Context: an optimization exercise on an open-source flow, tuned for small area, a short achievable clock period and few clock cycles. The choices shown serve that exercise and are no tape-out recipe.
At most, simulation tests tie the RTL to the original design; equivalence was not proved.
Some runs may be left out. An edit can pass the tests and still lose a function that they never use.
Function not checked in runs 4 to 13: the RTL went through the layout flow alone.

**flow/design.v**
```verilog
module fifo_conv_top(
input clk,
input rst,
input data_valid,
input [7:0] data_i,
output wire idle,
output wire done,
output wire [15:0] data_o,
output wire conv_done
);
assign idle = 1'b1;
reg [7:0] x;           
reg acc;               
reg [7:0] h0, h1;      
reg [2:0] col;         
reg [2:0] row;         
reg signed [8:0]  a0, a1, a2;
reg signed [10:0] b0, b1, b2;
reg signed [10:0] out_r;
reg vld_r, done_r;
wire signed [8:0] d = {1'b0, x} - {1'b0, h0};
wire last_col = (col == 3'd4);
wire upd = acc && (col[2] || col[1]);    
always @(posedge clk) begin
  x <= data_i;
  out_r <= b0 + d;
  if (acc) begin
    h1 <= x;
    h0 <= h1;
  end
  if (upd) begin
    a0 <= a1; a1 <= a2; a2 <= d;
    b0 <= b1; b1 <= b2; b2 <= a0 + (d <<< 1);
  end
  if (rst) begin
    acc <= 1'b0;
    col <= 3'd0;
    row <= 3'd0;
    vld_r <= 1'b0;
    done_r <= 1'b0;
  end else begin
    acc <= data_valid;
    vld_r <= upd && (row[2] || row[1]);
    if (acc) begin
      col <= last_col ? 3'd0 : col + 3'd1;
      if (last_col && !row[2]) row <= row + 3'd1;
      if (last_col && row[2]) done_r <= 1'b1;
    end
  end
end
assign data_o = {{5{out_r[10]}}, out_r};
assign conv_done = vld_r;
assign done = done_r;
endmodule
```
**flow/config.mk**
```make
export PLATFORM = sky130hd
export DESIGN_NAME = fifo_conv_top
export DESIGN_NICKNAME = fifo_conv_top
export VERILOG_FILES = /design/flow/design.v
export SDC_FILE = /design/flow/constraint.sdc
export NUM_CORES = 4
export LEC_CHECK = 0
export CAP_MARGIN = 20
export CORE_MARGIN = 2
export CORE_UTILIZATION = 40
export SLEW_MARGIN = 20
```
**flow/constraint.sdc**
```tcl
create_clock -name core_clock -period 5.0 [get_ports {clk}]
set_input_delay 1.0000 -clock core_clock [delete_from_list [all_inputs] [get_ports {clk}]]
set_output_delay 1.0000 -clock core_clock [all_outputs]
set_load 0.01 [all_outputs]
```
**flow/run.sh**
```bash
#!/bin/bash
# synth_recipe.tcl (not shown) runs the flow's synth.tcl, then flattens the netlist and writes it again
# the make line also repeats each setting of config.mk as NAME=value (left out here)
make -C /OpenROAD-flow-scripts/flow DESIGN_CONFIG=/design/flow/config.mk WORK_HOME=/design/flow/orfs CLKGATE_MAP_FILE= SYNTH_SCRIPT=/design/flow/synth_recipe.tcl finish
```
### Met1 routing, run 1

(8 px per um)
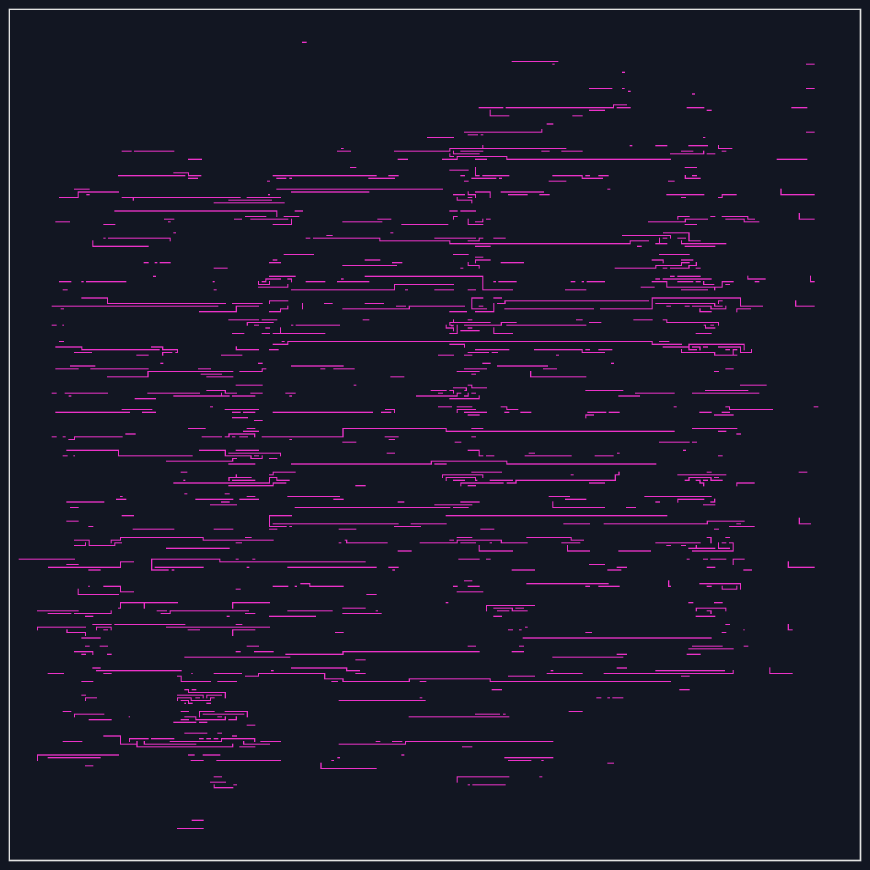
The longest straight run is 45.5 um. The layer carries 2,580 um of wire.
routed wire length: 5380 um
via count: 2,128
global-route met1 utilization: 13.0%

### Register map, names as in the netlist, run 1

(4 px per um) Other sequential cells in the stronger gray, the rest of the logic in the fainter gray.
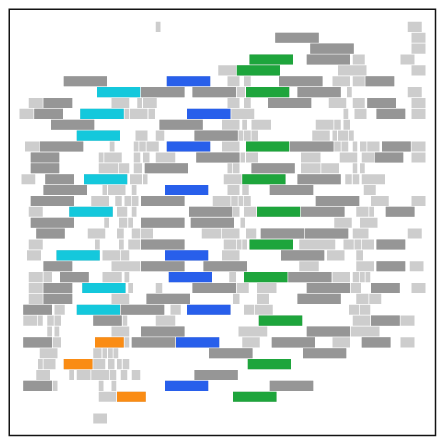
h0: marked cyan, placed flops 8. a1: marked blue, placed flops 9. col: marked orange, placed flops 3. b2: marked green, placed flops 11.
Another 73 sequential cells are not colored.
Util after Layout: 46.7%
sequential share of cell area: 59.5%
FF/Latch Area: 0.00284 mm^2

### The whole layout, all layers, run 1

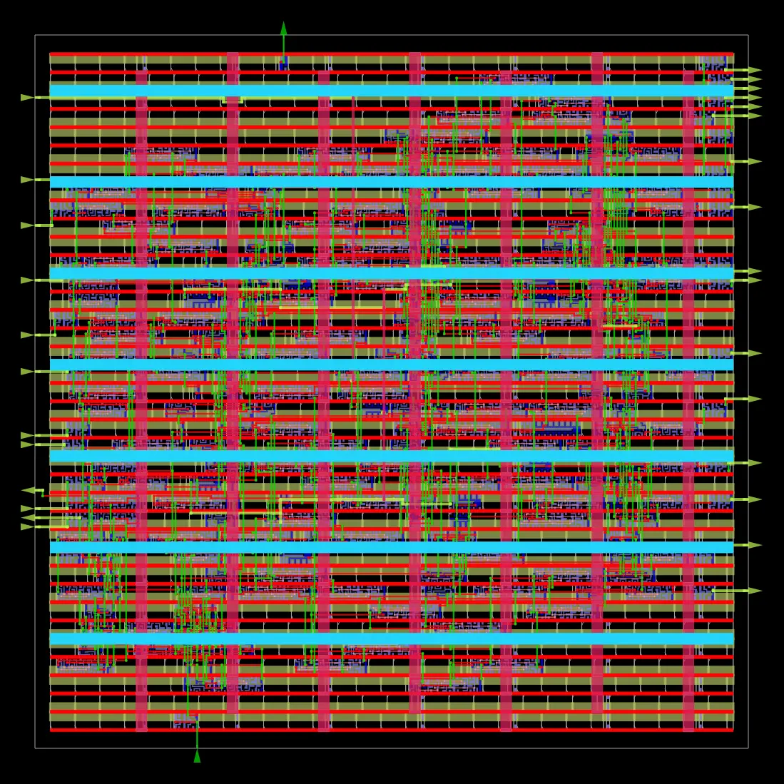
final instance count without filler cells: 455
Die X-Extent: 106 um
DIE AREA: 0.0113 mm^2
Die H: 106 um
final instance area: 0.00478 mm^2

### A small window of the routed layout, run 1

Window x 2 to 52, y 2 to 52 um. Cells in gray, sequential cells in the stronger gray; small squares are vias.
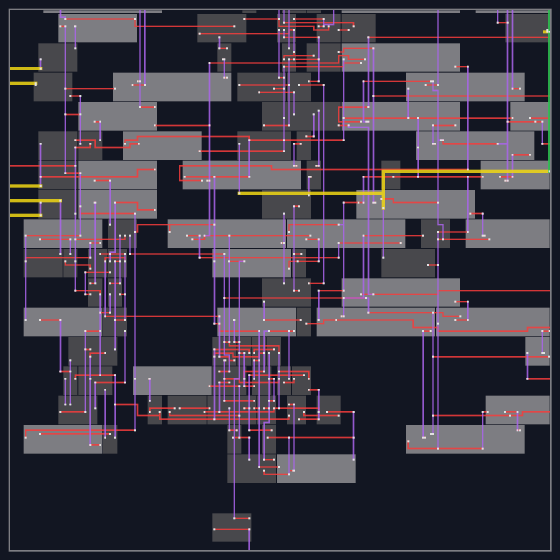
M2: marked purple. M4: marked green. M1: marked red. M3: marked yellow.
Most frequent: edfxtp_1 (16), dfxtp_1 (12), nor2_1 (8). 86 logic cells have their middle in the window. Netlist names of flops here include a1 (5), a2 (4), col (3). Sequential cells in the window: 28.

==> flow_summary.toml, run 1 <==
[route]
wirelength_met1_um = 2580
top_layer = "met4"
drtIter0Drc = 36
via_per_inst = 4.68
wl_met3_um = 235
final_antenna_net_count = 0

[timing]
setup_viol = 0
fin_worst_skew_ns = 0.0176
max_freq_mhz = 324
finalCritPeriodShare_pct = 61.6
tightest_slew_ns = 0.904
finalSetupTns_ns = 0

[setup_path]
arrival_ns = 3.33
slowest_stage = "edfxtp_1"
critical_path_required_ns = 5.25
reg2reg_depth = 15
path_depth = 15

[hold_path]
hold_class = "register to register"
holdPathStages = 0

[layout]
antennaDiodeCount = 0
nNetsFinal = 361
fillers = 883
buffers = 29
seq_cell_count = 104
clock_cell_area_share_pct = 4.00
inverters = 14
layout_common_cells = "edfxtp_1 (76), ha_1 (33), dfxtp_1 (28), clkdlybuf4s50_1 (28), nor2_1 (25)"

[floorplan]
rows = 37
coreArea_mm2 = 0.0102
initial_core_util_pct = 40.8

[placed_design]
placed_area_mm2 = 0.00459
placedCellCount = 439
hpwlAfterDp_um = 3680
place_ws_ns = 1.92

[run_status]
status = "no timing/DRC/antenna violations"

[synth]
post-synth-top-area-cell = "edfxtp_1"
ys_seq_elements = 104
ys_seq_area_share_pct = 68.0
ys_types = 36
syn_inst = 281
syn-cell-area_mm2 = 0.00418
synth_top_family_by_area = "adder cells"

[global_route]
grt_use_total_pct = 10.6
grt_max_degree = 49

[clock_network]
holdBufCountCts = 0
htreeDepth = 3
cts_max_path_buffers = 2
clk_pin_slew_ns = 0.10
clk-insertion-delay-late_ns = 0.36

[run]
cap_violations = 0
Testbench counts for the RTL of run 1, summed over its fixed seeds: cycles 1,616.
### Signal wires by layer, run 1

(6 px per um) Two of the layers only.
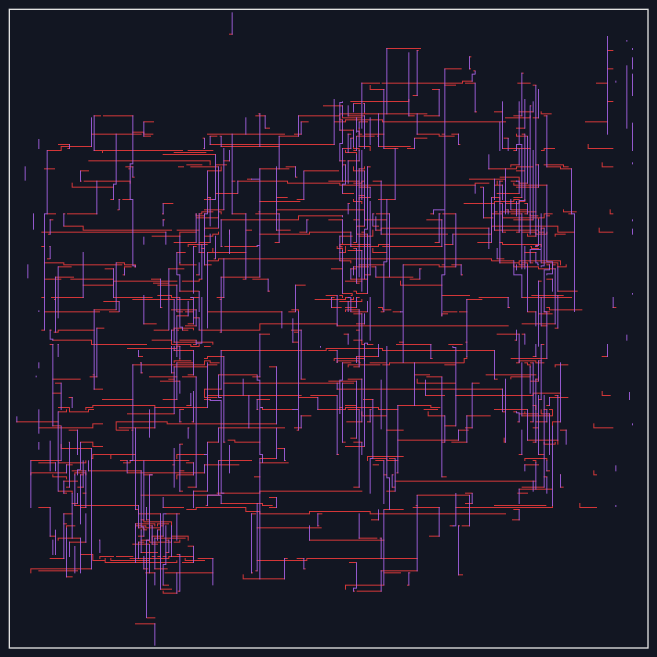

--- run 2 (diff from run 1) ---
--- a/flow/config.mk
+++ b/flow/config.mk
@@ -9,3 +9,4 @@
 export CORE_MARGIN = 2
 export CORE_UTILIZATION = 40
+export SETUP_SLACK_MARGIN = 3.5
 export SLEW_MARGIN = 20
### Signal wires by layer, run 2

(6 px per um) Two of the layers only.
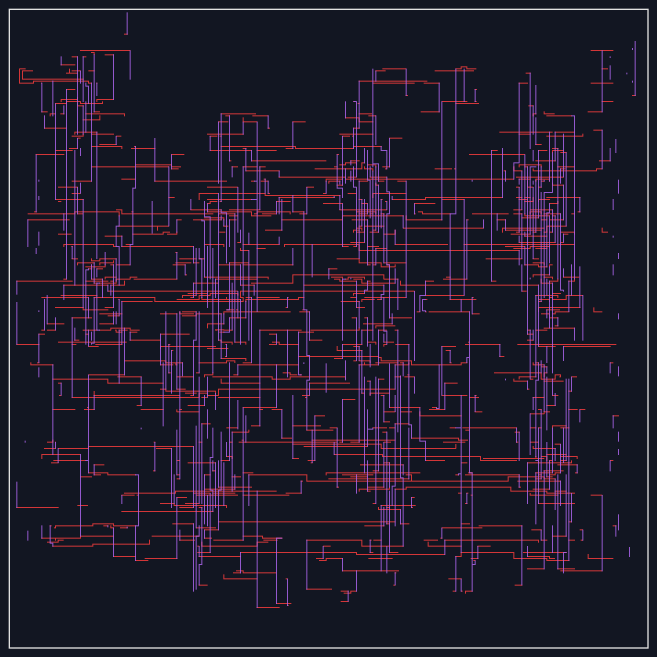
M1: marked red, wire length 2,980 um. M2: marked purple, wire length 3,200 um.
routed wire length: 6610 um
GRT Resource Usage Total: 12.1%
DR WL/cell: 13.7 um

### Register map, names as in the netlist, run 2

(4 px per um) Other sequential cells in the stronger gray, the rest of the logic in the fainter gray.
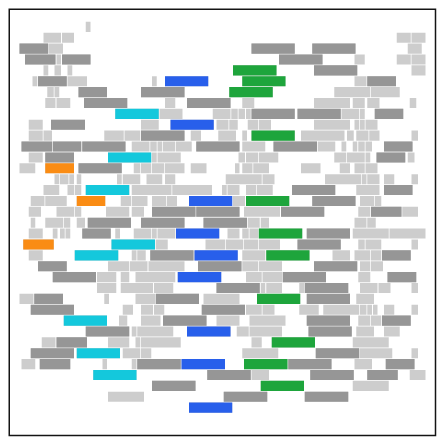
Util after Layout: 54.0%
FF/Latch Area: 0.00286 mm^2

==> run 2 against run 1 <==
Net effect: worst hold slack worse by 0.0018 ns; critical path depth up 1; synthesized cell count unchanged; synthesized area unchanged; non-clock buffer count up 26; die area unchanged; sequential share of layout area down 7.8 points; register-to-register slack better by 0.28 ns; count of clock-buffer cells in the layout unchanged; final cell count up 5.9%; critical endpoint unchanged; highest routed layer unchanged.
==> flow_summary.toml, run 2 <==
[floorplan]
die_h_um = 106
initial_core_util_pct = 40.8
coreArea_mm2 = 0.0102
rows = 37
die_w_um = 106

[layout]
buffers = 55
antennaDiodeCount = 0
clock_cell_area_share_pct = 4.03
layout_common_cells = "edfxtp_1 (76), dfxtp_1 (20), nor2_1 (18), buf_4 (18), ha_4 (16)"
nNetsFinal = 388
inverters = 14
post_layout_nonfiller_instances = 482
finalInstanceArea_mm2 = 0.00552

[synth]
post-synth-top-area-cell = "edfxtp_1"
syn_inst = 281
synth_top_family_by_area = "adder cells"
ys_types = 36
ys_seq_elements = 104
synth.avg_cell_area_um2 = 14.9

[global_route]
grt_max_degree = 32
grt_util_met1_pct = 15.2

[route]
top_layer = "met4"
via_per_inst = 4.80
drtIter0Drc = 78
wirelength_met1_um = 2980
via_count = 2315
wl_met3_um = 334

[placed_design]
placedCellCount = 438
placed_area_mm2 = 0.00471
place_ws_ns = 1.96

[setup_path]
reg2reg_depth = 16
arrival_ns = 3.09
path_depth = 16
critical_path_required_ns = 5.29

[clock_network]
holdBufCountCts = 0
cts_max_path_buffers = 2
clk_pin_slew_ns = 0.10
clk-insertion-delay-late_ns = 0.35

[hold_path]
holdPathStages = 0
hold_class = "register to register"

[timing]
setup_viol = 0
finalSetupTns_ns = 0
max_freq_mhz = 357
finalCritPeriodShare_pct = 56.0

[run_status]
status = "no timing/DRC/antenna violations"
--- run 3 (diff from run 2) ---
--- a/flow/config.mk
+++ b/flow/config.mk
@@ -6,4 +6,5 @@
 export NUM_CORES = 4
 export LEC_CHECK = 0
+export ABC_CLOCK_PERIOD_IN_PS = 1500
 export CAP_MARGIN = 20
 export CORE_MARGIN = 2
### The whole layout, all layers, run 3

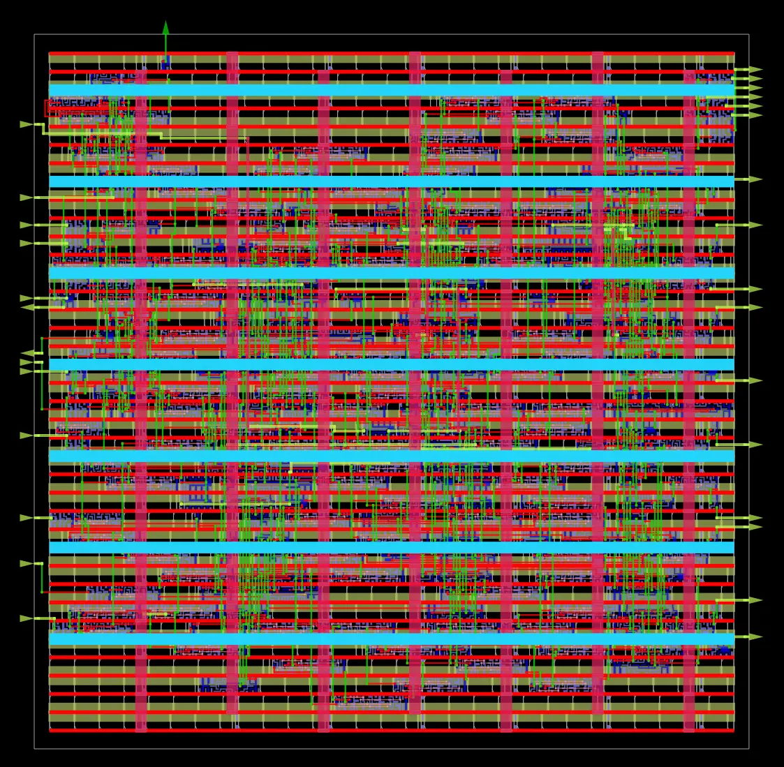
I/O pins: 30
final instance area: 0.00552 mm^2

==> run 3 against run 2 <==
Net effect: die area stayed put; cell area stayed put; synthesized cell count stayed put; clock skew stayed put; final cell count stayed put; critical path type unchanged; critical endpoint unchanged; largest cell class unchanged.
==> flow_summary.toml, run 3 <==
[synth]
syn-cell-area_mm2 = 0.00418
synth_compound_area_share_pct = 8.08
async_flop_share_pct = 0
synth_top_cells_by_count = "edfxtp_1 (76), ha_1 (33), dfxtp_1 (28), nor2_1 (25), xnor2_1 (15)"
synthSimpleGateAreaFrac_pct = 4.97
synth_top_family_by_area = "adder cells"
ys_types = 36
synth.most_common_cell = "edfxtp_1"
synth_ff_type = "edfxtp_1"
synth_top_area_share_pct = 54.6
post-synth-top-area-cell = "edfxtp_1"
yosys_warnings = 1
ys_seq_area_share_pct = 68.0
syn_inst = 281
ys_seq_elements = 104
synth.avg_cell_area_um2 = 14.9

[layout]
nMultiInputCombCells = 157
multi_input_area_mm2 = 0.00174
buffer_area_share_pct = 8.70
areaGrowthSynthToFinish_pct = 32.1
inverters = 14
largest_class = "registers"
layout_commonest_cell = "edfxtp_1"
final-seq-area_mm2 = 0.00286
layout_common_cells = "edfxtp_1 (76), dfxtp_1 (20), nor2_1 (18), buf_4 (18), ha_4 (16)"
layout-drive-gt1-share_pct = 39.6
post_layout_nonfiller_instances = 482
clock_cell_area_share_pct = 4.03
buffers = 55
antennaDiodeCount = 0
nNetsFinal = 388
post-route-util_pct = 54.0

[setup_path]
start_kind = "register"
cp_cell_sequence = "inv_2, ha_4, inv_2, fa_2, nand2_2, a21oi_2, o21a_1, nor3_2, o21ba_4, ha_4, nand2_1, nor2_1, a211oi_4, o31ai_2, xnor2_1, xnor2_1"
path_depth = 16
r2r-end = "out_r[10]"
crit_family = "compound AO/OA/AOI/OAI gates"
cp_slowest_stage_delay_ns = 0.34
critical_path_required_ns = 5.29
worst-path-buf-inv = 2
arrival_ns = 3.09
regToRegSetupSlack_ns = 2.20
reg2reg_depth = 16
startpoint = "x[0]"

[global_route]
grt_util_met1_pct = 15.2
grt_pass1_wl_um = 10600
top_usage_layer = "met2"
grt_pass1_vias = 2275
overflow = 0
grt_max_degree = 32
grt_use_met3_pct = 3.92
grt_use_total_pct = 12.1

[route]
via_count = 2315
met2_length_um = 3200
wl_met3_um = 334
final_antenna_net_count = 0
first_pass_iters = 4
drtIter0Drc = 78
wirelength_um = 6610
wirelength_met1_um = 2980
top_layer = "met4"
route.detailed.wl_per_inst_um = 13.7
via_per_inst = 4.80

[clock_network]
clk-insertion-delay-late_ns = 0.35
holdBufCountCts = 0
cts_setup_buffers = 13
cts_max_path_buffers = 2
cts.sinks = 104
clk_pin_slew_ns = 0.10
cts-buffers-inserted = 9
cts_root_buf = "clkbuf_8"
htreeDepth = 3

[hold_path]
hold_class = "register to register"
holdPathStages = 0
min_to = "b0[8]"
min_from = "b1[8]"

[timing]
hold_ws_ns = 0.414
fin_ws_ns = 2.20
setup_viol = 0
finalSetupTns_ns = 0
finalCritPeriodShare_pct = 56.0
max_freq_mhz = 357
timing.final.crit_period_ns = 2.80

[placed_design]
io_buffer_count = 28
placedCellCount = 438
placed_area_mm2 = 0.00471
place_ws_ns = 1.96
hpwlAfterDp_um = 3840

[run_status]
status = "no timing/DRC/antenna violations"

[floorplan]
initial_core_util_pct = 40.8
die_w_um = 106
rows = 37
fp.dieArea_mm2 = 0.0113
coreArea_mm2 = 0.0102
die_h_um = 106
### A small window of the routed layout, run 3

Window x 2 to 52, y 2 to 52 um. Cells in gray, sequential cells in the stronger gray; small squares are vias.
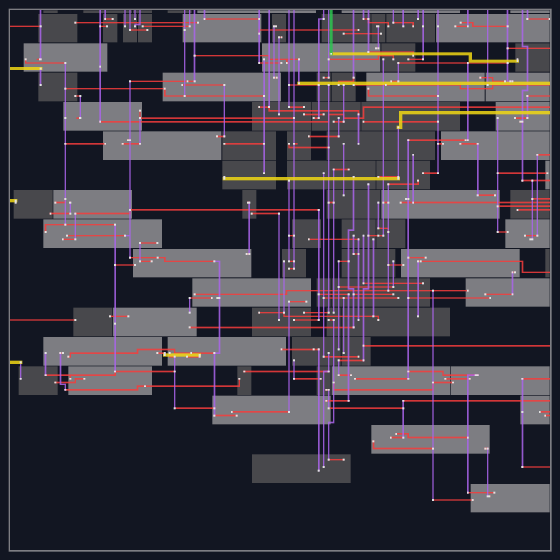
M4: marked green. M2: marked purple. M1: marked red. M3: marked yellow.
68 logic cells have their middle in the window. Sequential cells in the window: 26. Netlist names of flops here include a1 (6), a2 (5), h0 (5). Most frequent: edfxtp_1 (20), inv_1 (6), clkdlybuf4s50_1 (5).

### Met1 routing, run 3

(8 px per um)
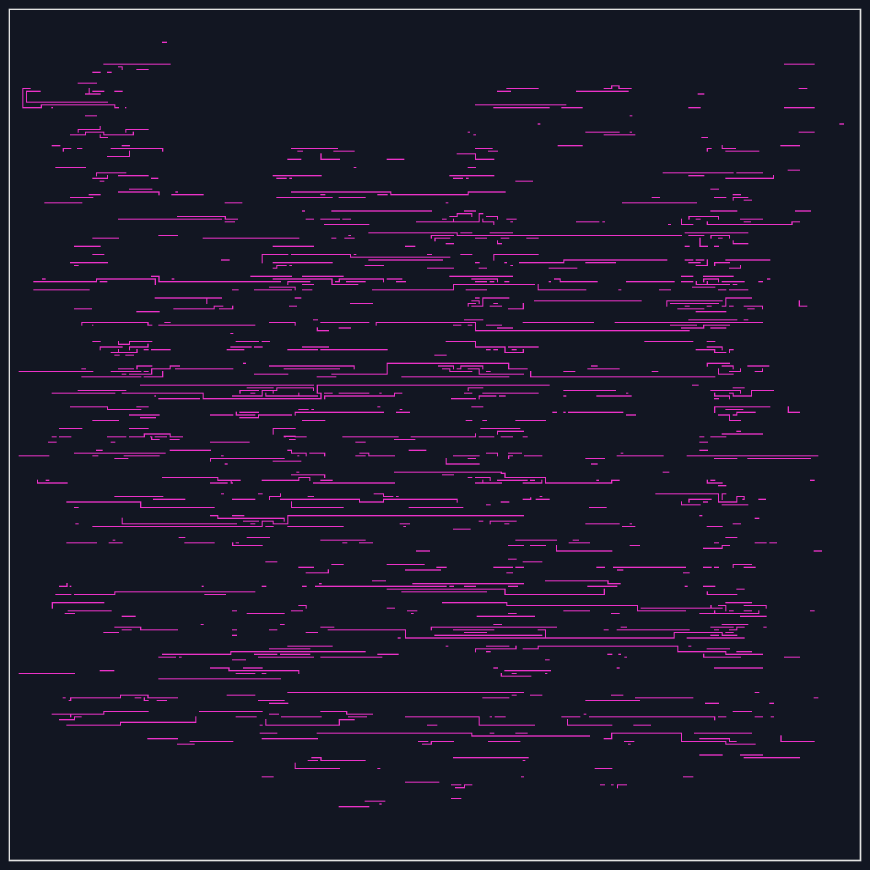

--- run 4 (diff from run 3) ---
--- a/flow/design.v
+++ b/flow/design.v
@@ -15,6 +15,8 @@
 reg [2:0] col;         
 reg [2:0] row;         
-reg signed [8:0]  a0, a1, a2;
-reg signed [10:0] b0, b1, b2;
+reg signed [8:0] dq;
+reg signed [10:0] pq;
+reg emit;
+reg signed [8:0] q0, q1, q2, q3, q4, q5;
 reg signed [10:0] out_r;
 reg vld_r, done_r;
@@ -24,5 +26,7 @@
 always @(posedge clk) begin
   x <= data_i;
-  out_r <= b0 + d;
+  dq <= d;
+  pq <= q0 + (q3 <<< 1);
+  out_r <= pq + dq;
   if (acc) begin
     h1 <= x;
@@ -30,6 +34,5 @@
   end
   if (upd) begin
-    a0 <= a1; a1 <= a2; a2 <= d;
-    b0 <= b1; b1 <= b2; b2 <= a0 + (d <<< 1);
+    q0 <= q1; q1 <= q2; q2 <= q3; q3 <= q4; q4 <= q5; q5 <= d;
   end
   if (rst) begin
@@ -37,13 +40,15 @@
     col <= 3'd0;
     row <= 3'd0;
+    emit <= 1'b0;
     vld_r <= 1'b0;
     done_r <= 1'b0;
   end else begin
     acc <= data_valid;
-    vld_r <= upd && (row[2] || row[1]);
+    emit <= upd && (row[2] || row[1]);
+    vld_r <= emit;
+    done_r <= (row == 3'd5);
     if (acc) begin
       col <= last_col ? 3'd0 : col + 3'd1;
-      if (last_col && !row[2]) row <= row + 3'd1;
-      if (last_col && row[2]) done_r <= 1'b1;
+      if (last_col && row != 3'd5) row <= row + 3'd1;
     end
   end
--- a/flow/config.mk
+++ b/flow/config.mk
@@ -6,8 +6,7 @@
 export NUM_CORES = 4
 export LEC_CHECK = 0
-export ABC_CLOCK_PERIOD_IN_PS = 1500
 export CAP_MARGIN = 20
 export CORE_MARGIN = 2
 export CORE_UTILIZATION = 40
-export SETUP_SLACK_MARGIN = 3.5
+export SETUP_SLACK_MARGIN = 3.2
 export SLEW_MARGIN = 20
### Met1 routing, run 4

(6 px per um)
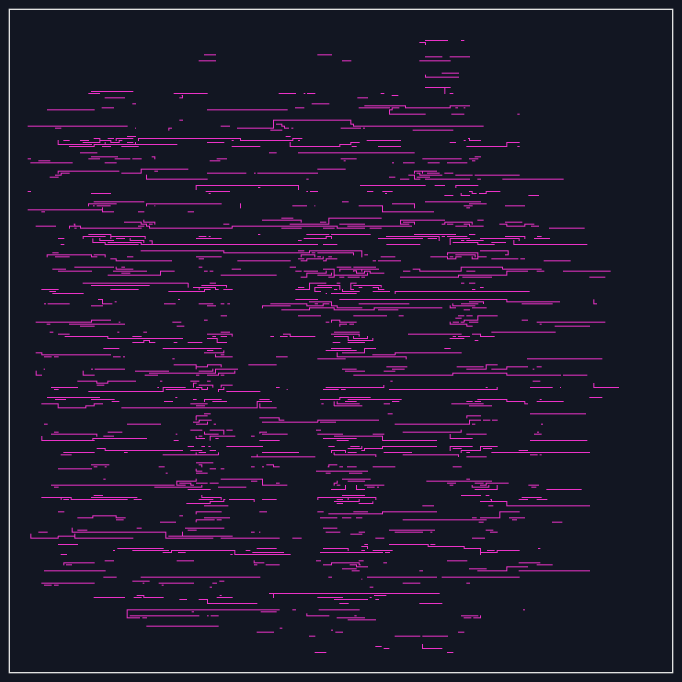
The layer carries 3,340 um of wire. The longest straight run is 29.4 um.
via count: 2,461
routed wire length: 7110 um
global-route met1 utilization: 17.3%

==> run 4 against run 3 <==
Net effect: still clean; worst hold slack lost 0.046 ns; register-to-register slack better by 0.92 ns; routed wire length grew 7.6%; critical path type is now register to primary output.
==> flow_summary.toml, run 4 <==
[route]
met2_length_um = 3380
final_antenna_net_count = 0
top_layer = "met4"
first_pass_iters = 4
wirelength_met1_um = 3340
wl_met3_um = 259

[layout]
buffers = 35
nMultiInputCombCells = 171
layout_common_cells = "edfxtp_1 (70), dfxtp_1 (43), ha_1 (29)"
finalInstanceArea_mm2 = 0.00565
multi_input_area_mm2 = 0.00140
largest_class = "registers"
post-route-util_pct = 51.7
buffer_area_share_pct = 4.92
layout-drive-gt1-share_pct = 24.2
nNetsFinal = 417

[synth]
yosys_warnings = 1
synth_compound_area_share_pct = 6.92
ys_seq_elements = 119
synthSimpleGateAreaFrac_pct = 7.03
synth.avg_cell_area_um2 = 14.0
ys_seq_area_share_pct = 68.2
ys_types = 40
synth.most_common_cell = "edfxtp_1"
synth_top_area_share_pct = 46.5
syn-cell-area_mm2 = 0.00452
synth_top_cells_by_count = "edfxtp_1 (70), dfxtp_1 (49), ha_1 (31), inv_1 (28), nor2_1 (22)"
post-synth-top-area-cell = "edfxtp_1"

[floorplan]
rows = 38
fp.dieArea_mm2 = 0.0122
io_pins = 30
initial_core_util_pct = 41.4

[timing]
max_freq_mhz = 509
finalSetupTns_ns = 0
hold_ws_ns = 0.368
fin_ws_ns = 3.04
timing.final.crit_period_ns = 1.96

[run_status]
status = "no timing/DRC/antenna violations"

[placed_design]
placed_area_mm2 = 0.00494
io_buffer_count = 28
placedCellCount = 485
place_ws_ns = 2.90
hpwlAfterDp_um = 4330

[setup_path]
reg2reg_depth = 7
critical_path_required_ns = 4.00
r2r-end = "q5[8]"
cp_slowest_stage_delay_ns = 0.34
startpoint = "out_r[10]"

[clock_network]
clk_pin_slew_ns = 0.05
clk-insertion-delay-late_ns = 0.41
holdBufCountCts = 0
cts-buffers-inserted = 17
cts_root_buf = "clkbuf_16"
cts_setup_buffers = 6
cts_max_path_buffers = 2

[global_route]
grt_pass1_wl_um = 11800
overflow = 0
grt_use_met3_pct = 4.94
top_usage_layer = "met2"
grt_pass1_vias = 2477

[hold_path]
min_to = "pq[0]"
min_from = "q0[0]"
holdPathStages = 0
hold_class = "register to register"
### Signal wires by layer, run 4

(4 px per um) Two of the layers only.
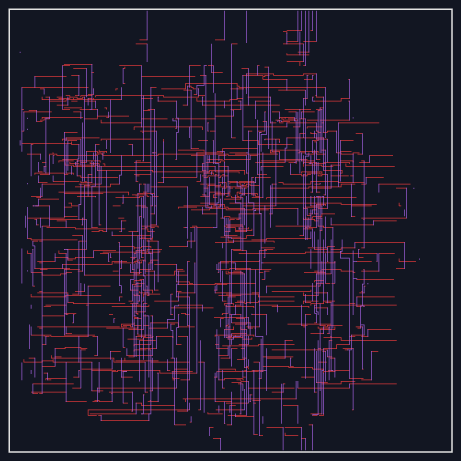
GRT Resource Usage Total: 13.4%
DR WL/cell: 13.5 um

### A small window of the routed layout, run 4

Window x 3 to 53, y 3 to 53 um. Cells in gray, sequential cells in the stronger gray; small squares are vias.
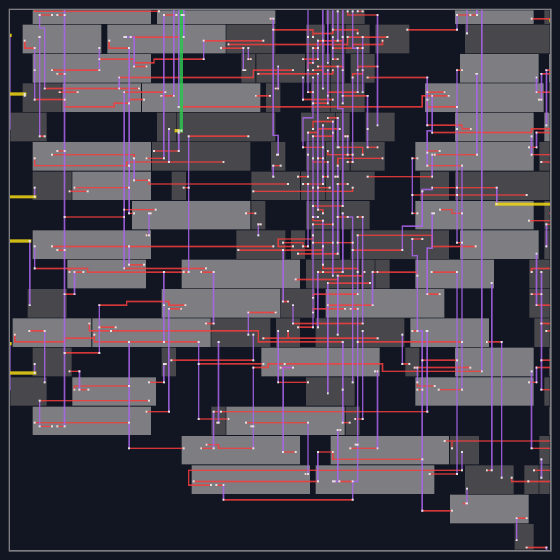

--- run 5 (diff from run 4) ---
--- a/flow/config.mk
+++ b/flow/config.mk
@@ -9,4 +9,4 @@
 export CORE_MARGIN = 2
 export CORE_UTILIZATION = 40
-export SETUP_SLACK_MARGIN = 3.2
+export SETUP_SLACK_MARGIN = 2.8
 export SLEW_MARGIN = 20
### A small window of the routed layout, run 5

Window x 3 to 53, y 3 to 53 um. Cells in gray, sequential cells in the stronger gray; small squares are vias.
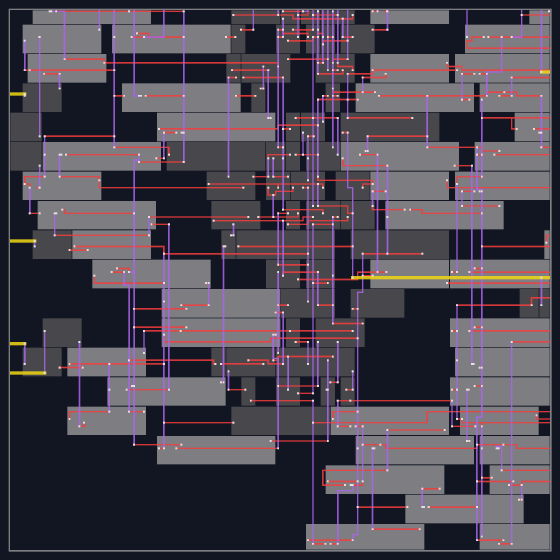

==> run 5 against run 4 <==
Net effect: clock skew decreased by 0.0026 ns; fmax decreased by 3.9%; via count decreased by 3.2%.
==> flow_summary.toml, run 5 <==
[route]
drtIter0Drc = 140
final_antenna_net_count = 0
route.detailed.wl_per_inst_um = 12.8
first_pass_iters = 4
wl_met3_um = 237
top_layer = "met4"
wirelength_met1_um = 3290
met2_length_um = 3040

[hold_path]
min_to = "pq[0]"
min_from = "q0[0]"
holdPathStages = 0
hold_class = "register to register"

[layout]
clock_cell_area_share_pct = 10.7
layout_commonest_cell = "edfxtp_1"
nNetsFinal = 410
nMultiInputCombCells = 170
fillers = 946
finalInstanceArea_mm2 = 0.00551
buffers = 29
layout_common_cells = "edfxtp_1 (70), dfxtp_1 (47), ha_1 (31)"
layout-drive-gt1-share_pct = 12.2
final-seq-area_mm2 = 0.00309
largest_class = "registers"
reg_top3 = "out_r: 11 flops, pq: 11 flops"
buffer_area_share_pct = 4.88
post-route-util_pct = 50.4
nClkBuffers = 23
areaGrowthSynthToFinish_pct = 21.9
multi_input_area_mm2 = 0.00129
seq_cell_count = 119
multi_input_area_share_pct = 23.3

[synth]
synth_ff_type = "edfxtp_1"
yosys_warnings = 1
synthSimpleGateAreaFrac_pct = 7.03
ys_seq_elements = 119
syn_inst = 324
synth_top_family_by_area = "adder cells"
syn-cell-area_mm2 = 0.00452
synth.most_common_cell = "edfxtp_1"
ys_types = 40
synth_compound_area_share_pct = 6.92
synth_top_area_share_pct = 46.5
netlist_top_cells_area = "edfxtp_1 (46%), dfxtp_1 (22%), ha_1 (8.6%)"
post-synth-top-area-cell = "edfxtp_1"
synthXorXnorAreaFrac_pct = 4.26
synth.avg_cell_area_um2 = 14.0
synth_top_cells_by_count = "edfxtp_1 (70), dfxtp_1 (49), ha_1 (31), inv_1 (28), nor2_1 (22)"
ys_seq_area_share_pct = 68.2

[timing]
fin_ws_ns = 2.96
finalCritPeriodShare_pct = 40.9
hold_ws_ns = 0.363
timing.final.crit_period_ns = 2.04
finalSetupTns_ns = 0
max_freq_mhz = 489
fin_worst_skew_ns = 0.00774

[setup_path]
cp-end-kind = "primary output"
path_class = "register to primary output"
cp_slowest_stage_delay_ns = 0.37
critPathCapture = "data_o[8]"
r2r-end = "q5[8]"
startpoint = "out_r[8]"
start_kind = "register"
arrival_ns = 1.04
critical_path_required_ns = 4.00
worst-path-buf-inv = 1
reg2reg_depth = 8
slowest_stage = "dfxtp_1"

[floorplan]
io_pins = 30
fp.dieArea_mm2 = 0.0122
coreArea_mm2 = 0.0109
die_h_um = 110
rows = 38
initial_core_util_pct = 41.4

[clock_network]
htreeDepth = 4
holdBufCountCts = 0
cts_root_buf = "clkbuf_16"
cts_max_path_buffers = 2
cts_setup_buffers = 0
clk_pin_slew_ns = 0.05
cts-buffers-inserted = 17
clk-insertion-delay-late_ns = 0.40

[global_route]
grt_use_met3_pct = 5.29
top_usage_layer = "met2"
overflow = 0
grt_pass1_wl_um = 10500
grt_pass1_vias = 2324
grt_use_total_pct = 12.0

[placed_design]
hpwlAfterDp_um = 4350
io_buffer_count = 28
place_ws_ns = 2.91
gp_congestion = 0.764
placedCellCount = 486
placed_area_mm2 = 0.00494

[run_status]
status = "no timing/DRC/antenna violations"
### Met1 routing, run 5

(6 px per um)
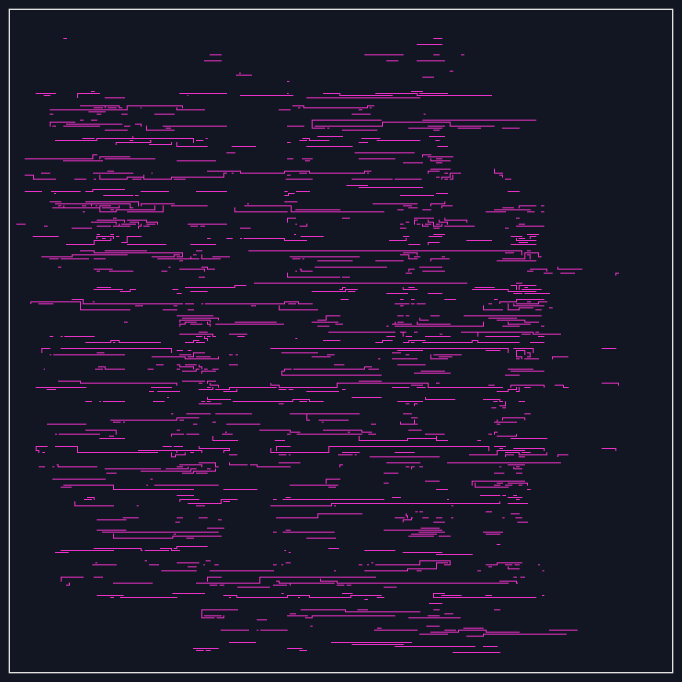
via count: 2,383
global-route met1 utilization: 14.8%
routed wire length: 6630 um

### Signal wires by layer, run 5

(4 px per um) Two of the layers only.
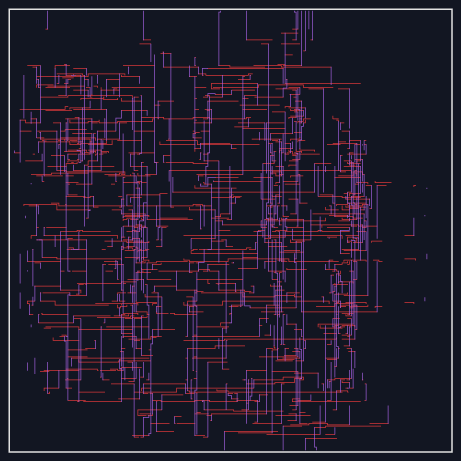

--- run 6 (diff from run 5) ---
--- a/flow/config.mk
+++ b/flow/config.mk
@@ -9,4 +9,4 @@
 export CORE_MARGIN = 2
 export CORE_UTILIZATION = 40
-export SETUP_SLACK_MARGIN = 2.8
+export SETUP_SLACK_MARGIN = 3.0
 export SLEW_MARGIN = 20
### Signal wires by layer, run 6

(4 px per um) Two of the layers only.
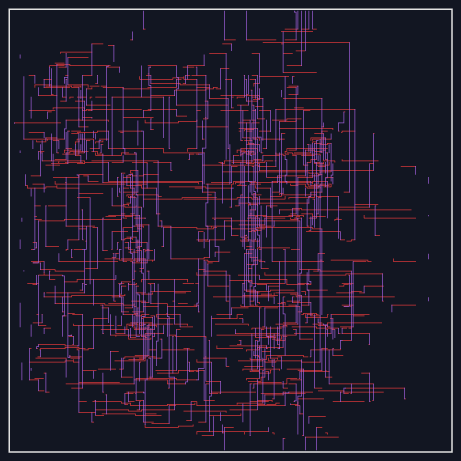
M1: marked red, wire length 3,320 um. M2: marked purple, wire length 3,260 um.
GRT Resource Usage Total: 13.2%
DR WL/cell: 13.3 um
routed wire length: 6950 um
via count: 2,456

### Register map, names as in the netlist, run 6

(3 px per um) Other sequential cells in the stronger gray, the rest of the logic in the fainter gray.
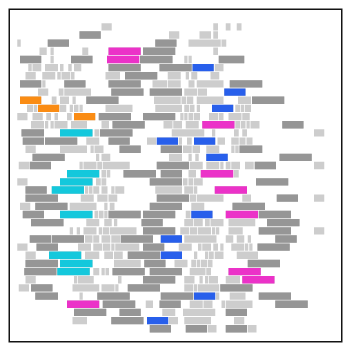
Util after Layout: 51.2%
FF/Latch Area: 0.00309 mm^2
sequential share of cell area: 55.2%

==> run 6 against run 5 <==
Net effect: still clean; first-iteration DRC count fell by 45%; fmax rose by 1.5%; critical path depth rose by 6; sequential share of layout area fell by 0.77 points; routed wire length rose by 4.9%; worst hold slack got worse by 0.012 ns.
==> flow_summary.toml, run 6 <==
[route]
wl_met3_um = 255
final_antenna_net_count = 0
top_layer = "met4"
first_pass_iters = 6
met2_length_um = 3260
wirelength_met1_um = 3320

[layout]
areaGrowthSynthToFinish_pct = 23.8
buffers = 31
multi_input_area_share_pct = 23.5
largest_class = "registers"
nClkBuffers = 24
multi_input_area_mm2 = 0.00132
layout_common_cells = "edfxtp_1 (70), dfxtp_1 (45), ha_1 (29)"
nMultiInputCombCells = 171
nNetsFinal = 413
layout-drive-gt1-share_pct = 16.0
seq_cell_count = 119
fillers = 928
buffer_area_share_pct = 4.83
layout_commonest_cell = "edfxtp_1"
clock_cell_area_share_pct = 11.5
reg_top3 = "out_r: 11 flops, pq: 11 flops"

[setup_path]
critical_path_required_ns = 5.14
cp_slowest_stage_delay_ns = 0.42
start_kind = "register"
slowest_stage = "fa_2"
r2r-end = "q5[8]"
path_class = "register to register"
arrival_ns = 2.15
cp-end-kind = "register"
startpoint = "h0[0]"
critPathCapture = "q5[8]"
worst-path-buf-inv = 0

[floorplan]
die_w_um = 110
rows = 38
coreArea_mm2 = 0.0109
fp.dieArea_mm2 = 0.0122
initial_core_util_pct = 41.4
die_h_um = 110
io_pins = 30

[synth]
synth.most_common_cell = "edfxtp_1"
netlist_top_cells_area = "edfxtp_1 (46%), dfxtp_1 (22%), ha_1 (8.6%)"
ys_types = 40
synth.avg_cell_area_um2 = 14.0
synthSimpleGateAreaFrac_pct = 7.03
synthXorXnorAreaFrac_pct = 4.26
synth_top_cells_by_count = "edfxtp_1 (70), dfxtp_1 (49), ha_1 (31), inv_1 (28), nor2_1 (22)"
synth_top_family_by_area = "adder cells"
post-synth-top-area-cell = "edfxtp_1"
syn_inst = 324
synth_top_area_share_pct = 46.5
synth_ff_type = "edfxtp_1"
synth_compound_area_share_pct = 6.92
ys_seq_area_share_pct = 68.2
yosys_warnings = 1
syn-cell-area_mm2 = 0.00452

[hold_path]
hold_class = "register to register"
min_to = "pq[0]"
holdPathStages = 0
min_from = "q0[0]"

[clock_network]
holdBufCountCts = 0
htreeDepth = 4
cts_max_path_buffers = 2
clk_pin_slew_ns = 0.05
cts-buffers-inserted = 17
clk-insertion-delay-late_ns = 0.40
cts_setup_buffers = 0

[timing]
timing.final.crit_period_ns = 2.01
max_freq_mhz = 497
fin_worst_skew_ns = 0.00765
fin_ws_ns = 2.99
finalSetupTns_ns = 0

[placed_design]
placedCellCount = 485
io_buffer_count = 28
placed_area_mm2 = 0.00494
hpwlAfterDp_um = 4610
gp_congestion = 0.824

[global_route]
grt_use_met3_pct = 4.94
overflow = 0
grt_util_met1_pct = 16.8
grt_pass1_vias = 2537
top_usage_layer = "met2"

[run_status]
status = "no timing/DRC/antenna violations"
### Met1 routing, run 6

(6 px per um)
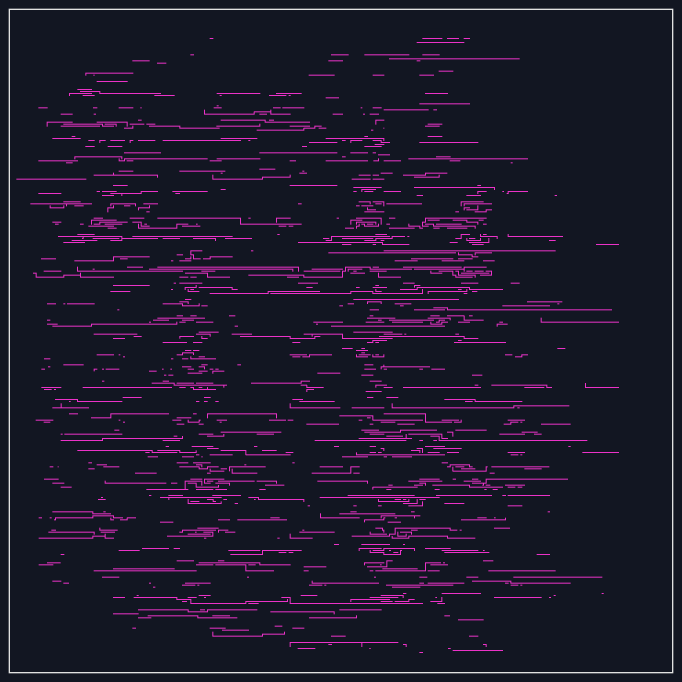

--- run 7 (diff from run 6) ---
--- a/flow/config.mk
+++ b/flow/config.mk
@@ -6,4 +6,5 @@
 export NUM_CORES = 4
 export LEC_CHECK = 0
+export ABC_AREA = 1
 export CAP_MARGIN = 20
 export CORE_MARGIN = 2
### Met1 routing, run 7

(6 px per um)
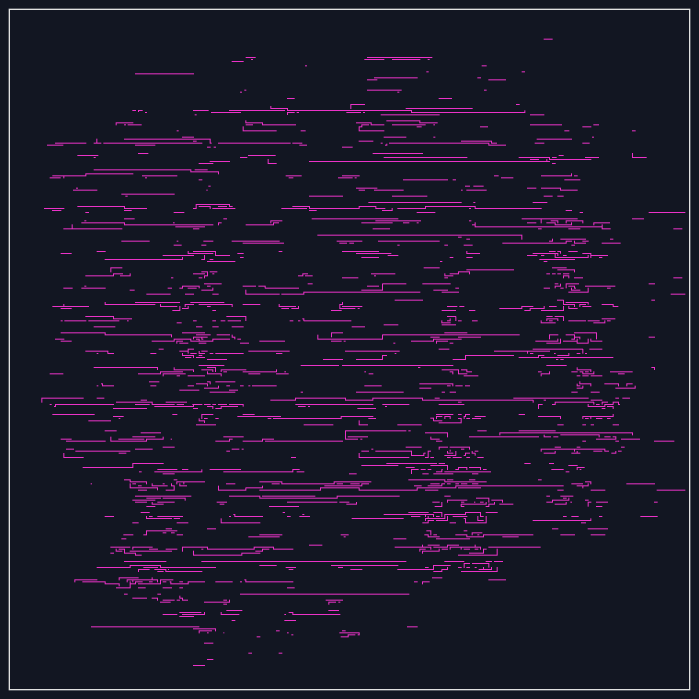
474 nets have wire on it. The layer carries 3,190 um of wire. The layer holds 46% of the routed length. The longest straight run is 40.0 um. The wires run mostly horizontal.
routed wire length: 6900 um
via count: 2,845

==> run 7 against run 6 <==
Net effect: first-iteration DRC count grew 91%; critical endpoint is now data_o[3]; die area up 5.2%; synthesized cell count up 31%; worst hold slack worse by 0.013 ns; fmax grew 2.6%; flip-flop and latch count did not move.
==> flow_summary.toml, run 7 <==
[run_status]
status = "no timing/DRC/antenna violations"

[route]
first_pass_iters = 15
wl_met3_um = 289
route.detailed.wl_per_inst_um = 11.1
met2_length_um = 3330
top_layer = "met4"
final_antenna_net_count = 0
wirelength_met1_um = 3190
via_per_inst = 4.56

[synth]
netlist_top_cells_area = "edfxtp_1 (44%), dfxtp_1 (21%), nand2_1 (8.2%)"
synth_compound_area_share_pct = 3.81
synth.avg_cell_area_um2 = 11.2
yosys_warnings = 1
synth_top_cells_by_count = "nand2_1 (104), edfxtp_1 (70), inv_1 (59), dfxtp_1 (49), ha_1 (31)"
synth_ff_type = "edfxtp_1"
synth_top_area_share_pct = 44.1
synthSimpleGateAreaFrac_pct = 13.8
synth.most_common_cell = "nand2_1"
synth_nets = 469
ys_types = 25
synth_top_family_by_area = "simple AND/OR/NAND/NOR gates"
syn_inst = 424
ys_seq_area_share_pct = 64.7
syn-cell-area_mm2 = 0.00477
post-synth-top-area-cell = "edfxtp_1"
synthXorXnorAreaFrac_pct = 2.21

[timing]
fin_worst_skew_ns = 0.00730
fin_ws_ns = 3.04
max_freq_mhz = 509
timing.final.crit_period_ns = 1.96
finalSetupTns_ns = 0
drv_slew = 0

[setup_path]
critPathCapture = "data_o[3]"
path_class = "register to primary output"
regToRegSetupSlack_ns = 3.30
cp_cell_sequence = "dlygate4sd2_1"
arrival_ns = 0.96
worst-path-buf-inv = 1
r2r-end = "pq[9]"
slowest_stage = "dfxtp_1"
startpoint = "out_r[3]"
crit_fanout = 1
cp_slowest_stage_delay_ns = 0.29
cp-end-kind = "primary output"
crit_family = "flip-flops"
r2r_start = "q3[0]"
critical_path_required_ns = 4.00
start_kind = "register"

[layout]
layout-drive-gt1-share_pct = 12.5
reg_top3 = "out_r: 11 flops, pq: 11 flops"
areaGrowthSynthToFinish_pct = 21.8
seq_cell_count = 119
fillers = 1017
multi_input_area_share_pct = 24.2
buffers = 31
buffer_area_share_pct = 4.68
layout_commonest_cell = "nand2_1"
multi_input_area_mm2 = 0.00141
clock_cell_area_share_pct = 10.6
seq_share_pct = 53.2
nMultiInputCombCells = 234
post-route-util_pct = 50.4
layout_common_cells = "nand2_1 (104), edfxtp_1 (70), inv_1 (59)"
final-seq-area_mm2 = 0.00309
largest_class = "registers"
nClkBuffers = 19
nNetsFinal = 513

[global_route]
grt_pass1_vias = 2696
overflow = 0
grt_util_met1_pct = 14.5
top_usage_layer = "met2"
antenna_found_initial = 0
grt_use_met3_pct = 4.66
grt_use_total_pct = 12.0

[floorplan]
initial_core_util_pct = 41.4
fp.dieArea_mm2 = 0.0128
coreArea_mm2 = 0.0115
rows = 39
io_pins = 30
die_h_um = 113
die_w_um = 113

[placed_design]
place_ws_ns = 2.92
io_buffer_count = 28
placedCellCount = 590
placed_area_mm2 = 0.00520
hpwlAfterDp_um = 4840
gp_congestion = 0.859

[hold_path]
min_from = "q0[0]"
hold_class = "register to register"
holdPathStages = 0
min_to = "pq[0]"

[clock_network]
cts_setup_buffers = 0
clk-insertion-delay-late_ns = 0.40
cts-buffers-inserted = 17
holdBufCountCts = 0
cts_max_path_buffers = 2
htreeDepth = 4
clk_pin_slew_ns = 0.06
### A small window of the routed layout, run 7

Window x 3 to 53, y 3 to 53 um. Cells in gray, sequential cells in the stronger gray; small squares are vias.
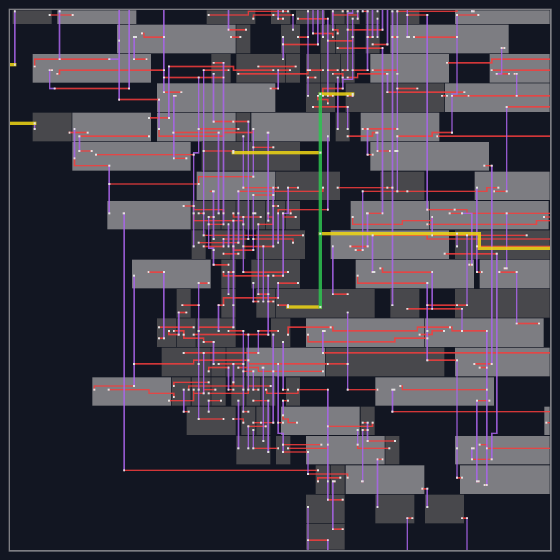
M1: marked red. M3: marked yellow. M4: marked green. M2: marked purple.
100 logic cells have their middle in the window. Most frequent: edfxtp_1 (19), nand2_1 (13), dfxtp_1 (13). Netlist names of flops here include q4 (4), q5 (4), col (3). Sequential cells in the window: 33.

### The whole layout, all layers, run 7

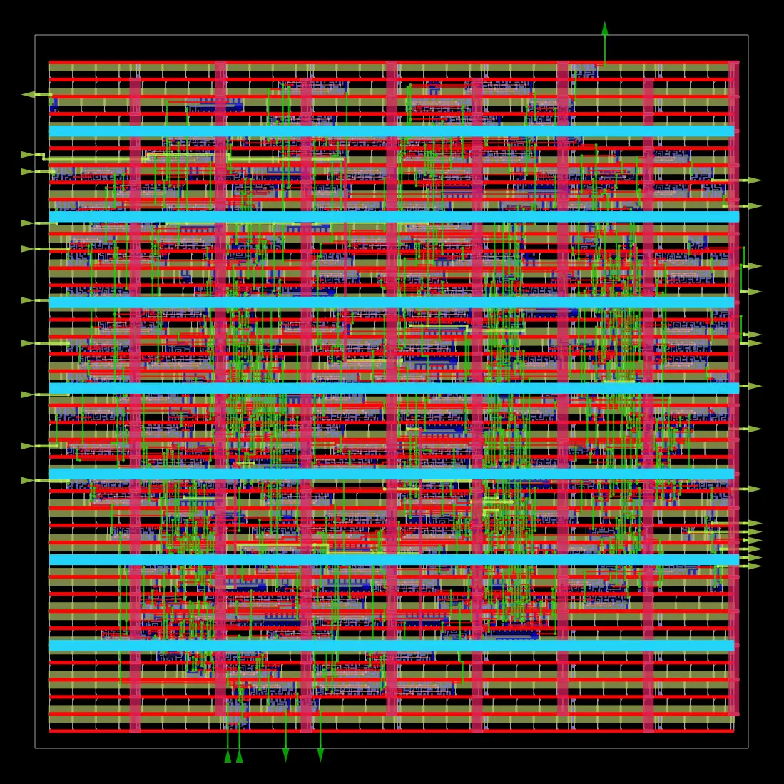

--- run 8 (diff from run 7) ---
--- a/flow/config.mk
+++ b/flow/config.mk
@@ -6,8 +6,10 @@
 export NUM_CORES = 4
 export LEC_CHECK = 0
-export ABC_AREA = 1
 export CAP_MARGIN = 20
 export CORE_MARGIN = 2
 export CORE_UTILIZATION = 40
-export SETUP_SLACK_MARGIN = 3.0
+export CTS_BUF_LIST = sky130_fd_sc_hd__clkbuf_4
+export CTS_CLUSTER_DIAMETER = 100
+export CTS_CLUSTER_SIZE = 30
+export SETUP_SLACK_MARGIN = 2.9
 export SLEW_MARGIN = 20
### The whole layout, all layers, run 8

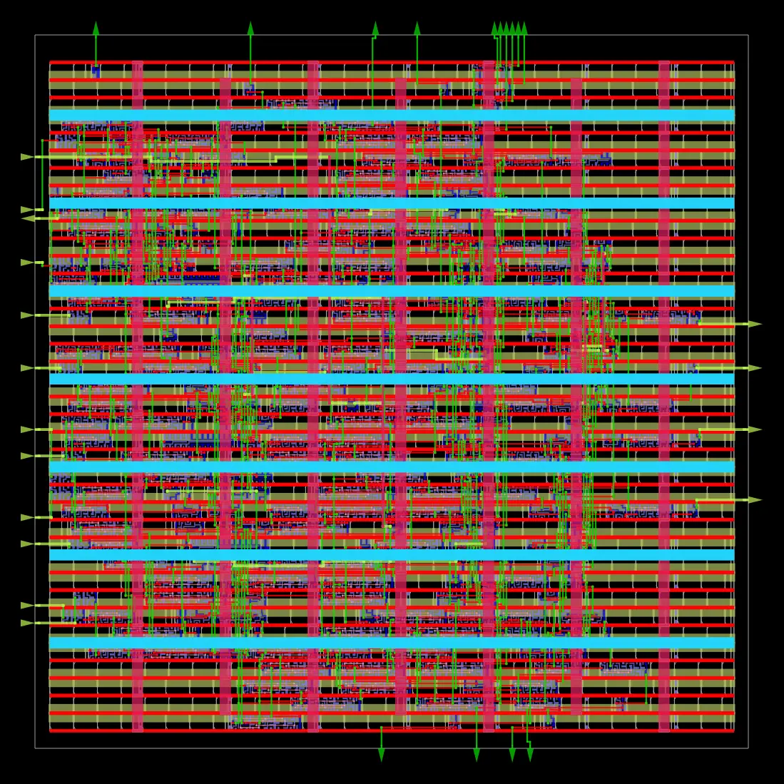
final instance count without filler cells: 518
Die H: 110 um

==> run 8 against run 7 <==
Net effect: critical path depth unchanged; synthesized area down 5.1%; flip-flop and latch count stayed put; synthesized cell count down 24%; critical path type unchanged; cell area fell by 11%; die area decreased by 4.9%; via count decreased by 16%; largest cell class unchanged; still clean on timing, DRC and antenna; utilization fell by 3.3 points; register-to-register slack worse by 0.29 ns; clock skew grew 0.019 ns.
==> flow_summary.toml, run 8 <==
[timing]
fin_worst_skew_ns = 0.0262
fin_ws_ns = 2.98
timing.final.crit_period_ns = 2.02

[clock_network]
cts_max_path_buffers = 2
cts-buffers-inserted = 17
clk_pin_slew_ns = 0.12
htreeDepth = 4

[synth]
synth_ff_type = "edfxtp_1"
synth_top_area_share_pct = 46.5
synthSimpleGateAreaFrac_pct = 7.03
syn-cell-area_mm2 = 0.00452
ys_types = 40
synth.most_common_cell = "edfxtp_1"
synthXorXnorAreaFrac_pct = 4.26
synth_top_cells_by_count = "edfxtp_1 (70), dfxtp_1 (49), ha_1 (31), inv_1 (28), nor2_1 (22)"
synth_nets = 369
ys_seq_area_share_pct = 68.2

[layout]
clock_cell_area_share_pct = 5.68
buffers = 29
fillers = 990
multi_input_area_mm2 = 0.00129
nMultiInputCombCells = 170
final-seq-area_mm2 = 0.00310
areaGrowthSynthToFinish_pct = 14.0
seq_share_pct = 60.0
multi_input_area_share_pct = 25.0
nClkBuffers = 18

[setup_path]
cp-end-kind = "primary output"
path_class = "register to primary output"
cp_slowest_stage_delay_ns = 0.39
arrival_ns = 1.02
slowest_stage = "dfxtp_4"
crit_fanout = 6
critical_path_required_ns = 4.00
regToRegSetupSlack_ns = 3.01
r2r-end = "q5[8]"
r2r_start = "x[0]"

[global_route]
overflow = 0
grt_pass1_vias = 2264
top_usage_layer = "met2"
grt_use_met3_pct = 4.53
grt_util_met1_pct = 14.8

[route]
wirelength_met1_um = 3160
top_layer = "met4"
first_pass_iters = 4

[placed_design]
gp_congestion = 0.764
place_ws_ns = 2.91
placed_area_mm2 = 0.00494

[floorplan]
io_pins = 30
rows = 38
initial_core_util_pct = 41.4

[hold_path]
min_from = "q0[0]"
holdPathStages = 0

[run_status]
status = "no timing/DRC/antenna violations"
### Signal wires by layer, run 8

(4 px per um) Two of the layers only.
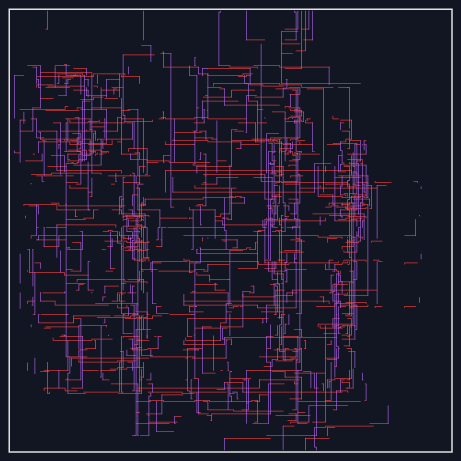
M1: marked red, wire length 3,160 um. M2: marked purple, wire length 2,920 um.
routed wire length: 6470 um
via count: 2,390
GRT Resource Usage Total: 11.8%
DR WL/cell: 12.5 um

### Register map, names as in the netlist, run 8

(3 px per um) Other sequential cells in the stronger gray, the rest of the logic in the fainter gray.
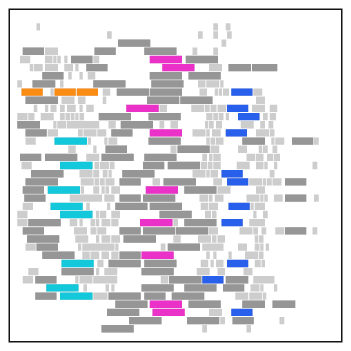

--- run 9 (diff from run 8) ---
--- a/flow/config.mk
+++ b/flow/config.mk
@@ -9,7 +9,7 @@
 export CORE_MARGIN = 2
 export CORE_UTILIZATION = 40
-export CTS_BUF_LIST = sky130_fd_sc_hd__clkbuf_4
-export CTS_CLUSTER_DIAMETER = 100
-export CTS_CLUSTER_SIZE = 30
+export CTS_BUF_LIST = sky130_fd_sc_hd__clkbuf_8
+export CTS_CLUSTER_DIAMETER = 150
+export CTS_CLUSTER_SIZE = 40
 export SETUP_SLACK_MARGIN = 2.9
 export SLEW_MARGIN = 20
### Register map, names as in the netlist, run 9

(3 px per um) Other sequential cells in the stronger gray, the rest of the logic in the fainter gray.
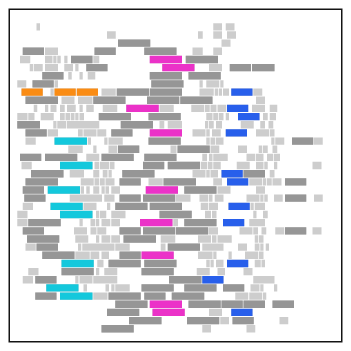
pq: marked blue, placed flops 11. q2: marked magenta, placed flops 9. h0: marked cyan, placed flops 8. col: marked orange, placed flops 3.
Another 88 sequential cells are not colored.
FF/Latch Area: 0.00309 mm^2
Util after Layout: 48.8%
sequential share of cell area: 57.9%

### Signal wires by layer, run 9

(4 px per um) Two of the layers only.
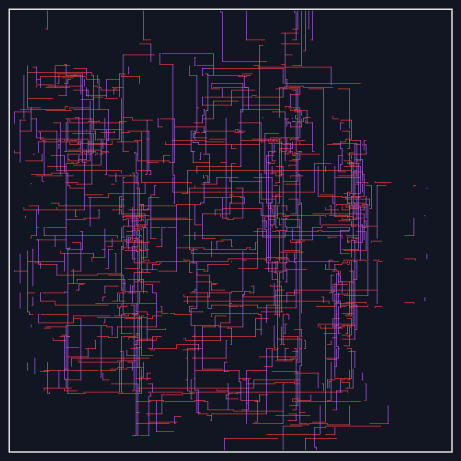
DR WL/cell: 12.6 um
GRT Resource Usage Total: 11.7%
via count: 2,408
routed wire length: 6510 um

==> run 9 against run 8 <==
Net effect: flip-flop and latch count unchanged; clock skew fell by 0.013 ns; critical path depth did not move; global-route usage down 0.052 points; first-iteration DRC count decreased by 4.1%; via count is 0.75% higher; fmax fell by 2.1%; die area did not move; highest routed layer unchanged.
==> flow_summary.toml, run 9 <==
[global_route]
grt_use_met3_pct = 4.94
top_usage_layer = "met2"
overflow = 0
grt_pass1_vias = 2269
antenna_found_initial = 0
grt_use_met2_pct = 17.6
grt_util_met1_pct = 14.9

[layout]
areaGrowthSynthToFinish_pct = 17.9
nMultiInputCombCells = 170
seq_cell_count = 119
multi_input_area_mm2 = 0.00129
fillers = 959
buffer_area_share_pct = 4.93
clock_cell_area_share_pct = 7.79
post_layout_nonfiller_instances = 518
multi_input_area_share_pct = 24.2
finalInstanceArea_mm2 = 0.00533
buffers = 29
nClkBuffers = 19
antennaDiodeCount = 0

[placed_design]
gp_congestion = 0.764
placed_area_mm2 = 0.00494
placedCellCount = 486
hpwlAfterDp_um = 4350
place_ws_ns = 2.91

[timing]
drv_slew = 0
timing.final.crit_period_ns = 2.06
setup_viol = 0
fin_ws_ns = 2.94
tightest_slew_ns = 0.645
fin_worst_skew_ns = 0.0129
finalCritPeriodShare_pct = 41.2

[setup_path]
r2r-end = "q5[8]"
arrival_ns = 1.06
slowest_stage = "dfxtp_2"
cp_slowest_stage_delay_ns = 0.37
start_kind = "register"
crit_family = "flip-flops"
crit_fanout = 6
r2r_start = "x[0]"
critical_path_required_ns = 4.00
regToRegSetupSlack_ns = 3.02
cp-end-kind = "primary output"
path_class = "register to primary output"

[route]
via_per_inst = 4.65
wirelength_met1_um = 3190
drc = 0
first_pass_iters = 6
top_layer = "met4"

[synth]
synth_nets = 369
synth_top_cells_by_count = "edfxtp_1 (70), dfxtp_1 (49), ha_1 (31), inv_1 (28), nor2_1 (22)"
netlist_top_cells_area = "edfxtp_1 (46%), dfxtp_1 (22%), ha_1 (8.6%)"
synth_compound_area_share_pct = 6.92
synthSimpleGateAreaFrac_pct = 7.03
syn-cell-area_mm2 = 0.00452
ys_types = 40
async_flop_share_pct = 0
synth_top_family_by_area = "adder cells"
synthXorXnorAreaFrac_pct = 4.26
synth_top_area_share_pct = 46.5
synth_ff_type = "edfxtp_1"
synth.most_common_cell = "edfxtp_1"
ys_seq_area_share_pct = 68.2

[hold_path]
min_to = "pq[0]"
holdPathStages = 0
min_from = "q0[0]"

[floorplan]
die_w_um = 110
die_h_um = 110
fp.dieArea_mm2 = 0.0122
rows = 38
io_pins = 30
initial_core_util_pct = 41.4

[clock_network]
cts-buffers-inserted = 17
htreeDepth = 4
clk_pin_slew_ns = 0.08
cts_max_path_buffers = 2
cts.sinks = 119
holdBufCountCts = 0

[run_status]
status = "no timing/DRC/antenna violations"
### A small window of the routed layout, run 9

Window x 3 to 53, y 3 to 53 um. Cells in gray, sequential cells in the stronger gray; small squares are vias.
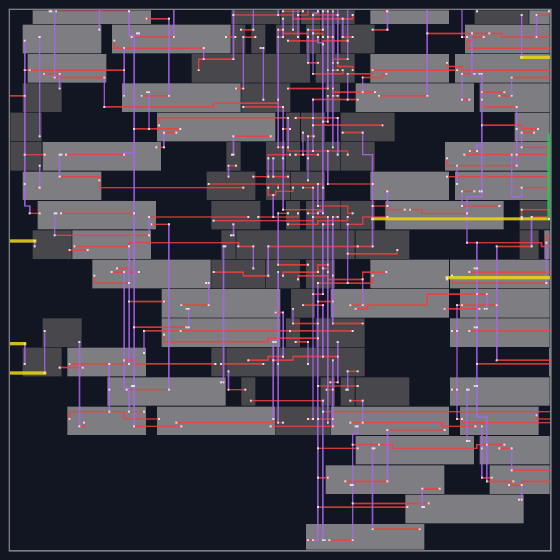

--- run 10 (diff from run 9) ---
--- a/flow/config.mk
+++ b/flow/config.mk
@@ -9,7 +9,6 @@
 export CORE_MARGIN = 2
 export CORE_UTILIZATION = 40
-export CTS_BUF_LIST = sky130_fd_sc_hd__clkbuf_8
-export CTS_CLUSTER_DIAMETER = 150
-export CTS_CLUSTER_SIZE = 40
+export CTS_BUF_LIST = sky130_fd_sc_hd__clkbuf_2 sky130_fd_sc_hd__clkbuf_4
+export CTS_CLUSTER_SIZE = 20
 export SETUP_SLACK_MARGIN = 2.9
 export SLEW_MARGIN = 20
### A small window of the routed layout, run 10

Window x 3 to 53, y 3 to 53 um. Cells in gray, sequential cells in the stronger gray; small squares are vias.
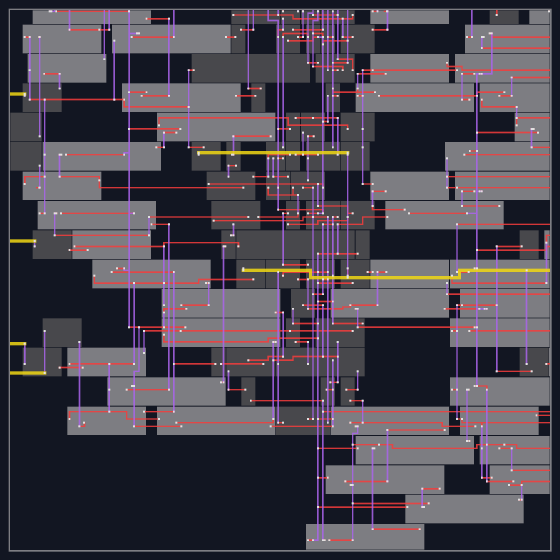
M2: marked purple. M1: marked red. M3: marked yellow.
89 logic cells have their middle in the window. Most frequent: edfxtp_1 (29), inv_1 (11), dfxtp_1 (10). Sequential cells in the window: 39. Netlist names of flops here include h0 (6), x (6), q2 (5).

### Met1 routing, run 10

(6 px per um)
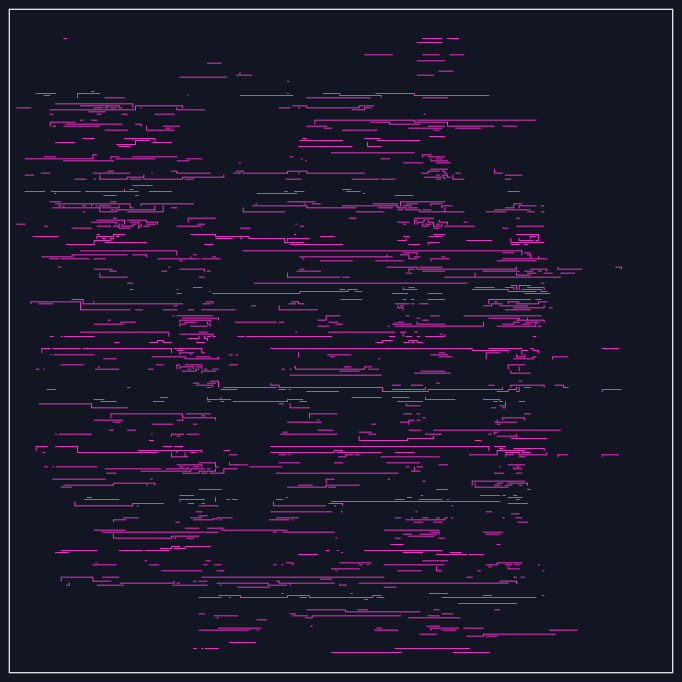
386 nets have wire on it. The longest straight run is 46.5 um. The layer carries 3,160 um of wire. The layer holds 49% of the routed length. The wires run mostly horizontal.
routed wire length: 6470 um
via count: 2,390

==> run 10 against run 9 <==
Net effect: highest routed layer unchanged; global-route usage grew 0.052 points; routed wire length decreased by 0.52%; fmax up 2.1%; synthesized cell count stayed put; still clean on timing, DRC and antenna; synthesized area did not move; register-to-register slack hardly changed; critical path type unchanged; non-clock buffer count stayed put; count of clock-buffer cells in the layout shrank 1.
==> flow_summary.toml, run 10 <==
[run_status]
status = "no timing/DRC/antenna violations"

[synth]
synth.most_common_cell = "edfxtp_1"
ys_types = 40
synth_nets = 369
synthSimpleGateAreaFrac_pct = 7.03
netlist_top_cells_area = "edfxtp_1 (46%), dfxtp_1 (22%), ha_1 (8.6%)"
synth_top_area_share_pct = 46.5
synth_compound_area_share_pct = 6.92
async_flop_share_pct = 0
synthXorXnorAreaFrac_pct = 4.26
syn-cell-area_mm2 = 0.00452
ys_seq_area_share_pct = 68.2
synth_top_family_by_area = "adder cells"
synth_ff_type = "edfxtp_1"

[layout]
finalInstanceArea_mm2 = 0.00515
post-route-util_pct = 47.1
nClkBuffers = 18
fillers = 990
areaGrowthSynthToFinish_pct = 14.0
seq_cell_count = 119
final-seq-area_mm2 = 0.00310
multi_input_area_share_pct = 25.0
multi_input_area_mm2 = 0.00129
nMultiInputCombCells = 170
post_layout_nonfiller_instances = 518
clock_cell_area_share_pct = 5.68
buffer_area_share_pct = 3.83
seq_share_pct = 60.0
buffers = 29
antennaDiodeCount = 0

[hold_path]
min_from = "q0[0]"
hold_class = "register to register"
holdPathStages = 0
min_to = "pq[0]"

[global_route]
grt_use_met2_pct = 17.5
antenna_found_initial = 0
grt_use_total_pct = 11.8
top_usage_layer = "met2"
overflow = 0
grt_util_met1_pct = 14.8
grt_use_met3_pct = 4.53

[setup_path]
start_kind = "register"
cp_slowest_stage_delay_ns = 0.39
critical_path_required_ns = 4.00
r2r-end = "q5[8]"
cp_cell_sequence = "buf_2"
r2r_start = "x[0]"
path_class = "register to primary output"
crit_fanout = 6
reg2reg_depth = 8
arrival_ns = 1.02
crit_family = "flip-flops"
slowest_stage = "dfxtp_4"
regToRegSetupSlack_ns = 3.01

[placed_design]
placedCellCount = 486
hpwlAfterDp_um = 4350
gp_congestion = 0.764
place_ws_ns = 2.91
placed_area_mm2 = 0.00494

[route]
route.detailed.wl_per_inst_um = 12.5
top_layer = "met4"
first_pass_iters = 4
wirelength_met1_um = 3160
drtIter0Drc = 169
drc = 0
via_per_inst = 4.61

[clock_network]
holdBufCountCts = 0
cts_tree = "yes"
cts-buffers-inserted = 17
htreeDepth = 4
cts_max_path_buffers = 2
cts.sinks = 119

[timing]
tightest_slew_ns = 0.647
fin_worst_skew_ns = 0.0262
finalCritPeriodShare_pct = 40.3
fin_ws_ns = 2.98
grt_setup_unrepaired = "true"
drv_slew = 0
setup_viol = 0
timing.final.crit_period_ns = 2.02
finalSetupTns_ns = 0

[floorplan]
io_pins = 30
die_w_um = 110
fp.dieArea_mm2 = 0.0122
rows = 38
die_h_um = 110
--- run 11 (diff from run 10) ---
--- a/flow/config.mk
+++ b/flow/config.mk
@@ -9,6 +9,5 @@
 export CORE_MARGIN = 2
 export CORE_UTILIZATION = 40
-export CTS_BUF_LIST = sky130_fd_sc_hd__clkbuf_2 sky130_fd_sc_hd__clkbuf_4
-export CTS_CLUSTER_SIZE = 20
+export CTS_BUF_LIST = sky130_fd_sc_hd__clkbuf_4 sky130_fd_sc_hd__clkbuf_8
 export SETUP_SLACK_MARGIN = 2.9
 export SLEW_MARGIN = 20
### Register map, names as in the netlist, run 11

(3 px per um) Other sequential cells in the stronger gray, the rest of the logic in the fainter gray.
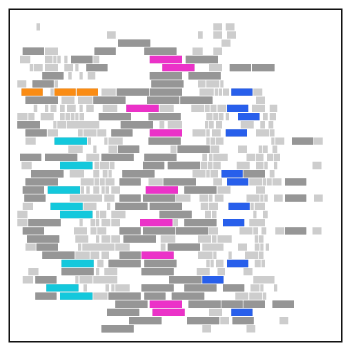
h0: marked cyan, placed flops 8. q2: marked magenta, placed flops 9. pq: marked blue, placed flops 11. col: marked orange, placed flops 3.
Another 88 sequential cells are not colored.
sequential share of cell area: 57.8%
Util after Layout: 48.8%

==> run 11 against run 10 <==
Net effect: synthesized cell count is the same; via count grew 0.63%; non-clock buffer count is the same.
==> flow_summary.toml, run 11 <==
[synth]
synth_nets = 369
netlist_top_cells_area = "edfxtp_1 (46%), dfxtp_1 (22%), ha_1 (8.6%)"
synth_compound_area_share_pct = 6.92
synth.most_common_cell = "edfxtp_1"
synthSimpleGateAreaFrac_pct = 7.03
synth_top_family_by_area = "adder cells"
synth_top_area_share_pct = 46.5
ys_seq_area_share_pct = 68.2
synthXorXnorAreaFrac_pct = 4.26

[timing]
fin_worst_skew_ns = 0.0127
grt_setup_unrepaired = "true"
finalSetupTns_ns = 0
tightest_slew_ns = 0.644
setup_viol = 0

[layout]
final-seq-area_mm2 = 0.00309
clock_cell_area_share_pct = 7.85
post_layout_nonfiller_instances = 518
buffer_area_share_pct = 4.92
seq_cell_count = 119
multi_input_area_share_pct = 24.2
areaGrowthSynthToFinish_pct = 18.0
buffers = 29
fillers = 957

[setup_path]
cp_slowest_stage_delay_ns = 0.37
arrival_ns = 1.06
r2r-end = "q5[8]"
regToRegSetupSlack_ns = 3.02
slowest_stage = "dfxtp_2"
crit_family = "flip-flops"
critical_path_required_ns = 4.00
reg2reg_depth = 8

[clock_network]
holdBufCountCts = 0
cts_max_path_buffers = 2
cts-buffers-inserted = 17
cts_tree = "yes"

[route]
first_pass_iters = 6
via_per_inst = 4.64
via_count = 2405
drtIter0Drc = 162

[hold_path]
hold_class = "register to register"
holdPathStages = 0
min_to = "pq[0]"
min_from = "q0[0]"

[global_route]
grt_use_met2_pct = 17.6
overflow = 0
antenna_found_initial = 0
grt_util_met1_pct = 14.9
grt_use_total_pct = 11.7

[placed_design]
gp_congestion = 0.764
place_ws_ns = 2.91

[floorplan]
io_pins = 30

[run_status]
status = "no timing/DRC/antenna violations"
### The whole layout, all layers, run 11

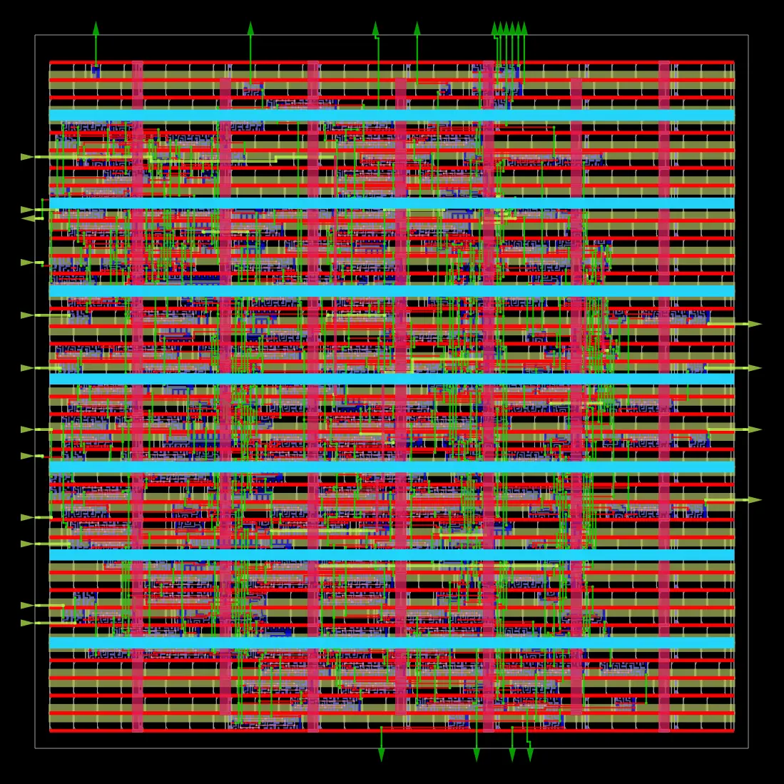
final instance area: 0.00534 mm^2
Die X-Extent: 110 um
routed wire length: 6500 um
DIE AREA: 0.0122 mm^2

### Signal wires by layer, run 11

(4 px per um) Two of the layers only.
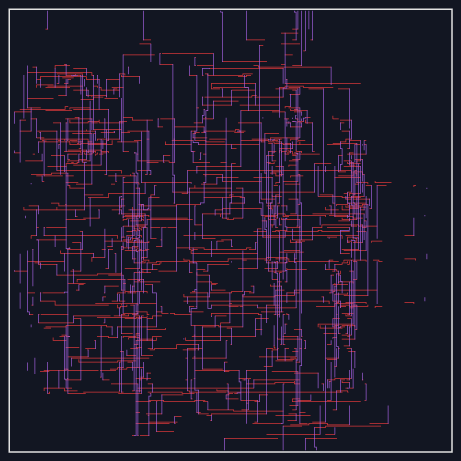

--- run 12 (diff from run 11) ---
--- a/flow/design.v
+++ b/flow/design.v
@@ -15,18 +15,14 @@
 reg [2:0] col;         
 reg [2:0] row;         
-reg signed [8:0] dq;
-reg signed [10:0] pq;
-reg emit;
+reg signed [8:0] dq;   
+reg upd, emit;         
 reg signed [8:0] q0, q1, q2, q3, q4, q5;
 reg signed [10:0] out_r;
 reg vld_r, done_r;
-wire signed [8:0] d = {1'b0, x} - {1'b0, h0};
 wire last_col = (col == 3'd4);
-wire upd = acc && (col[2] || col[1]);    
 always @(posedge clk) begin
   x <= data_i;
-  dq <= d;
-  pq <= q0 + (q3 <<< 1);
-  out_r <= pq + dq;
+  dq <= {1'b0, x} - {1'b0, h0};
+  out_r <= q0 + (q3 <<< 1) + dq;
   if (acc) begin
     h1 <= x;
@@ -34,5 +30,5 @@
   end
   if (upd) begin
-    q0 <= q1; q1 <= q2; q2 <= q3; q3 <= q4; q4 <= q5; q5 <= d;
+    q0 <= q1; q1 <= q2; q2 <= q3; q3 <= q4; q4 <= q5; q5 <= dq;
   end
   if (rst) begin
@@ -40,4 +36,5 @@
     col <= 3'd0;
     row <= 3'd0;
+    upd <= 1'b0;
     emit <= 1'b0;
     vld_r <= 1'b0;
@@ -45,5 +42,6 @@
   end else begin
     acc <= data_valid;
-    emit <= upd && (row[2] || row[1]);
+    upd <= acc && (col[2] || col[1]);
+    emit <= acc && (col[2] || col[1]) && (row[2] || row[1]);
     vld_r <= emit;
     done_r <= (row == 3'd5);
--- a/flow/config.mk
+++ b/flow/config.mk
@@ -9,5 +9,4 @@
 export CORE_MARGIN = 2
 export CORE_UTILIZATION = 40
-export CTS_BUF_LIST = sky130_fd_sc_hd__clkbuf_4 sky130_fd_sc_hd__clkbuf_8
-export SETUP_SLACK_MARGIN = 2.9
+export SETUP_SLACK_MARGIN = 3.2
 export SLEW_MARGIN = 20
### Signal wires by layer, run 12

(6 px per um) Two of the layers only.
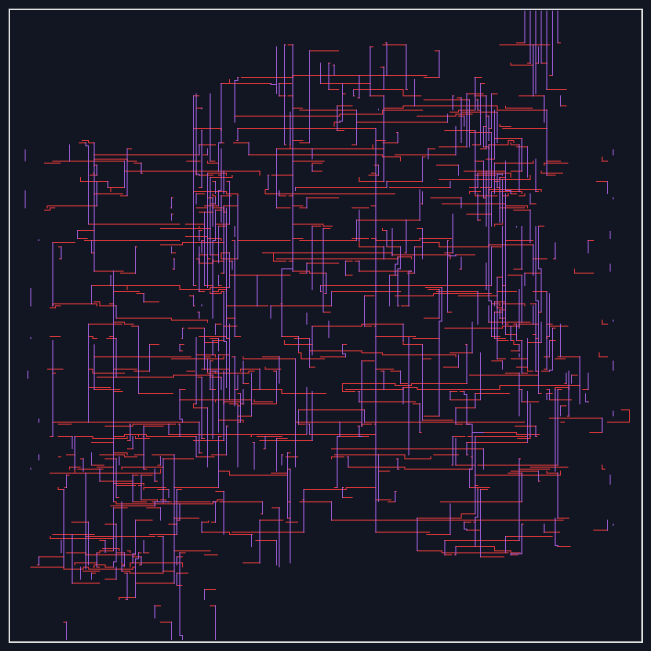
M2: marked purple, wire length 2,410 um. M1: marked red, wire length 2,680 um.
routed wire length: 5390 um
DR WL/cell: 12.1 um
GRT Resource Usage Total: 10.3%
via count: 1,990

==> run 12 against run 11 <==
Net effect: global-route usage decreased by 1.4 points; fmax decreased by 9.6%; first-iteration DRC count decreased by 55%; setup slack got worse by 0.22 ns; critical path depth increased by 8; utilization increased by 0.67 points; synthesized area decreased by 9.3%; die area decreased by 9.0%; final cell count decreased by 14%; count of clock-buffer cells in the layout decreased by 10; largest cell class unchanged.
==> flow_summary.toml, run 12 <==
[timing]
grt_setup_unrepaired = "true"
finalSetupTns_ns = 0
fin_worst_skew_ns = 0.0114
relSlewSlack_pct = 56.8
finalCritPeriodShare_pct = 45.5
setup_viol = 0
tightest_slew_ns = 0.648

[route]
wirelength_met1_um = 2680
drc = 0
drtIter0Drc = 73
first_pass_iters = 4
via_per_inst = 4.48
final_antenna_net_count = 0
wl_met3_um = 198

[layout]
areaGrowthSynthToFinish_pct = 19.0
layout-drive-gt1-share_pct = 25.1
multi_input_area_mm2 = 0.00123
post_layout_nonfiller_instances = 444
buffer_area_share_pct = 6.85
fillers = 841
seq_cell_count = 109
final-seq-area_mm2 = 0.00289
buffers = 39
largest_reg_flops = 11
finalInstanceArea_mm2 = 0.00488
clock_cell_area_share_pct = 3.41
seq_share_pct = 59.3
multi_input_area_share_pct = 25.2
post-route-util_pct = 49.5

[setup_path]
cp_cell_sequence = "fa_1, ha_2, inv_2, fa_2, inv_2, a21o_1, a41o_2, o41ai_4, xnor2_1"
path_class = "register to register"
critPathCapture = "out_r[9]"
cp_slowest_stage_delay_ns = 0.47
crit_fanout = 2
slowest_stage = "fa_1"
cp-end-kind = "register"
critPathMostFrequentCell = "inv_2"
arrival_ns = 2.53
critical_path_required_ns = 5.26
regToRegSetupSlack_ns = 2.72
start_kind = "register"
reg2reg_depth = 9
r2r-end = "out_r[9]"
crit_family = "adder cells"

[hold_path]
hold_class = "register to register"
min_from = "q1[2]"
holdPathStages = 0
min_to = "q0[2]"

[placed_design]
hpwlAfterDp_um = 3400
gp_congestion = 0.730
io_buffer_count = 28
placedCellCount = 418
placed_area_mm2 = 0.00455
place_ws_ns = 2.70

[clock_network]
holdBufCountCts = 0
cts_tree = "yes"
cts_max_path_buffers = 2
cts_resized = 69
cts-buffers-inserted = 9
cts_setup_buffers = 5
cts_root_buf = "clkbuf_8"
htreeDepth = 3
clk_pin_slew_ns = 0.10

[floorplan]
tap_cells = 133
die_w_um = 105
coreArea_mm2 = 0.00986
fp.dieArea_mm2 = 0.0111
io_pins = 30

[synth]
synth_fa_ha_area_share_pct = 12.1
synthXorXnorAreaFrac_pct = 3.20
synthSimpleGateAreaFrac_pct = 5.43
synth_nets = 307
ys_types = 36
synth_compound_area_share_pct = 5.25
synth_edf_count = 70
synth_top_family_by_area = "adder cells"
synth_top_area_share_pct = 51.3
async_flop_share_pct = 0
post-synth-top-area-cell = "edfxtp_1"
ys_seq_area_share_pct = 70.3
syn-cell-area_mm2 = 0.00410
netlist_top_cells_area = "edfxtp_1 (51%), dfxtp_1 (19%), ha_1 (6.7%)"
synth.most_common_cell = "edfxtp_1"

[global_route]
overflow = 0
grt_pass1_vias = 1852
antenna_found_initial = 0
grt_max_degree = 55
grt_use_met2_pct = 14.6
grt_util_met1_pct = 14.2

[run_status]
status = "no timing/DRC/antenna violations"

[run]
cap_violations = 0
### A small window of the routed layout, run 12

Window x 1 to 51, y 1 to 51 um. Cells in gray, sequential cells in the stronger gray; small squares are vias.
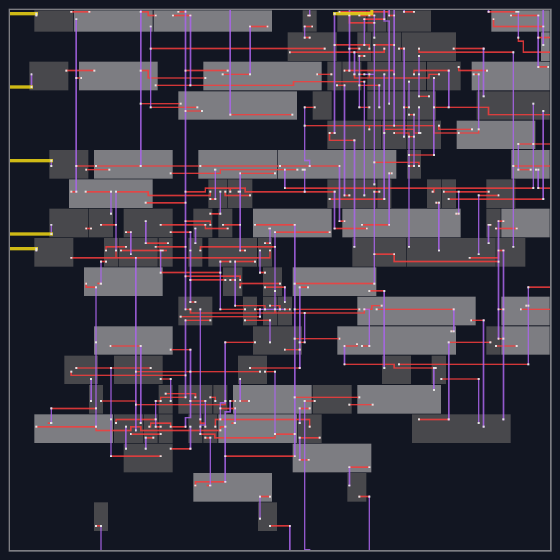

### The whole layout, all layers, run 12

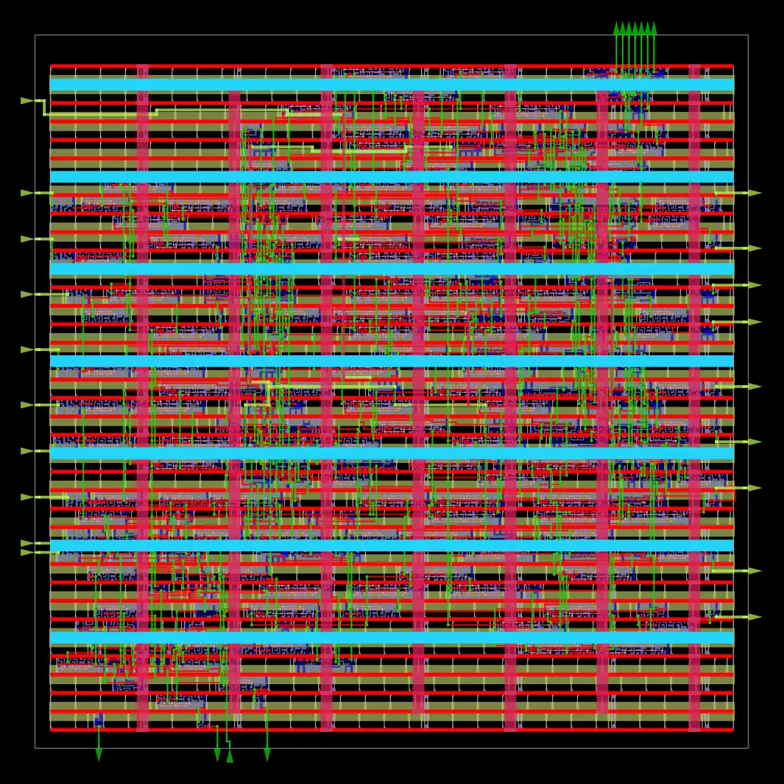

--- run 13 (diff from run 12) ---
--- a/flow/config.mk
+++ b/flow/config.mk
@@ -9,4 +9,4 @@
 export CORE_MARGIN = 2
 export CORE_UTILIZATION = 40
-export SETUP_SLACK_MARGIN = 3.2
+export SETUP_SLACK_MARGIN = 2.8
 export SLEW_MARGIN = 20
### The whole layout, all layers, run 13

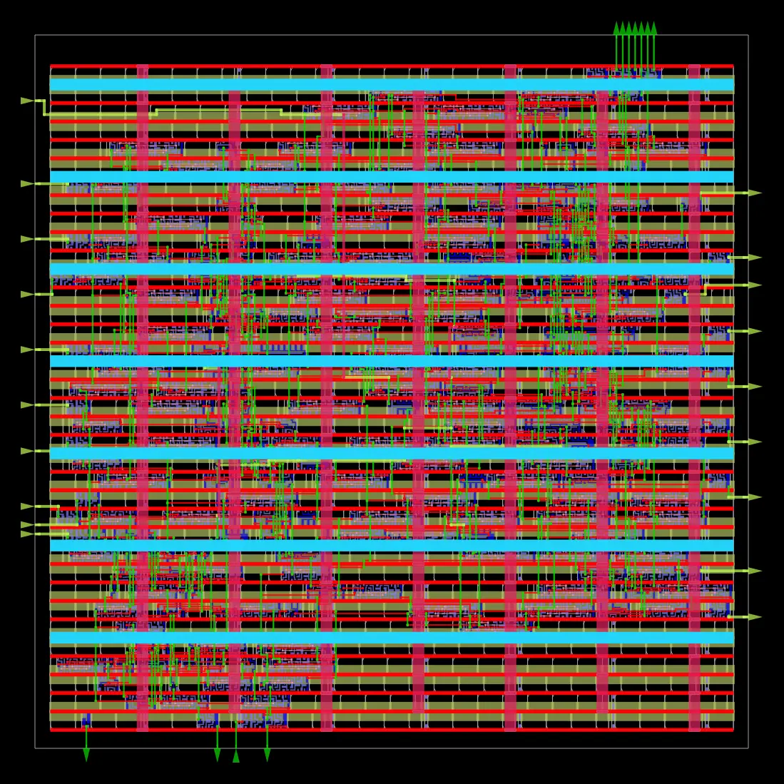
Die H: 105 um
final instance area: 0.00477 mm^2
Util after Layout: 48.4%
routed wire length: 5220 um
DIE AREA: 0.0111 mm^2

### Signal wires by layer, run 13

(6 px per um) Two of the layers only.
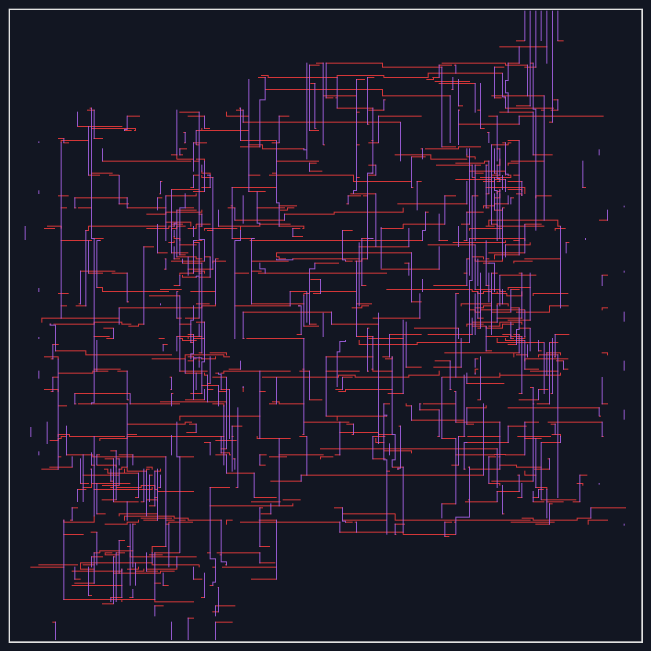
via count: 1,971
DR WL/cell: 11.9 um
GRT Resource Usage Total: 10.2%

==> run 13 against run 12 <==
Net effect: still clean on timing, DRC and antenna; synthesized area unchanged; routed wire length down 3.2%; first-iteration DRC count down 22%; sequential share of layout area up 1.1 points; fmax down 0.67%; global-route usage down 0.056 points; flip-flop and latch count unchanged; setup slack worse by 0.015 ns; cell area down 2.2%; clock skew up 0.0025 ns; critical endpoint unchanged.
==> flow_summary.toml, run 13 <==
[synth]
synth_top_area_share_pct = 51.3
synth_top_family_by_area = "adder cells"
synth.most_common_cell = "edfxtp_1"
syn-cell-area_mm2 = 0.00410
async_flop_share_pct = 0
synth_edf_count = 70
synth_compound_area_share_pct = 5.25

[setup_path]
crit_family = "adder cells"
critPathMostFrequentCell = "inv_2"
start_kind = "register"
critPathCapture = "out_r[9]"
crit_fanout = 2
cp-end-kind = "register"
reg2reg_depth = 9
cp_cell_sequence = "fa_1, ha_2, inv_2, fa_2, inv_2, a21o_1, a41o_2, o41ai_4, xnor2_1"
path_class = "register to register"
r2r-end = "out_r[9]"
arrival_ns = 2.55
regToRegSetupSlack_ns = 2.71

[layout]
seq_cell_count = 109
largest_reg_flops = 11
post_layout_nonfiller_instances = 438
clock_cell_area_share_pct = 4.30
seq_share_pct = 60.4
buffer_area_share_pct = 6.18
buffers = 33

[route]
wl_met3_um = 210
wirelength_met1_um = 2600
first_pass_iters = 4
via_per_inst = 4.50

[timing]
relSlewSlack_pct = 41.0
setup_viol = 0
grt_setup_unrepaired = "true"
tightest_slew_ns = 0.884
fin_worst_skew_ns = 0.0139

[global_route]
grt_pass1_vias = 1907
antenna_found_initial = 0
overflow = 0
grt_util_met1_pct = 13.6
grt_use_met2_pct = 14.8

[clock_network]
clk_pin_slew_ns = 0.11
cts_max_path_buffers = 2
cts_tree = "yes"
htreeDepth = 3
holdBufCountCts = 0
cts_root_buf = "clkbuf_8"
cts_setup_buffers = 1
cts_resized = 20

[hold_path]
holdPathStages = 0
hold_class = "register to register"
min_from = "h1[3]"

[floorplan]
io_pins = 30
tap_cells = 133
die_w_um = 105

[run_status]
status = "no timing/DRC/antenna violations"

[placed_design]
hpwlAfterDp_um = 3410
io_buffer_count = 28

[run]
cap_violations = 0
### A small window of the routed layout, run 13

Window x 1 to 51, y 1 to 51 um. Cells in gray, sequential cells in the stronger gray; small squares are vias.
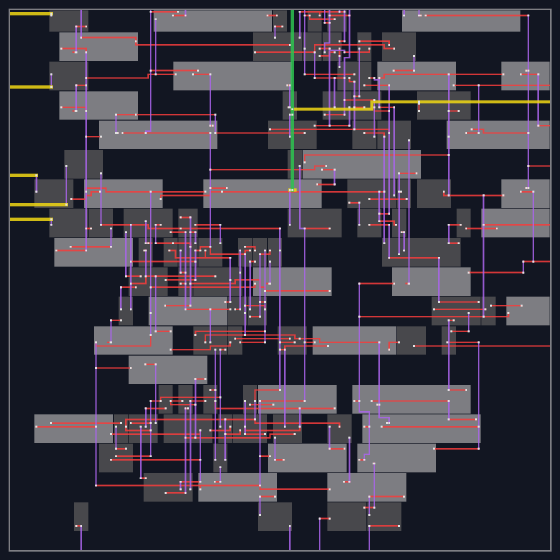

--- run 14 (diff from run 13) ---
--- a/flow/design.v
+++ b/flow/design.v
@@ -15,14 +15,16 @@
 reg [2:0] col;         
 reg [2:0] row;         
-reg signed [8:0] dq;   
-reg upd, emit;         
+reg signed [10:0] pq;
+reg emit;
 reg signed [8:0] q0, q1, q2, q3, q4, q5;
 reg signed [10:0] out_r;
 reg vld_r, done_r;
+wire signed [8:0] d = {1'b0, x} - {1'b0, h0};
 wire last_col = (col == 3'd4);
+wire upd = acc && (col[2] || col[1]);    
 always @(posedge clk) begin
   x <= data_i;
-  dq <= {1'b0, x} - {1'b0, h0};
-  out_r <= q0 + (q3 <<< 1) + dq;
+  pq <= q0 + (q3 <<< 1);
+  out_r <= pq + q5;
   if (acc) begin
     h1 <= x;
@@ -30,5 +32,5 @@
   end
   if (upd) begin
-    q0 <= q1; q1 <= q2; q2 <= q3; q3 <= q4; q4 <= q5; q5 <= dq;
+    q0 <= q1; q1 <= q2; q2 <= q3; q3 <= q4; q4 <= q5; q5 <= d;
   end
   if (rst) begin
@@ -36,5 +38,4 @@
     col <= 3'd0;
     row <= 3'd0;
-    upd <= 1'b0;
     emit <= 1'b0;
     vld_r <= 1'b0;
@@ -42,6 +43,5 @@
   end else begin
     acc <= data_valid;
-    upd <= acc && (col[2] || col[1]);
-    emit <= acc && (col[2] || col[1]) && (row[2] || row[1]);
+    emit <= upd && (row[2] || row[1]);
     vld_r <= emit;
     done_r <= (row == 3'd5);
==> flow/flow/run.sh (new file) <==
#!/bin/bash
# Own layout flow: the standard flow (standard.sh, standard synthesis
# included) with a few extra ORFS settings read from flow/knobs.txt, one
# VAR=value per line. Each tool's full output stays in the ORFS logs under
# orfs/logs; make's own output goes to make_finish.log here.
set -euo pipefail
W=$(pwd)
knobs=()
if [[ -f flow/knobs.txt ]]; then
  while IFS= read -r line; do
    [[ -z "$line" || "$line" == \#* ]] && continue
    knobs+=("${line//@FLOW@/$W/flow}")
  done < flow/knobs.txt
fi
bash standard.sh "${knobs[@]}" finish > make_finish.log 2>&1
==> flow/flow/knobs.txt (new file) <==
# none
==> flow/standard.sh (new file) <==
#!/bin/bash
# synth_recipe.tcl (not shown) runs the flow's synth.tcl, then flattens the netlist and writes it again
# the make line also repeats each setting of config.mk as NAME=value (left out here)
make -C /OpenROAD-flow-scripts/flow DESIGN_CONFIG=/design/flow/config.mk WORK_HOME=/design/flow/orfs CLKGATE_MAP_FILE= SYNTH_SCRIPT=/design/flow/synth_recipe.tcl "${@:-finish}"
--- a/flow/config.mk
+++ b/flow/config.mk
@@ -9,4 +9,4 @@
 export CORE_MARGIN = 2
 export CORE_UTILIZATION = 40
-export SETUP_SLACK_MARGIN = 2.8
+export SETUP_SLACK_MARGIN = 3.1
 export SLEW_MARGIN = 20
removed: flow/run.sh
### A small window of the routed layout, run 14

Window x 2 to 52, y 2 to 52 um. Cells in gray, sequential cells in the stronger gray; small squares are vias.
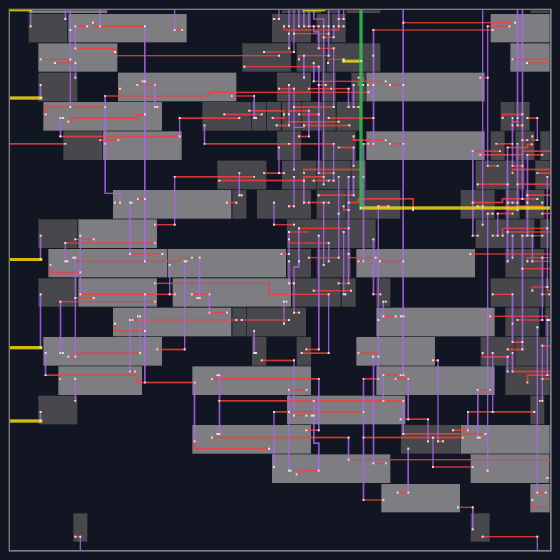
M1: marked red. M4: marked green. M3: marked yellow. M2: marked purple.
Netlist names of flops here include h1 (5), q5 (5), x (5). Most frequent: edfxtp_1 (20), inv_1 (11), dfxtp_1 (8). Sequential cells in the window: 29. 89 logic cells have their middle in the window.

### Signal wires by layer, run 14

(6 px per um) Two of the layers only.
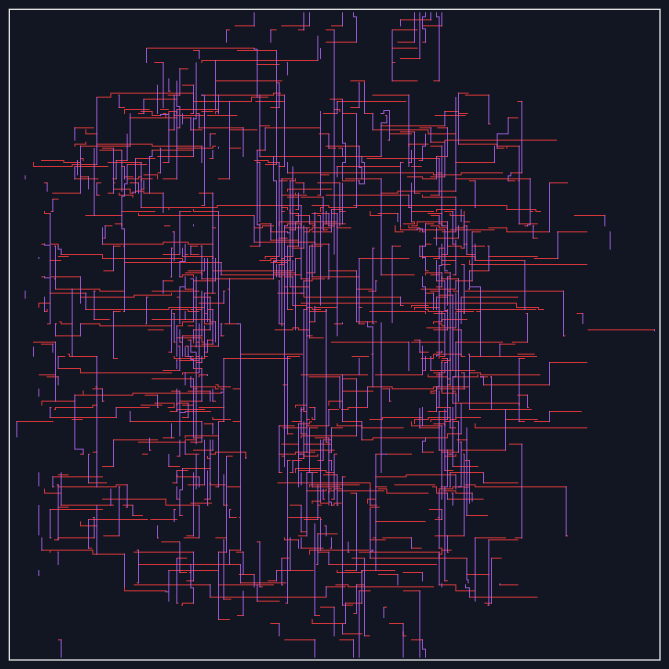
routed wire length: 6220 um
GRT Resource Usage Total: 11.2%
via count: 2,339
DR WL/cell: 12.6 um

==> run 14 against run 13 <==
Net effect: utilization down 2.1 points; register-to-register slack better by 0.39 ns; setup slack better by 0.39 ns; die area up 5.7%; count of clock-buffer cells in the layout down 1; final cell count up 13%; synthesized cell count up 20%; routed wire length up 19%; cell area up 3.6%.
==> flow_summary.toml, run 14 <==
[setup_path]
reg2reg_depth = 7
arrival_ns = 2.02
regToRegSetupSlack_ns = 3.10
path_class = "register to register"
cp_cell_sequence = "ha_2, fa_2, nor2b_4, o21ai_2, a21oi_2, o21ai_2, a211o_1"
critPathMostFrequentCell = "o21ai_2"
r2r-end = "q5[8]"
start_kind = "register"

[clock_network]
cts_resized = 72
cts_max_path_buffers = 2
holdBufCountCts = 0
cts_tree = "yes"
cts_root_buf = "clkbuf_8"
cts_setup_buffers = 2

[route]
wl_met3_um = 186

[synth]
synth_top_area_share_pct = 48.4
synth.most_common_cell = "edfxtp_1"
async_flop_share_pct = 0
synth_compound_area_share_pct = 7.09

[run]
cap_violations = 0

[layout]
seq_cell_count = 110
post_layout_nonfiller_instances = 495
buffer_area_share_pct = 4.27
post-route-util_pct = 46.3
seq_share_pct = 58.8

[hold_path]
holdPathStages = 0

[floorplan]
die_h_um = 108
io_pins = 30
fp.dieArea_mm2 = 0.0117

[placed_design]
hpwlAfterDp_um = 4100

[global_route]
grt_pass1_vias = 2194
grt_use_met2_pct = 17.8
grt_util_met1_pct = 14.7

[timing]
setup_viol = 0
relSlewSlack_pct = 56.1
grt_setup_unrepaired = "true"

[run_status]
status = "no timing/DRC/antenna violations"
Testbench counts for the RTL of run 14, summed over its fixed seeds: cycles 1,624.
### Register map, names as in the netlist, run 14

(3 px per um) Other sequential cells in the stronger gray, the rest of the logic in the fainter gray.
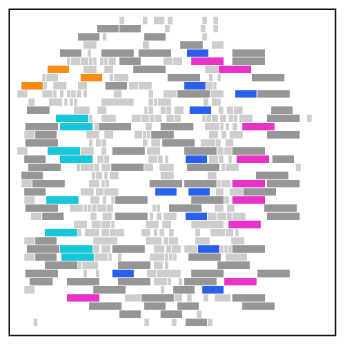

--- run 15 (diff from run 14) ---
==> flow/flow/knobs.txt (replaced) <==
CTS_ARGS=-sink_clustering_enable -repair_clock_nets -buf_list sky130_fd_sc_hd__clkbuf_8 -sink_clustering_size 50 -sink_clustering_max_diameter 200 -dont_use_dummy_load
BUFFER_PORTS_ARGS=-buffer_cell sky130_fd_sc_hd__buf_1
### Register map, names as in the netlist, run 15

(3 px per um) Other sequential cells in the stronger gray, the rest of the logic in the fainter gray.
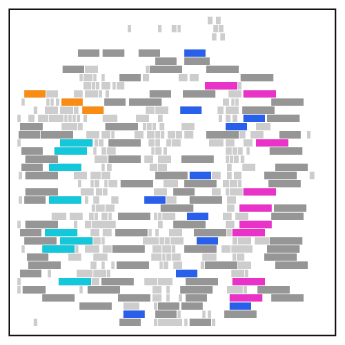
sequential share of cell area: 60.9%
FF/Latch Area: 0.00291 mm^2

### Signal wires by layer, run 15

(6 px per um) Two of the layers only.
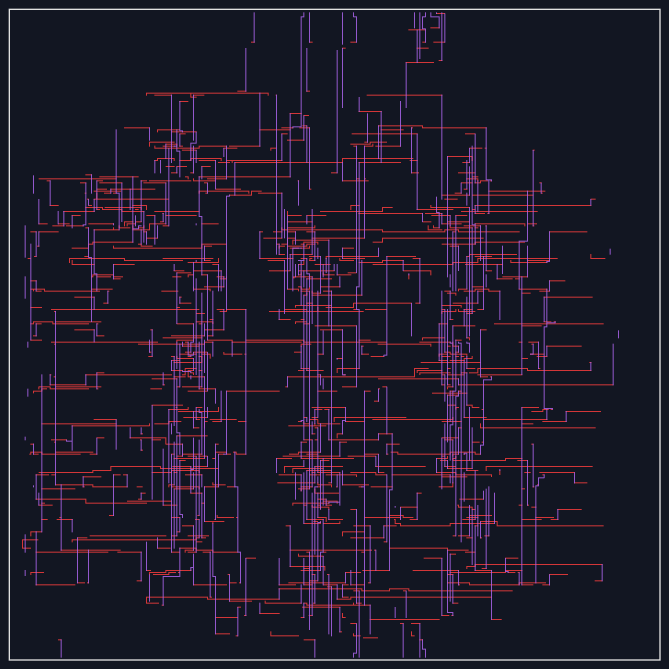
M2: marked purple, wire length 2,820 um. M1: marked red, wire length 2,860 um.
DR WL/cell: 12.3 um
routed wire length: 6000 um
via count: 2,254

==> run 15 against run 14 <==
Net effect: cell area fell by 3.4%; worst hold slack worse by 0.0067 ns; clock skew grew 0.0046 ns; highest routed layer unchanged; critical path type unchanged; largest cell class unchanged; still clean.
==> flow_summary.toml, run 15 <==
[synth]
synth_fa_ha_area_share_pct = 10.3
synth.most_common_cell = "edfxtp_1"
post-synth-top-area-cell = "edfxtp_1"
yosys_warnings = 1
synth_top_area_share_pct = 48.4
async_flop_share_pct = 0
synth_compound_area_share_pct = 7.09
synthSimpleGateAreaFrac_pct = 7.23
ys_types = 41

[setup_path]
path_depth = 7
reg2reg_depth = 7
arrival_ns = 2.02
regToRegSetupSlack_ns = 3.11
startpoint = "h0[0]"
r2r_start = "h0[0]"
start_kind = "register"
critPathMostFrequentCell = "o21ai_2"
r2r-end = "q5[8]"
cp_cell_sequence = "ha_2, fa_2, nor2b_4, o21ai_2, a21oi_2, o21ai_2, a211o_1"
path_class = "register to register"

[global_route]
grt_use_met3_pct = 3.80
grt_pass1_vias = 2220
grt_use_total_pct = 11.6
overflow = 0
grt_util_met1_pct = 15.0
grt_use_met2_pct = 18.0

[placed_design]
hpwlAfterDp_um = 4120
gp_congestion = 0.800
placedCellCount = 476

[layout]
reg_top3 = "out_r: 11 flops, pq: 11 flops"
largest_class = "registers"
finalInstanceArea_mm2 = 0.00478
post_layout_nonfiller_instances = 487
buffers = 30
post-route-util_pct = 44.7
seq_cell_count = 110
clock_cell_area_share_pct = 2.59
buffer_area_share_pct = 2.72
nNetsFinal = 394
fillers = 991
nMultiInputCombCells = 170
inverters = 28

[clock_network]
cts_root_buf = "clkbuf_8"
cts_tree = "yes"
cts_max_path_buffers = 2
cts_resized = 7
holdBufCountCts = 0
cts_setup_buffers = 2

[route]
drtIter0Drc = 64
first_pass_iters = 4
met2_length_um = 2820
drc = 0
final_antenna_net_count = 0
wl_met3_um = 191

[timing]
finalSetupTns_ns = 0
grt_setup_unrepaired = "true"
timing.final.crit_period_ns = 1.89
relSlewSlack_pct = 50.1
fin_ws_ns = 3.11
finalHoldViolations = 0
setup_viol = 0
max_freq_mhz = 528

[floorplan]
fp.dieArea_mm2 = 0.0117
io_pins = 30
die_h_um = 108

[hold_path]
min_from = "q0[0]"
holdPathStages = 0

[run_status]
status = "no timing/DRC/antenna violations"

[run]
cap_violations = 0
### The whole layout, all layers, run 15

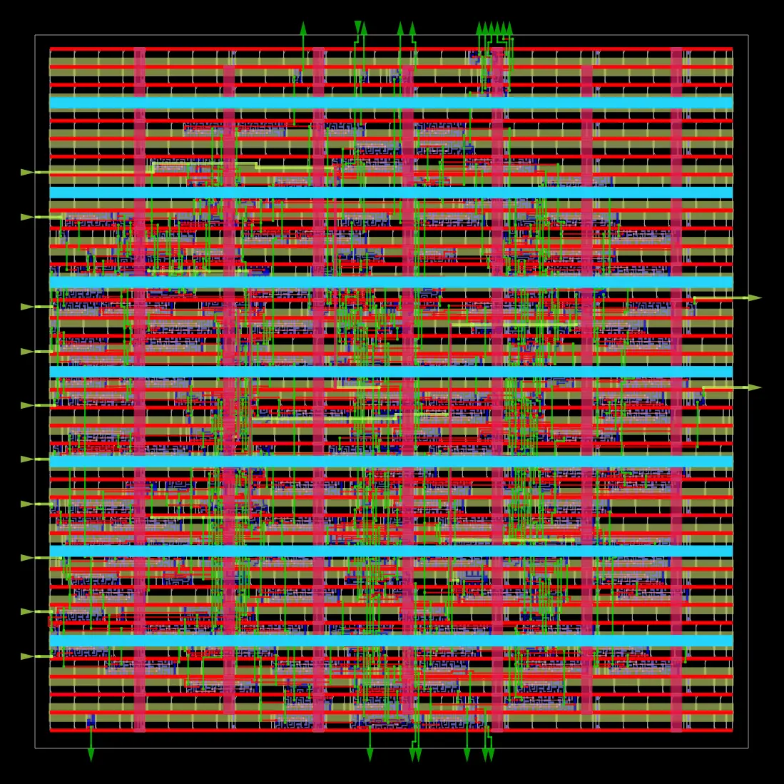

--- run 16 (diff from run 15) ---
==> flow/flow/knobs.txt (replaced) <==
CTS_ARGS=-sink_clustering_enable -repair_clock_nets -buf_list sky130_fd_sc_hd__clkbuf_8 -sink_clustering_size 50 -sink_clustering_max_diameter 200 -dont_use_dummy_load
### The whole layout, all layers, run 16

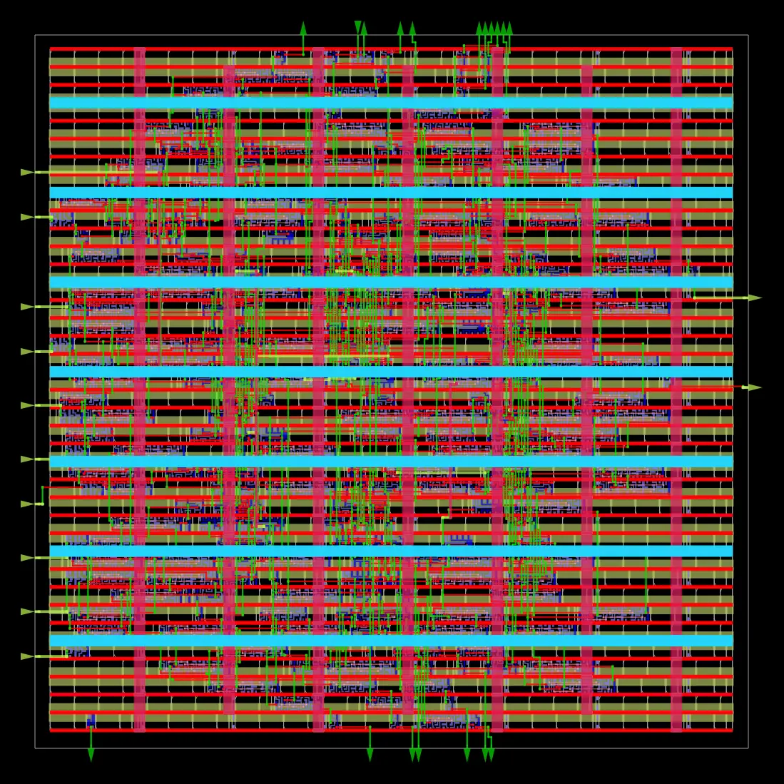
Die X-Extent: 108 um
Cell Rows: 38
Die H: 108 um

### Met1 routing, run 16

(8 px per um)
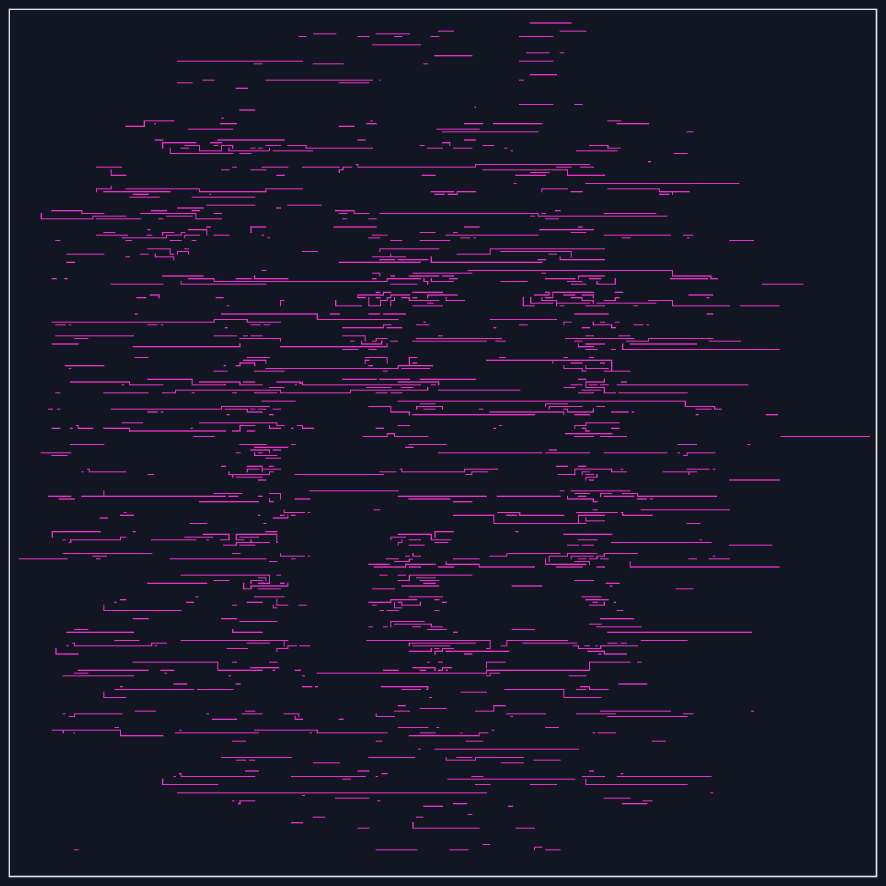
The layer holds 49% of the routed length. The layer carries 3,040 um of wire.
routed wire length: 6250 um
via count: 2,303
global-route met1 utilization: 14.7%

==> run 16 against run 15 <==
Net effect: register-to-register slack worse by 0.02 ns; global-route usage shrank 0.31 points; cell area is 1.8% higher; non-clock buffer count is the same; die area did not move; setup slack got worse by 0.022 ns; worst hold slack improved by 0.0078 ns; still clean on timing, DRC and antenna; synthesized cell count is the same; flip-flop and latch count unchanged; critical endpoint unchanged; routed wire length rose by 4.1%; fmax fell by 1.1%.
==> flow_summary.toml, run 16 <==
[synth]
synth_top_area_share_pct = 48.4
post-synth-top-area-cell = "edfxtp_1"
synth_top_cells_by_count = "edfxtp_1 (70), dfxtp_1 (40), ha_1 (31), inv_1 (28), nor2_1 (23)"
synthSimpleGateAreaFrac_pct = 7.23
yosys_warnings = 1
synth_fa_ha_area_share_pct = 10.3
synth_compound_area_share_pct = 7.09
async_flop_share_pct = 0
synth_mux_area_share_pct = 0.490
ys_types = 41
synth_ff_type = "edfxtp_1"
synth.most_common_cell = "edfxtp_1"
synth_nets = 360

[layout]
seq_cell_count = 110
clock_cell_area_share_pct = 2.55
largest_class = "registers"
fillers = 960
buffer_area_share_pct = 4.35
seq_share_pct = 59.8
nNetsFinal = 395
buffers = 30
post_layout_nonfiller_instances = 488
reg_top3 = "out_r: 11 flops, pq: 11 flops"
final-seq-area_mm2 = 0.00291
inverters = 28
finalInstanceArea_mm2 = 0.00486
multi_input_area_share_pct = 27.5
multi_input_area_mm2 = 0.00134
post-route-util_pct = 45.5
nMultiInputCombCells = 171

[timing]
max_freq_mhz = 522
hold_ws_ns = 0.364
finalSetupTns_ns = 0
timing.final.crit_period_ns = 1.91
grt_setup_unrepaired = "true"
finalHoldViolations = 0
fin_ws_ns = 3.09
setup_viol = 0
relSlewSlack_pct = 54.7

[global_route]
grt_pass1_vias = 2213
grt_use_met2_pct = 18.3
grt_use_total_pct = 11.3
grt_max_degree = 29
overflow = 0
grt_use_met3_pct = 2.71
top_usage_layer = "met2"

[route]
top_layer = "met4"
met2_length_um = 2970
first_pass_iters = 4
route.detailed.wl_per_inst_um = 12.8
drc = 0
drtIter0Drc = 63
wl_met3_um = 132
final_antenna_net_count = 0

[setup_path]
worst-path-buf-inv = 0
startpoint = "h0[0]"
critical_path_required_ns = 5.10
r2r_start = "h0[0]"
critPathMostFrequentCell = "o21ai_2"
cp_cell_sequence = "ha_2, fa_2, nor2b_4, o21ai_2, a21oi_2, o21ai_2, a211o_1"
regToRegSetupSlack_ns = 3.09
r2r-end = "q5[8]"
path_depth = 7
path_class = "register to register"
start_kind = "register"
arrival_ns = 2.01
reg2reg_depth = 7

[floorplan]
io_pins = 30
fp.dieArea_mm2 = 0.0117

[hold_path]
min_to = "pq[0]"
min_from = "q0[0]"
holdPathStages = 0

[clock_network]
cts_root_buf = "clkbuf_8"
cts_max_path_buffers = 2
cts_setup_buffers = 2
htreeDepth = 3
cts_resized = 61
clk_pin_slew_ns = 0.10
holdBufCountCts = 0
cts_tree = "yes"

[run_status]
status = "no timing/DRC/antenna violations"

[placed_design]
placedCellCount = 476
gp_congestion = 0.751
hpwlAfterDp_um = 4100

[run]
cap_violations = 0

==> layout pictures side by side <==
A small window of the routed layout.
panel A
Window x 2 to 52, y 2 to 52 um. Cells in gray, sequential cells in the stronger gray; small squares are vias.
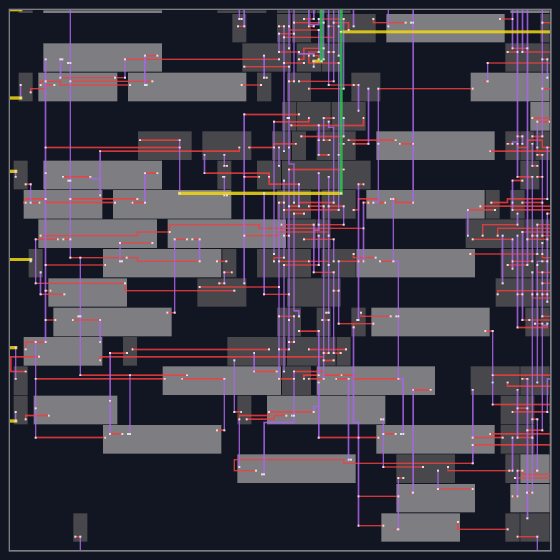
panel B
Window x 3 to 53, y 3 to 53 um. Cells in gray, sequential cells in the stronger gray; small squares are vias.
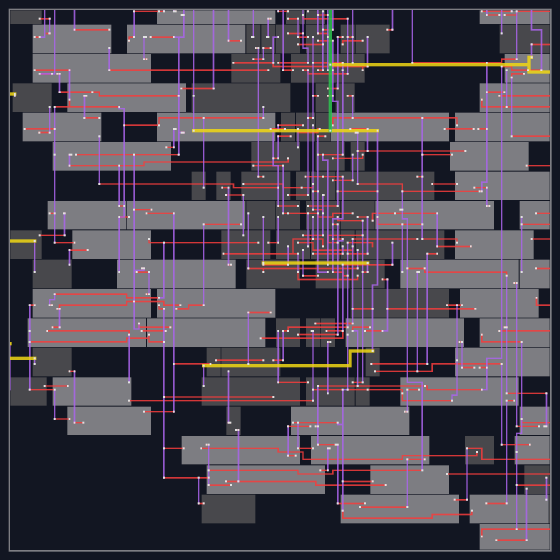
Panel B comes from run 6.
Panel A comes from run 15.

Key to panel B:
M4: marked green. M3: marked yellow. M2: marked purple. M1: marked red.
Sequential cells in the window: 38. Netlist names of flops here include h1 (6), x (6), h0 (5). Most frequent: edfxtp_1 (26), inv_1 (11), dfxtp_1 (11). 94 logic cells have their middle in the window.


==> screenshots <==
Register map, names as in the netlist.
(a)
(3 px per um) Other sequential cells in the stronger gray, the rest of the logic in the fainter gray.
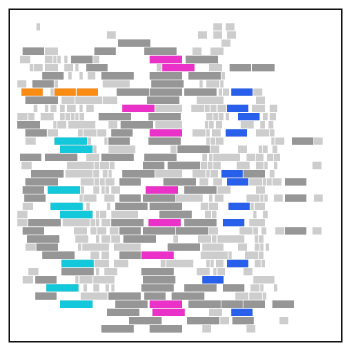
(b)
(4 px per um) Other sequential cells in the stronger gray, the rest of the logic in the fainter gray.
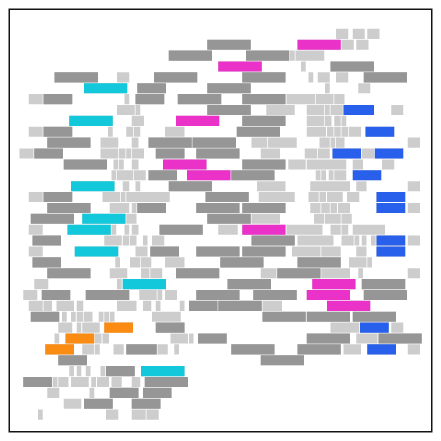
(c)
(3 px per um) Other sequential cells in the stronger gray, the rest of the logic in the fainter gray.
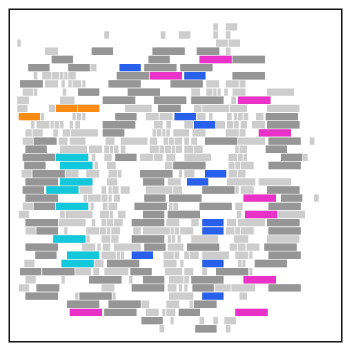
(d)
(3 px per um) Other sequential cells in the stronger gray, the rest of the logic in the fainter gray.
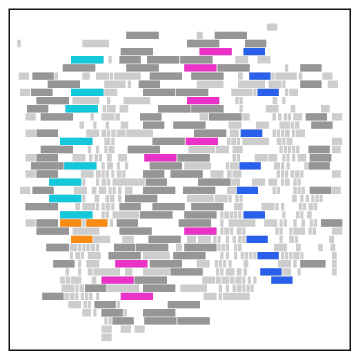
(a): run 5
(c): run 4
(d): run 7
(b): run 13
- most cells: (d)
- fewest cells: (b)

Key to (c):
q2: marked magenta, placed flops 9. pq: marked blue, placed flops 11. h0: marked cyan, placed flops 8, where west. col: marked orange, placed flops 3.

-- what the ideal ports hide --
In the flow no input, the clock included, has a driving cell. The finished layouts below were timed again as built, in two steps.
Step 1 sets driving cells, clkbuf_16 on the clock port and buf_2 on the other inputs (assumed; they add their load-dependent delay and slew).
Step 2 times the ports against the registers' clock, not the clock port: input delays grow and output delays shrink by t, the midpoint of the rising clock arrivals with the driver on.
a / b / c = no drivers / after step 1 / after step 2; a / b = the first two.
run	t (ns)	slack for setup (ns)	worst setup path after step 2	worst data-port slew with drivers (ns)	pins driven straight from the clock port
run 1	0.381	1.918 / 1.918 / 1.918	register to register	0.03	1
run 2	0.382	2.201 / 2.201 / 2.201	register to register	0.03	1
run 3	0.382	2.201 / 2.201 / 2.201	register to register	0.03	1
run 4	0.442	3.036 / 2.999 / 3.085	input to register	0.03	1
run 5	0.428	2.955 / 2.920 / 2.967	register to register	0.03	1
run 6	0.435	2.986 / 2.986 / 2.986	register to register	0.03	1
run 7	0.435	3.037 / 3.001 / 2.982	input to register	0.03	1
run 8	0.510	2.984 / 2.954 / 3.010	register to register	0.03	1
run 9	0.434	2.941 / 2.910 / 3.015	register to register	0.03	1
run 10	0.510	2.984 / 2.954 / 3.010	register to register	0.03	1
run 11	0.434	2.942 / 2.911 / 3.015	register to register	0.03	1
run 12	0.386	2.724 / 2.724 / 2.724	register to register	0.03	1
run 13	0.393	2.708 / 2.708 / 2.708	register to register	0.03	1
run 14	0.381	3.099 / 3.099 / 3.049	input to register	0.03	1
run 15	0.387	3.107 / 3.107 / 3.107	register to register	0.04	1
run 16	0.369	3.085 / 3.085 / 3.044	input to register	0.03	1
After both steps setup and hold are still met in every run listed. The setup slack of run 7, which loses most, moves by -0.036 ns with the drivers and by -0.055 ns with both steps.
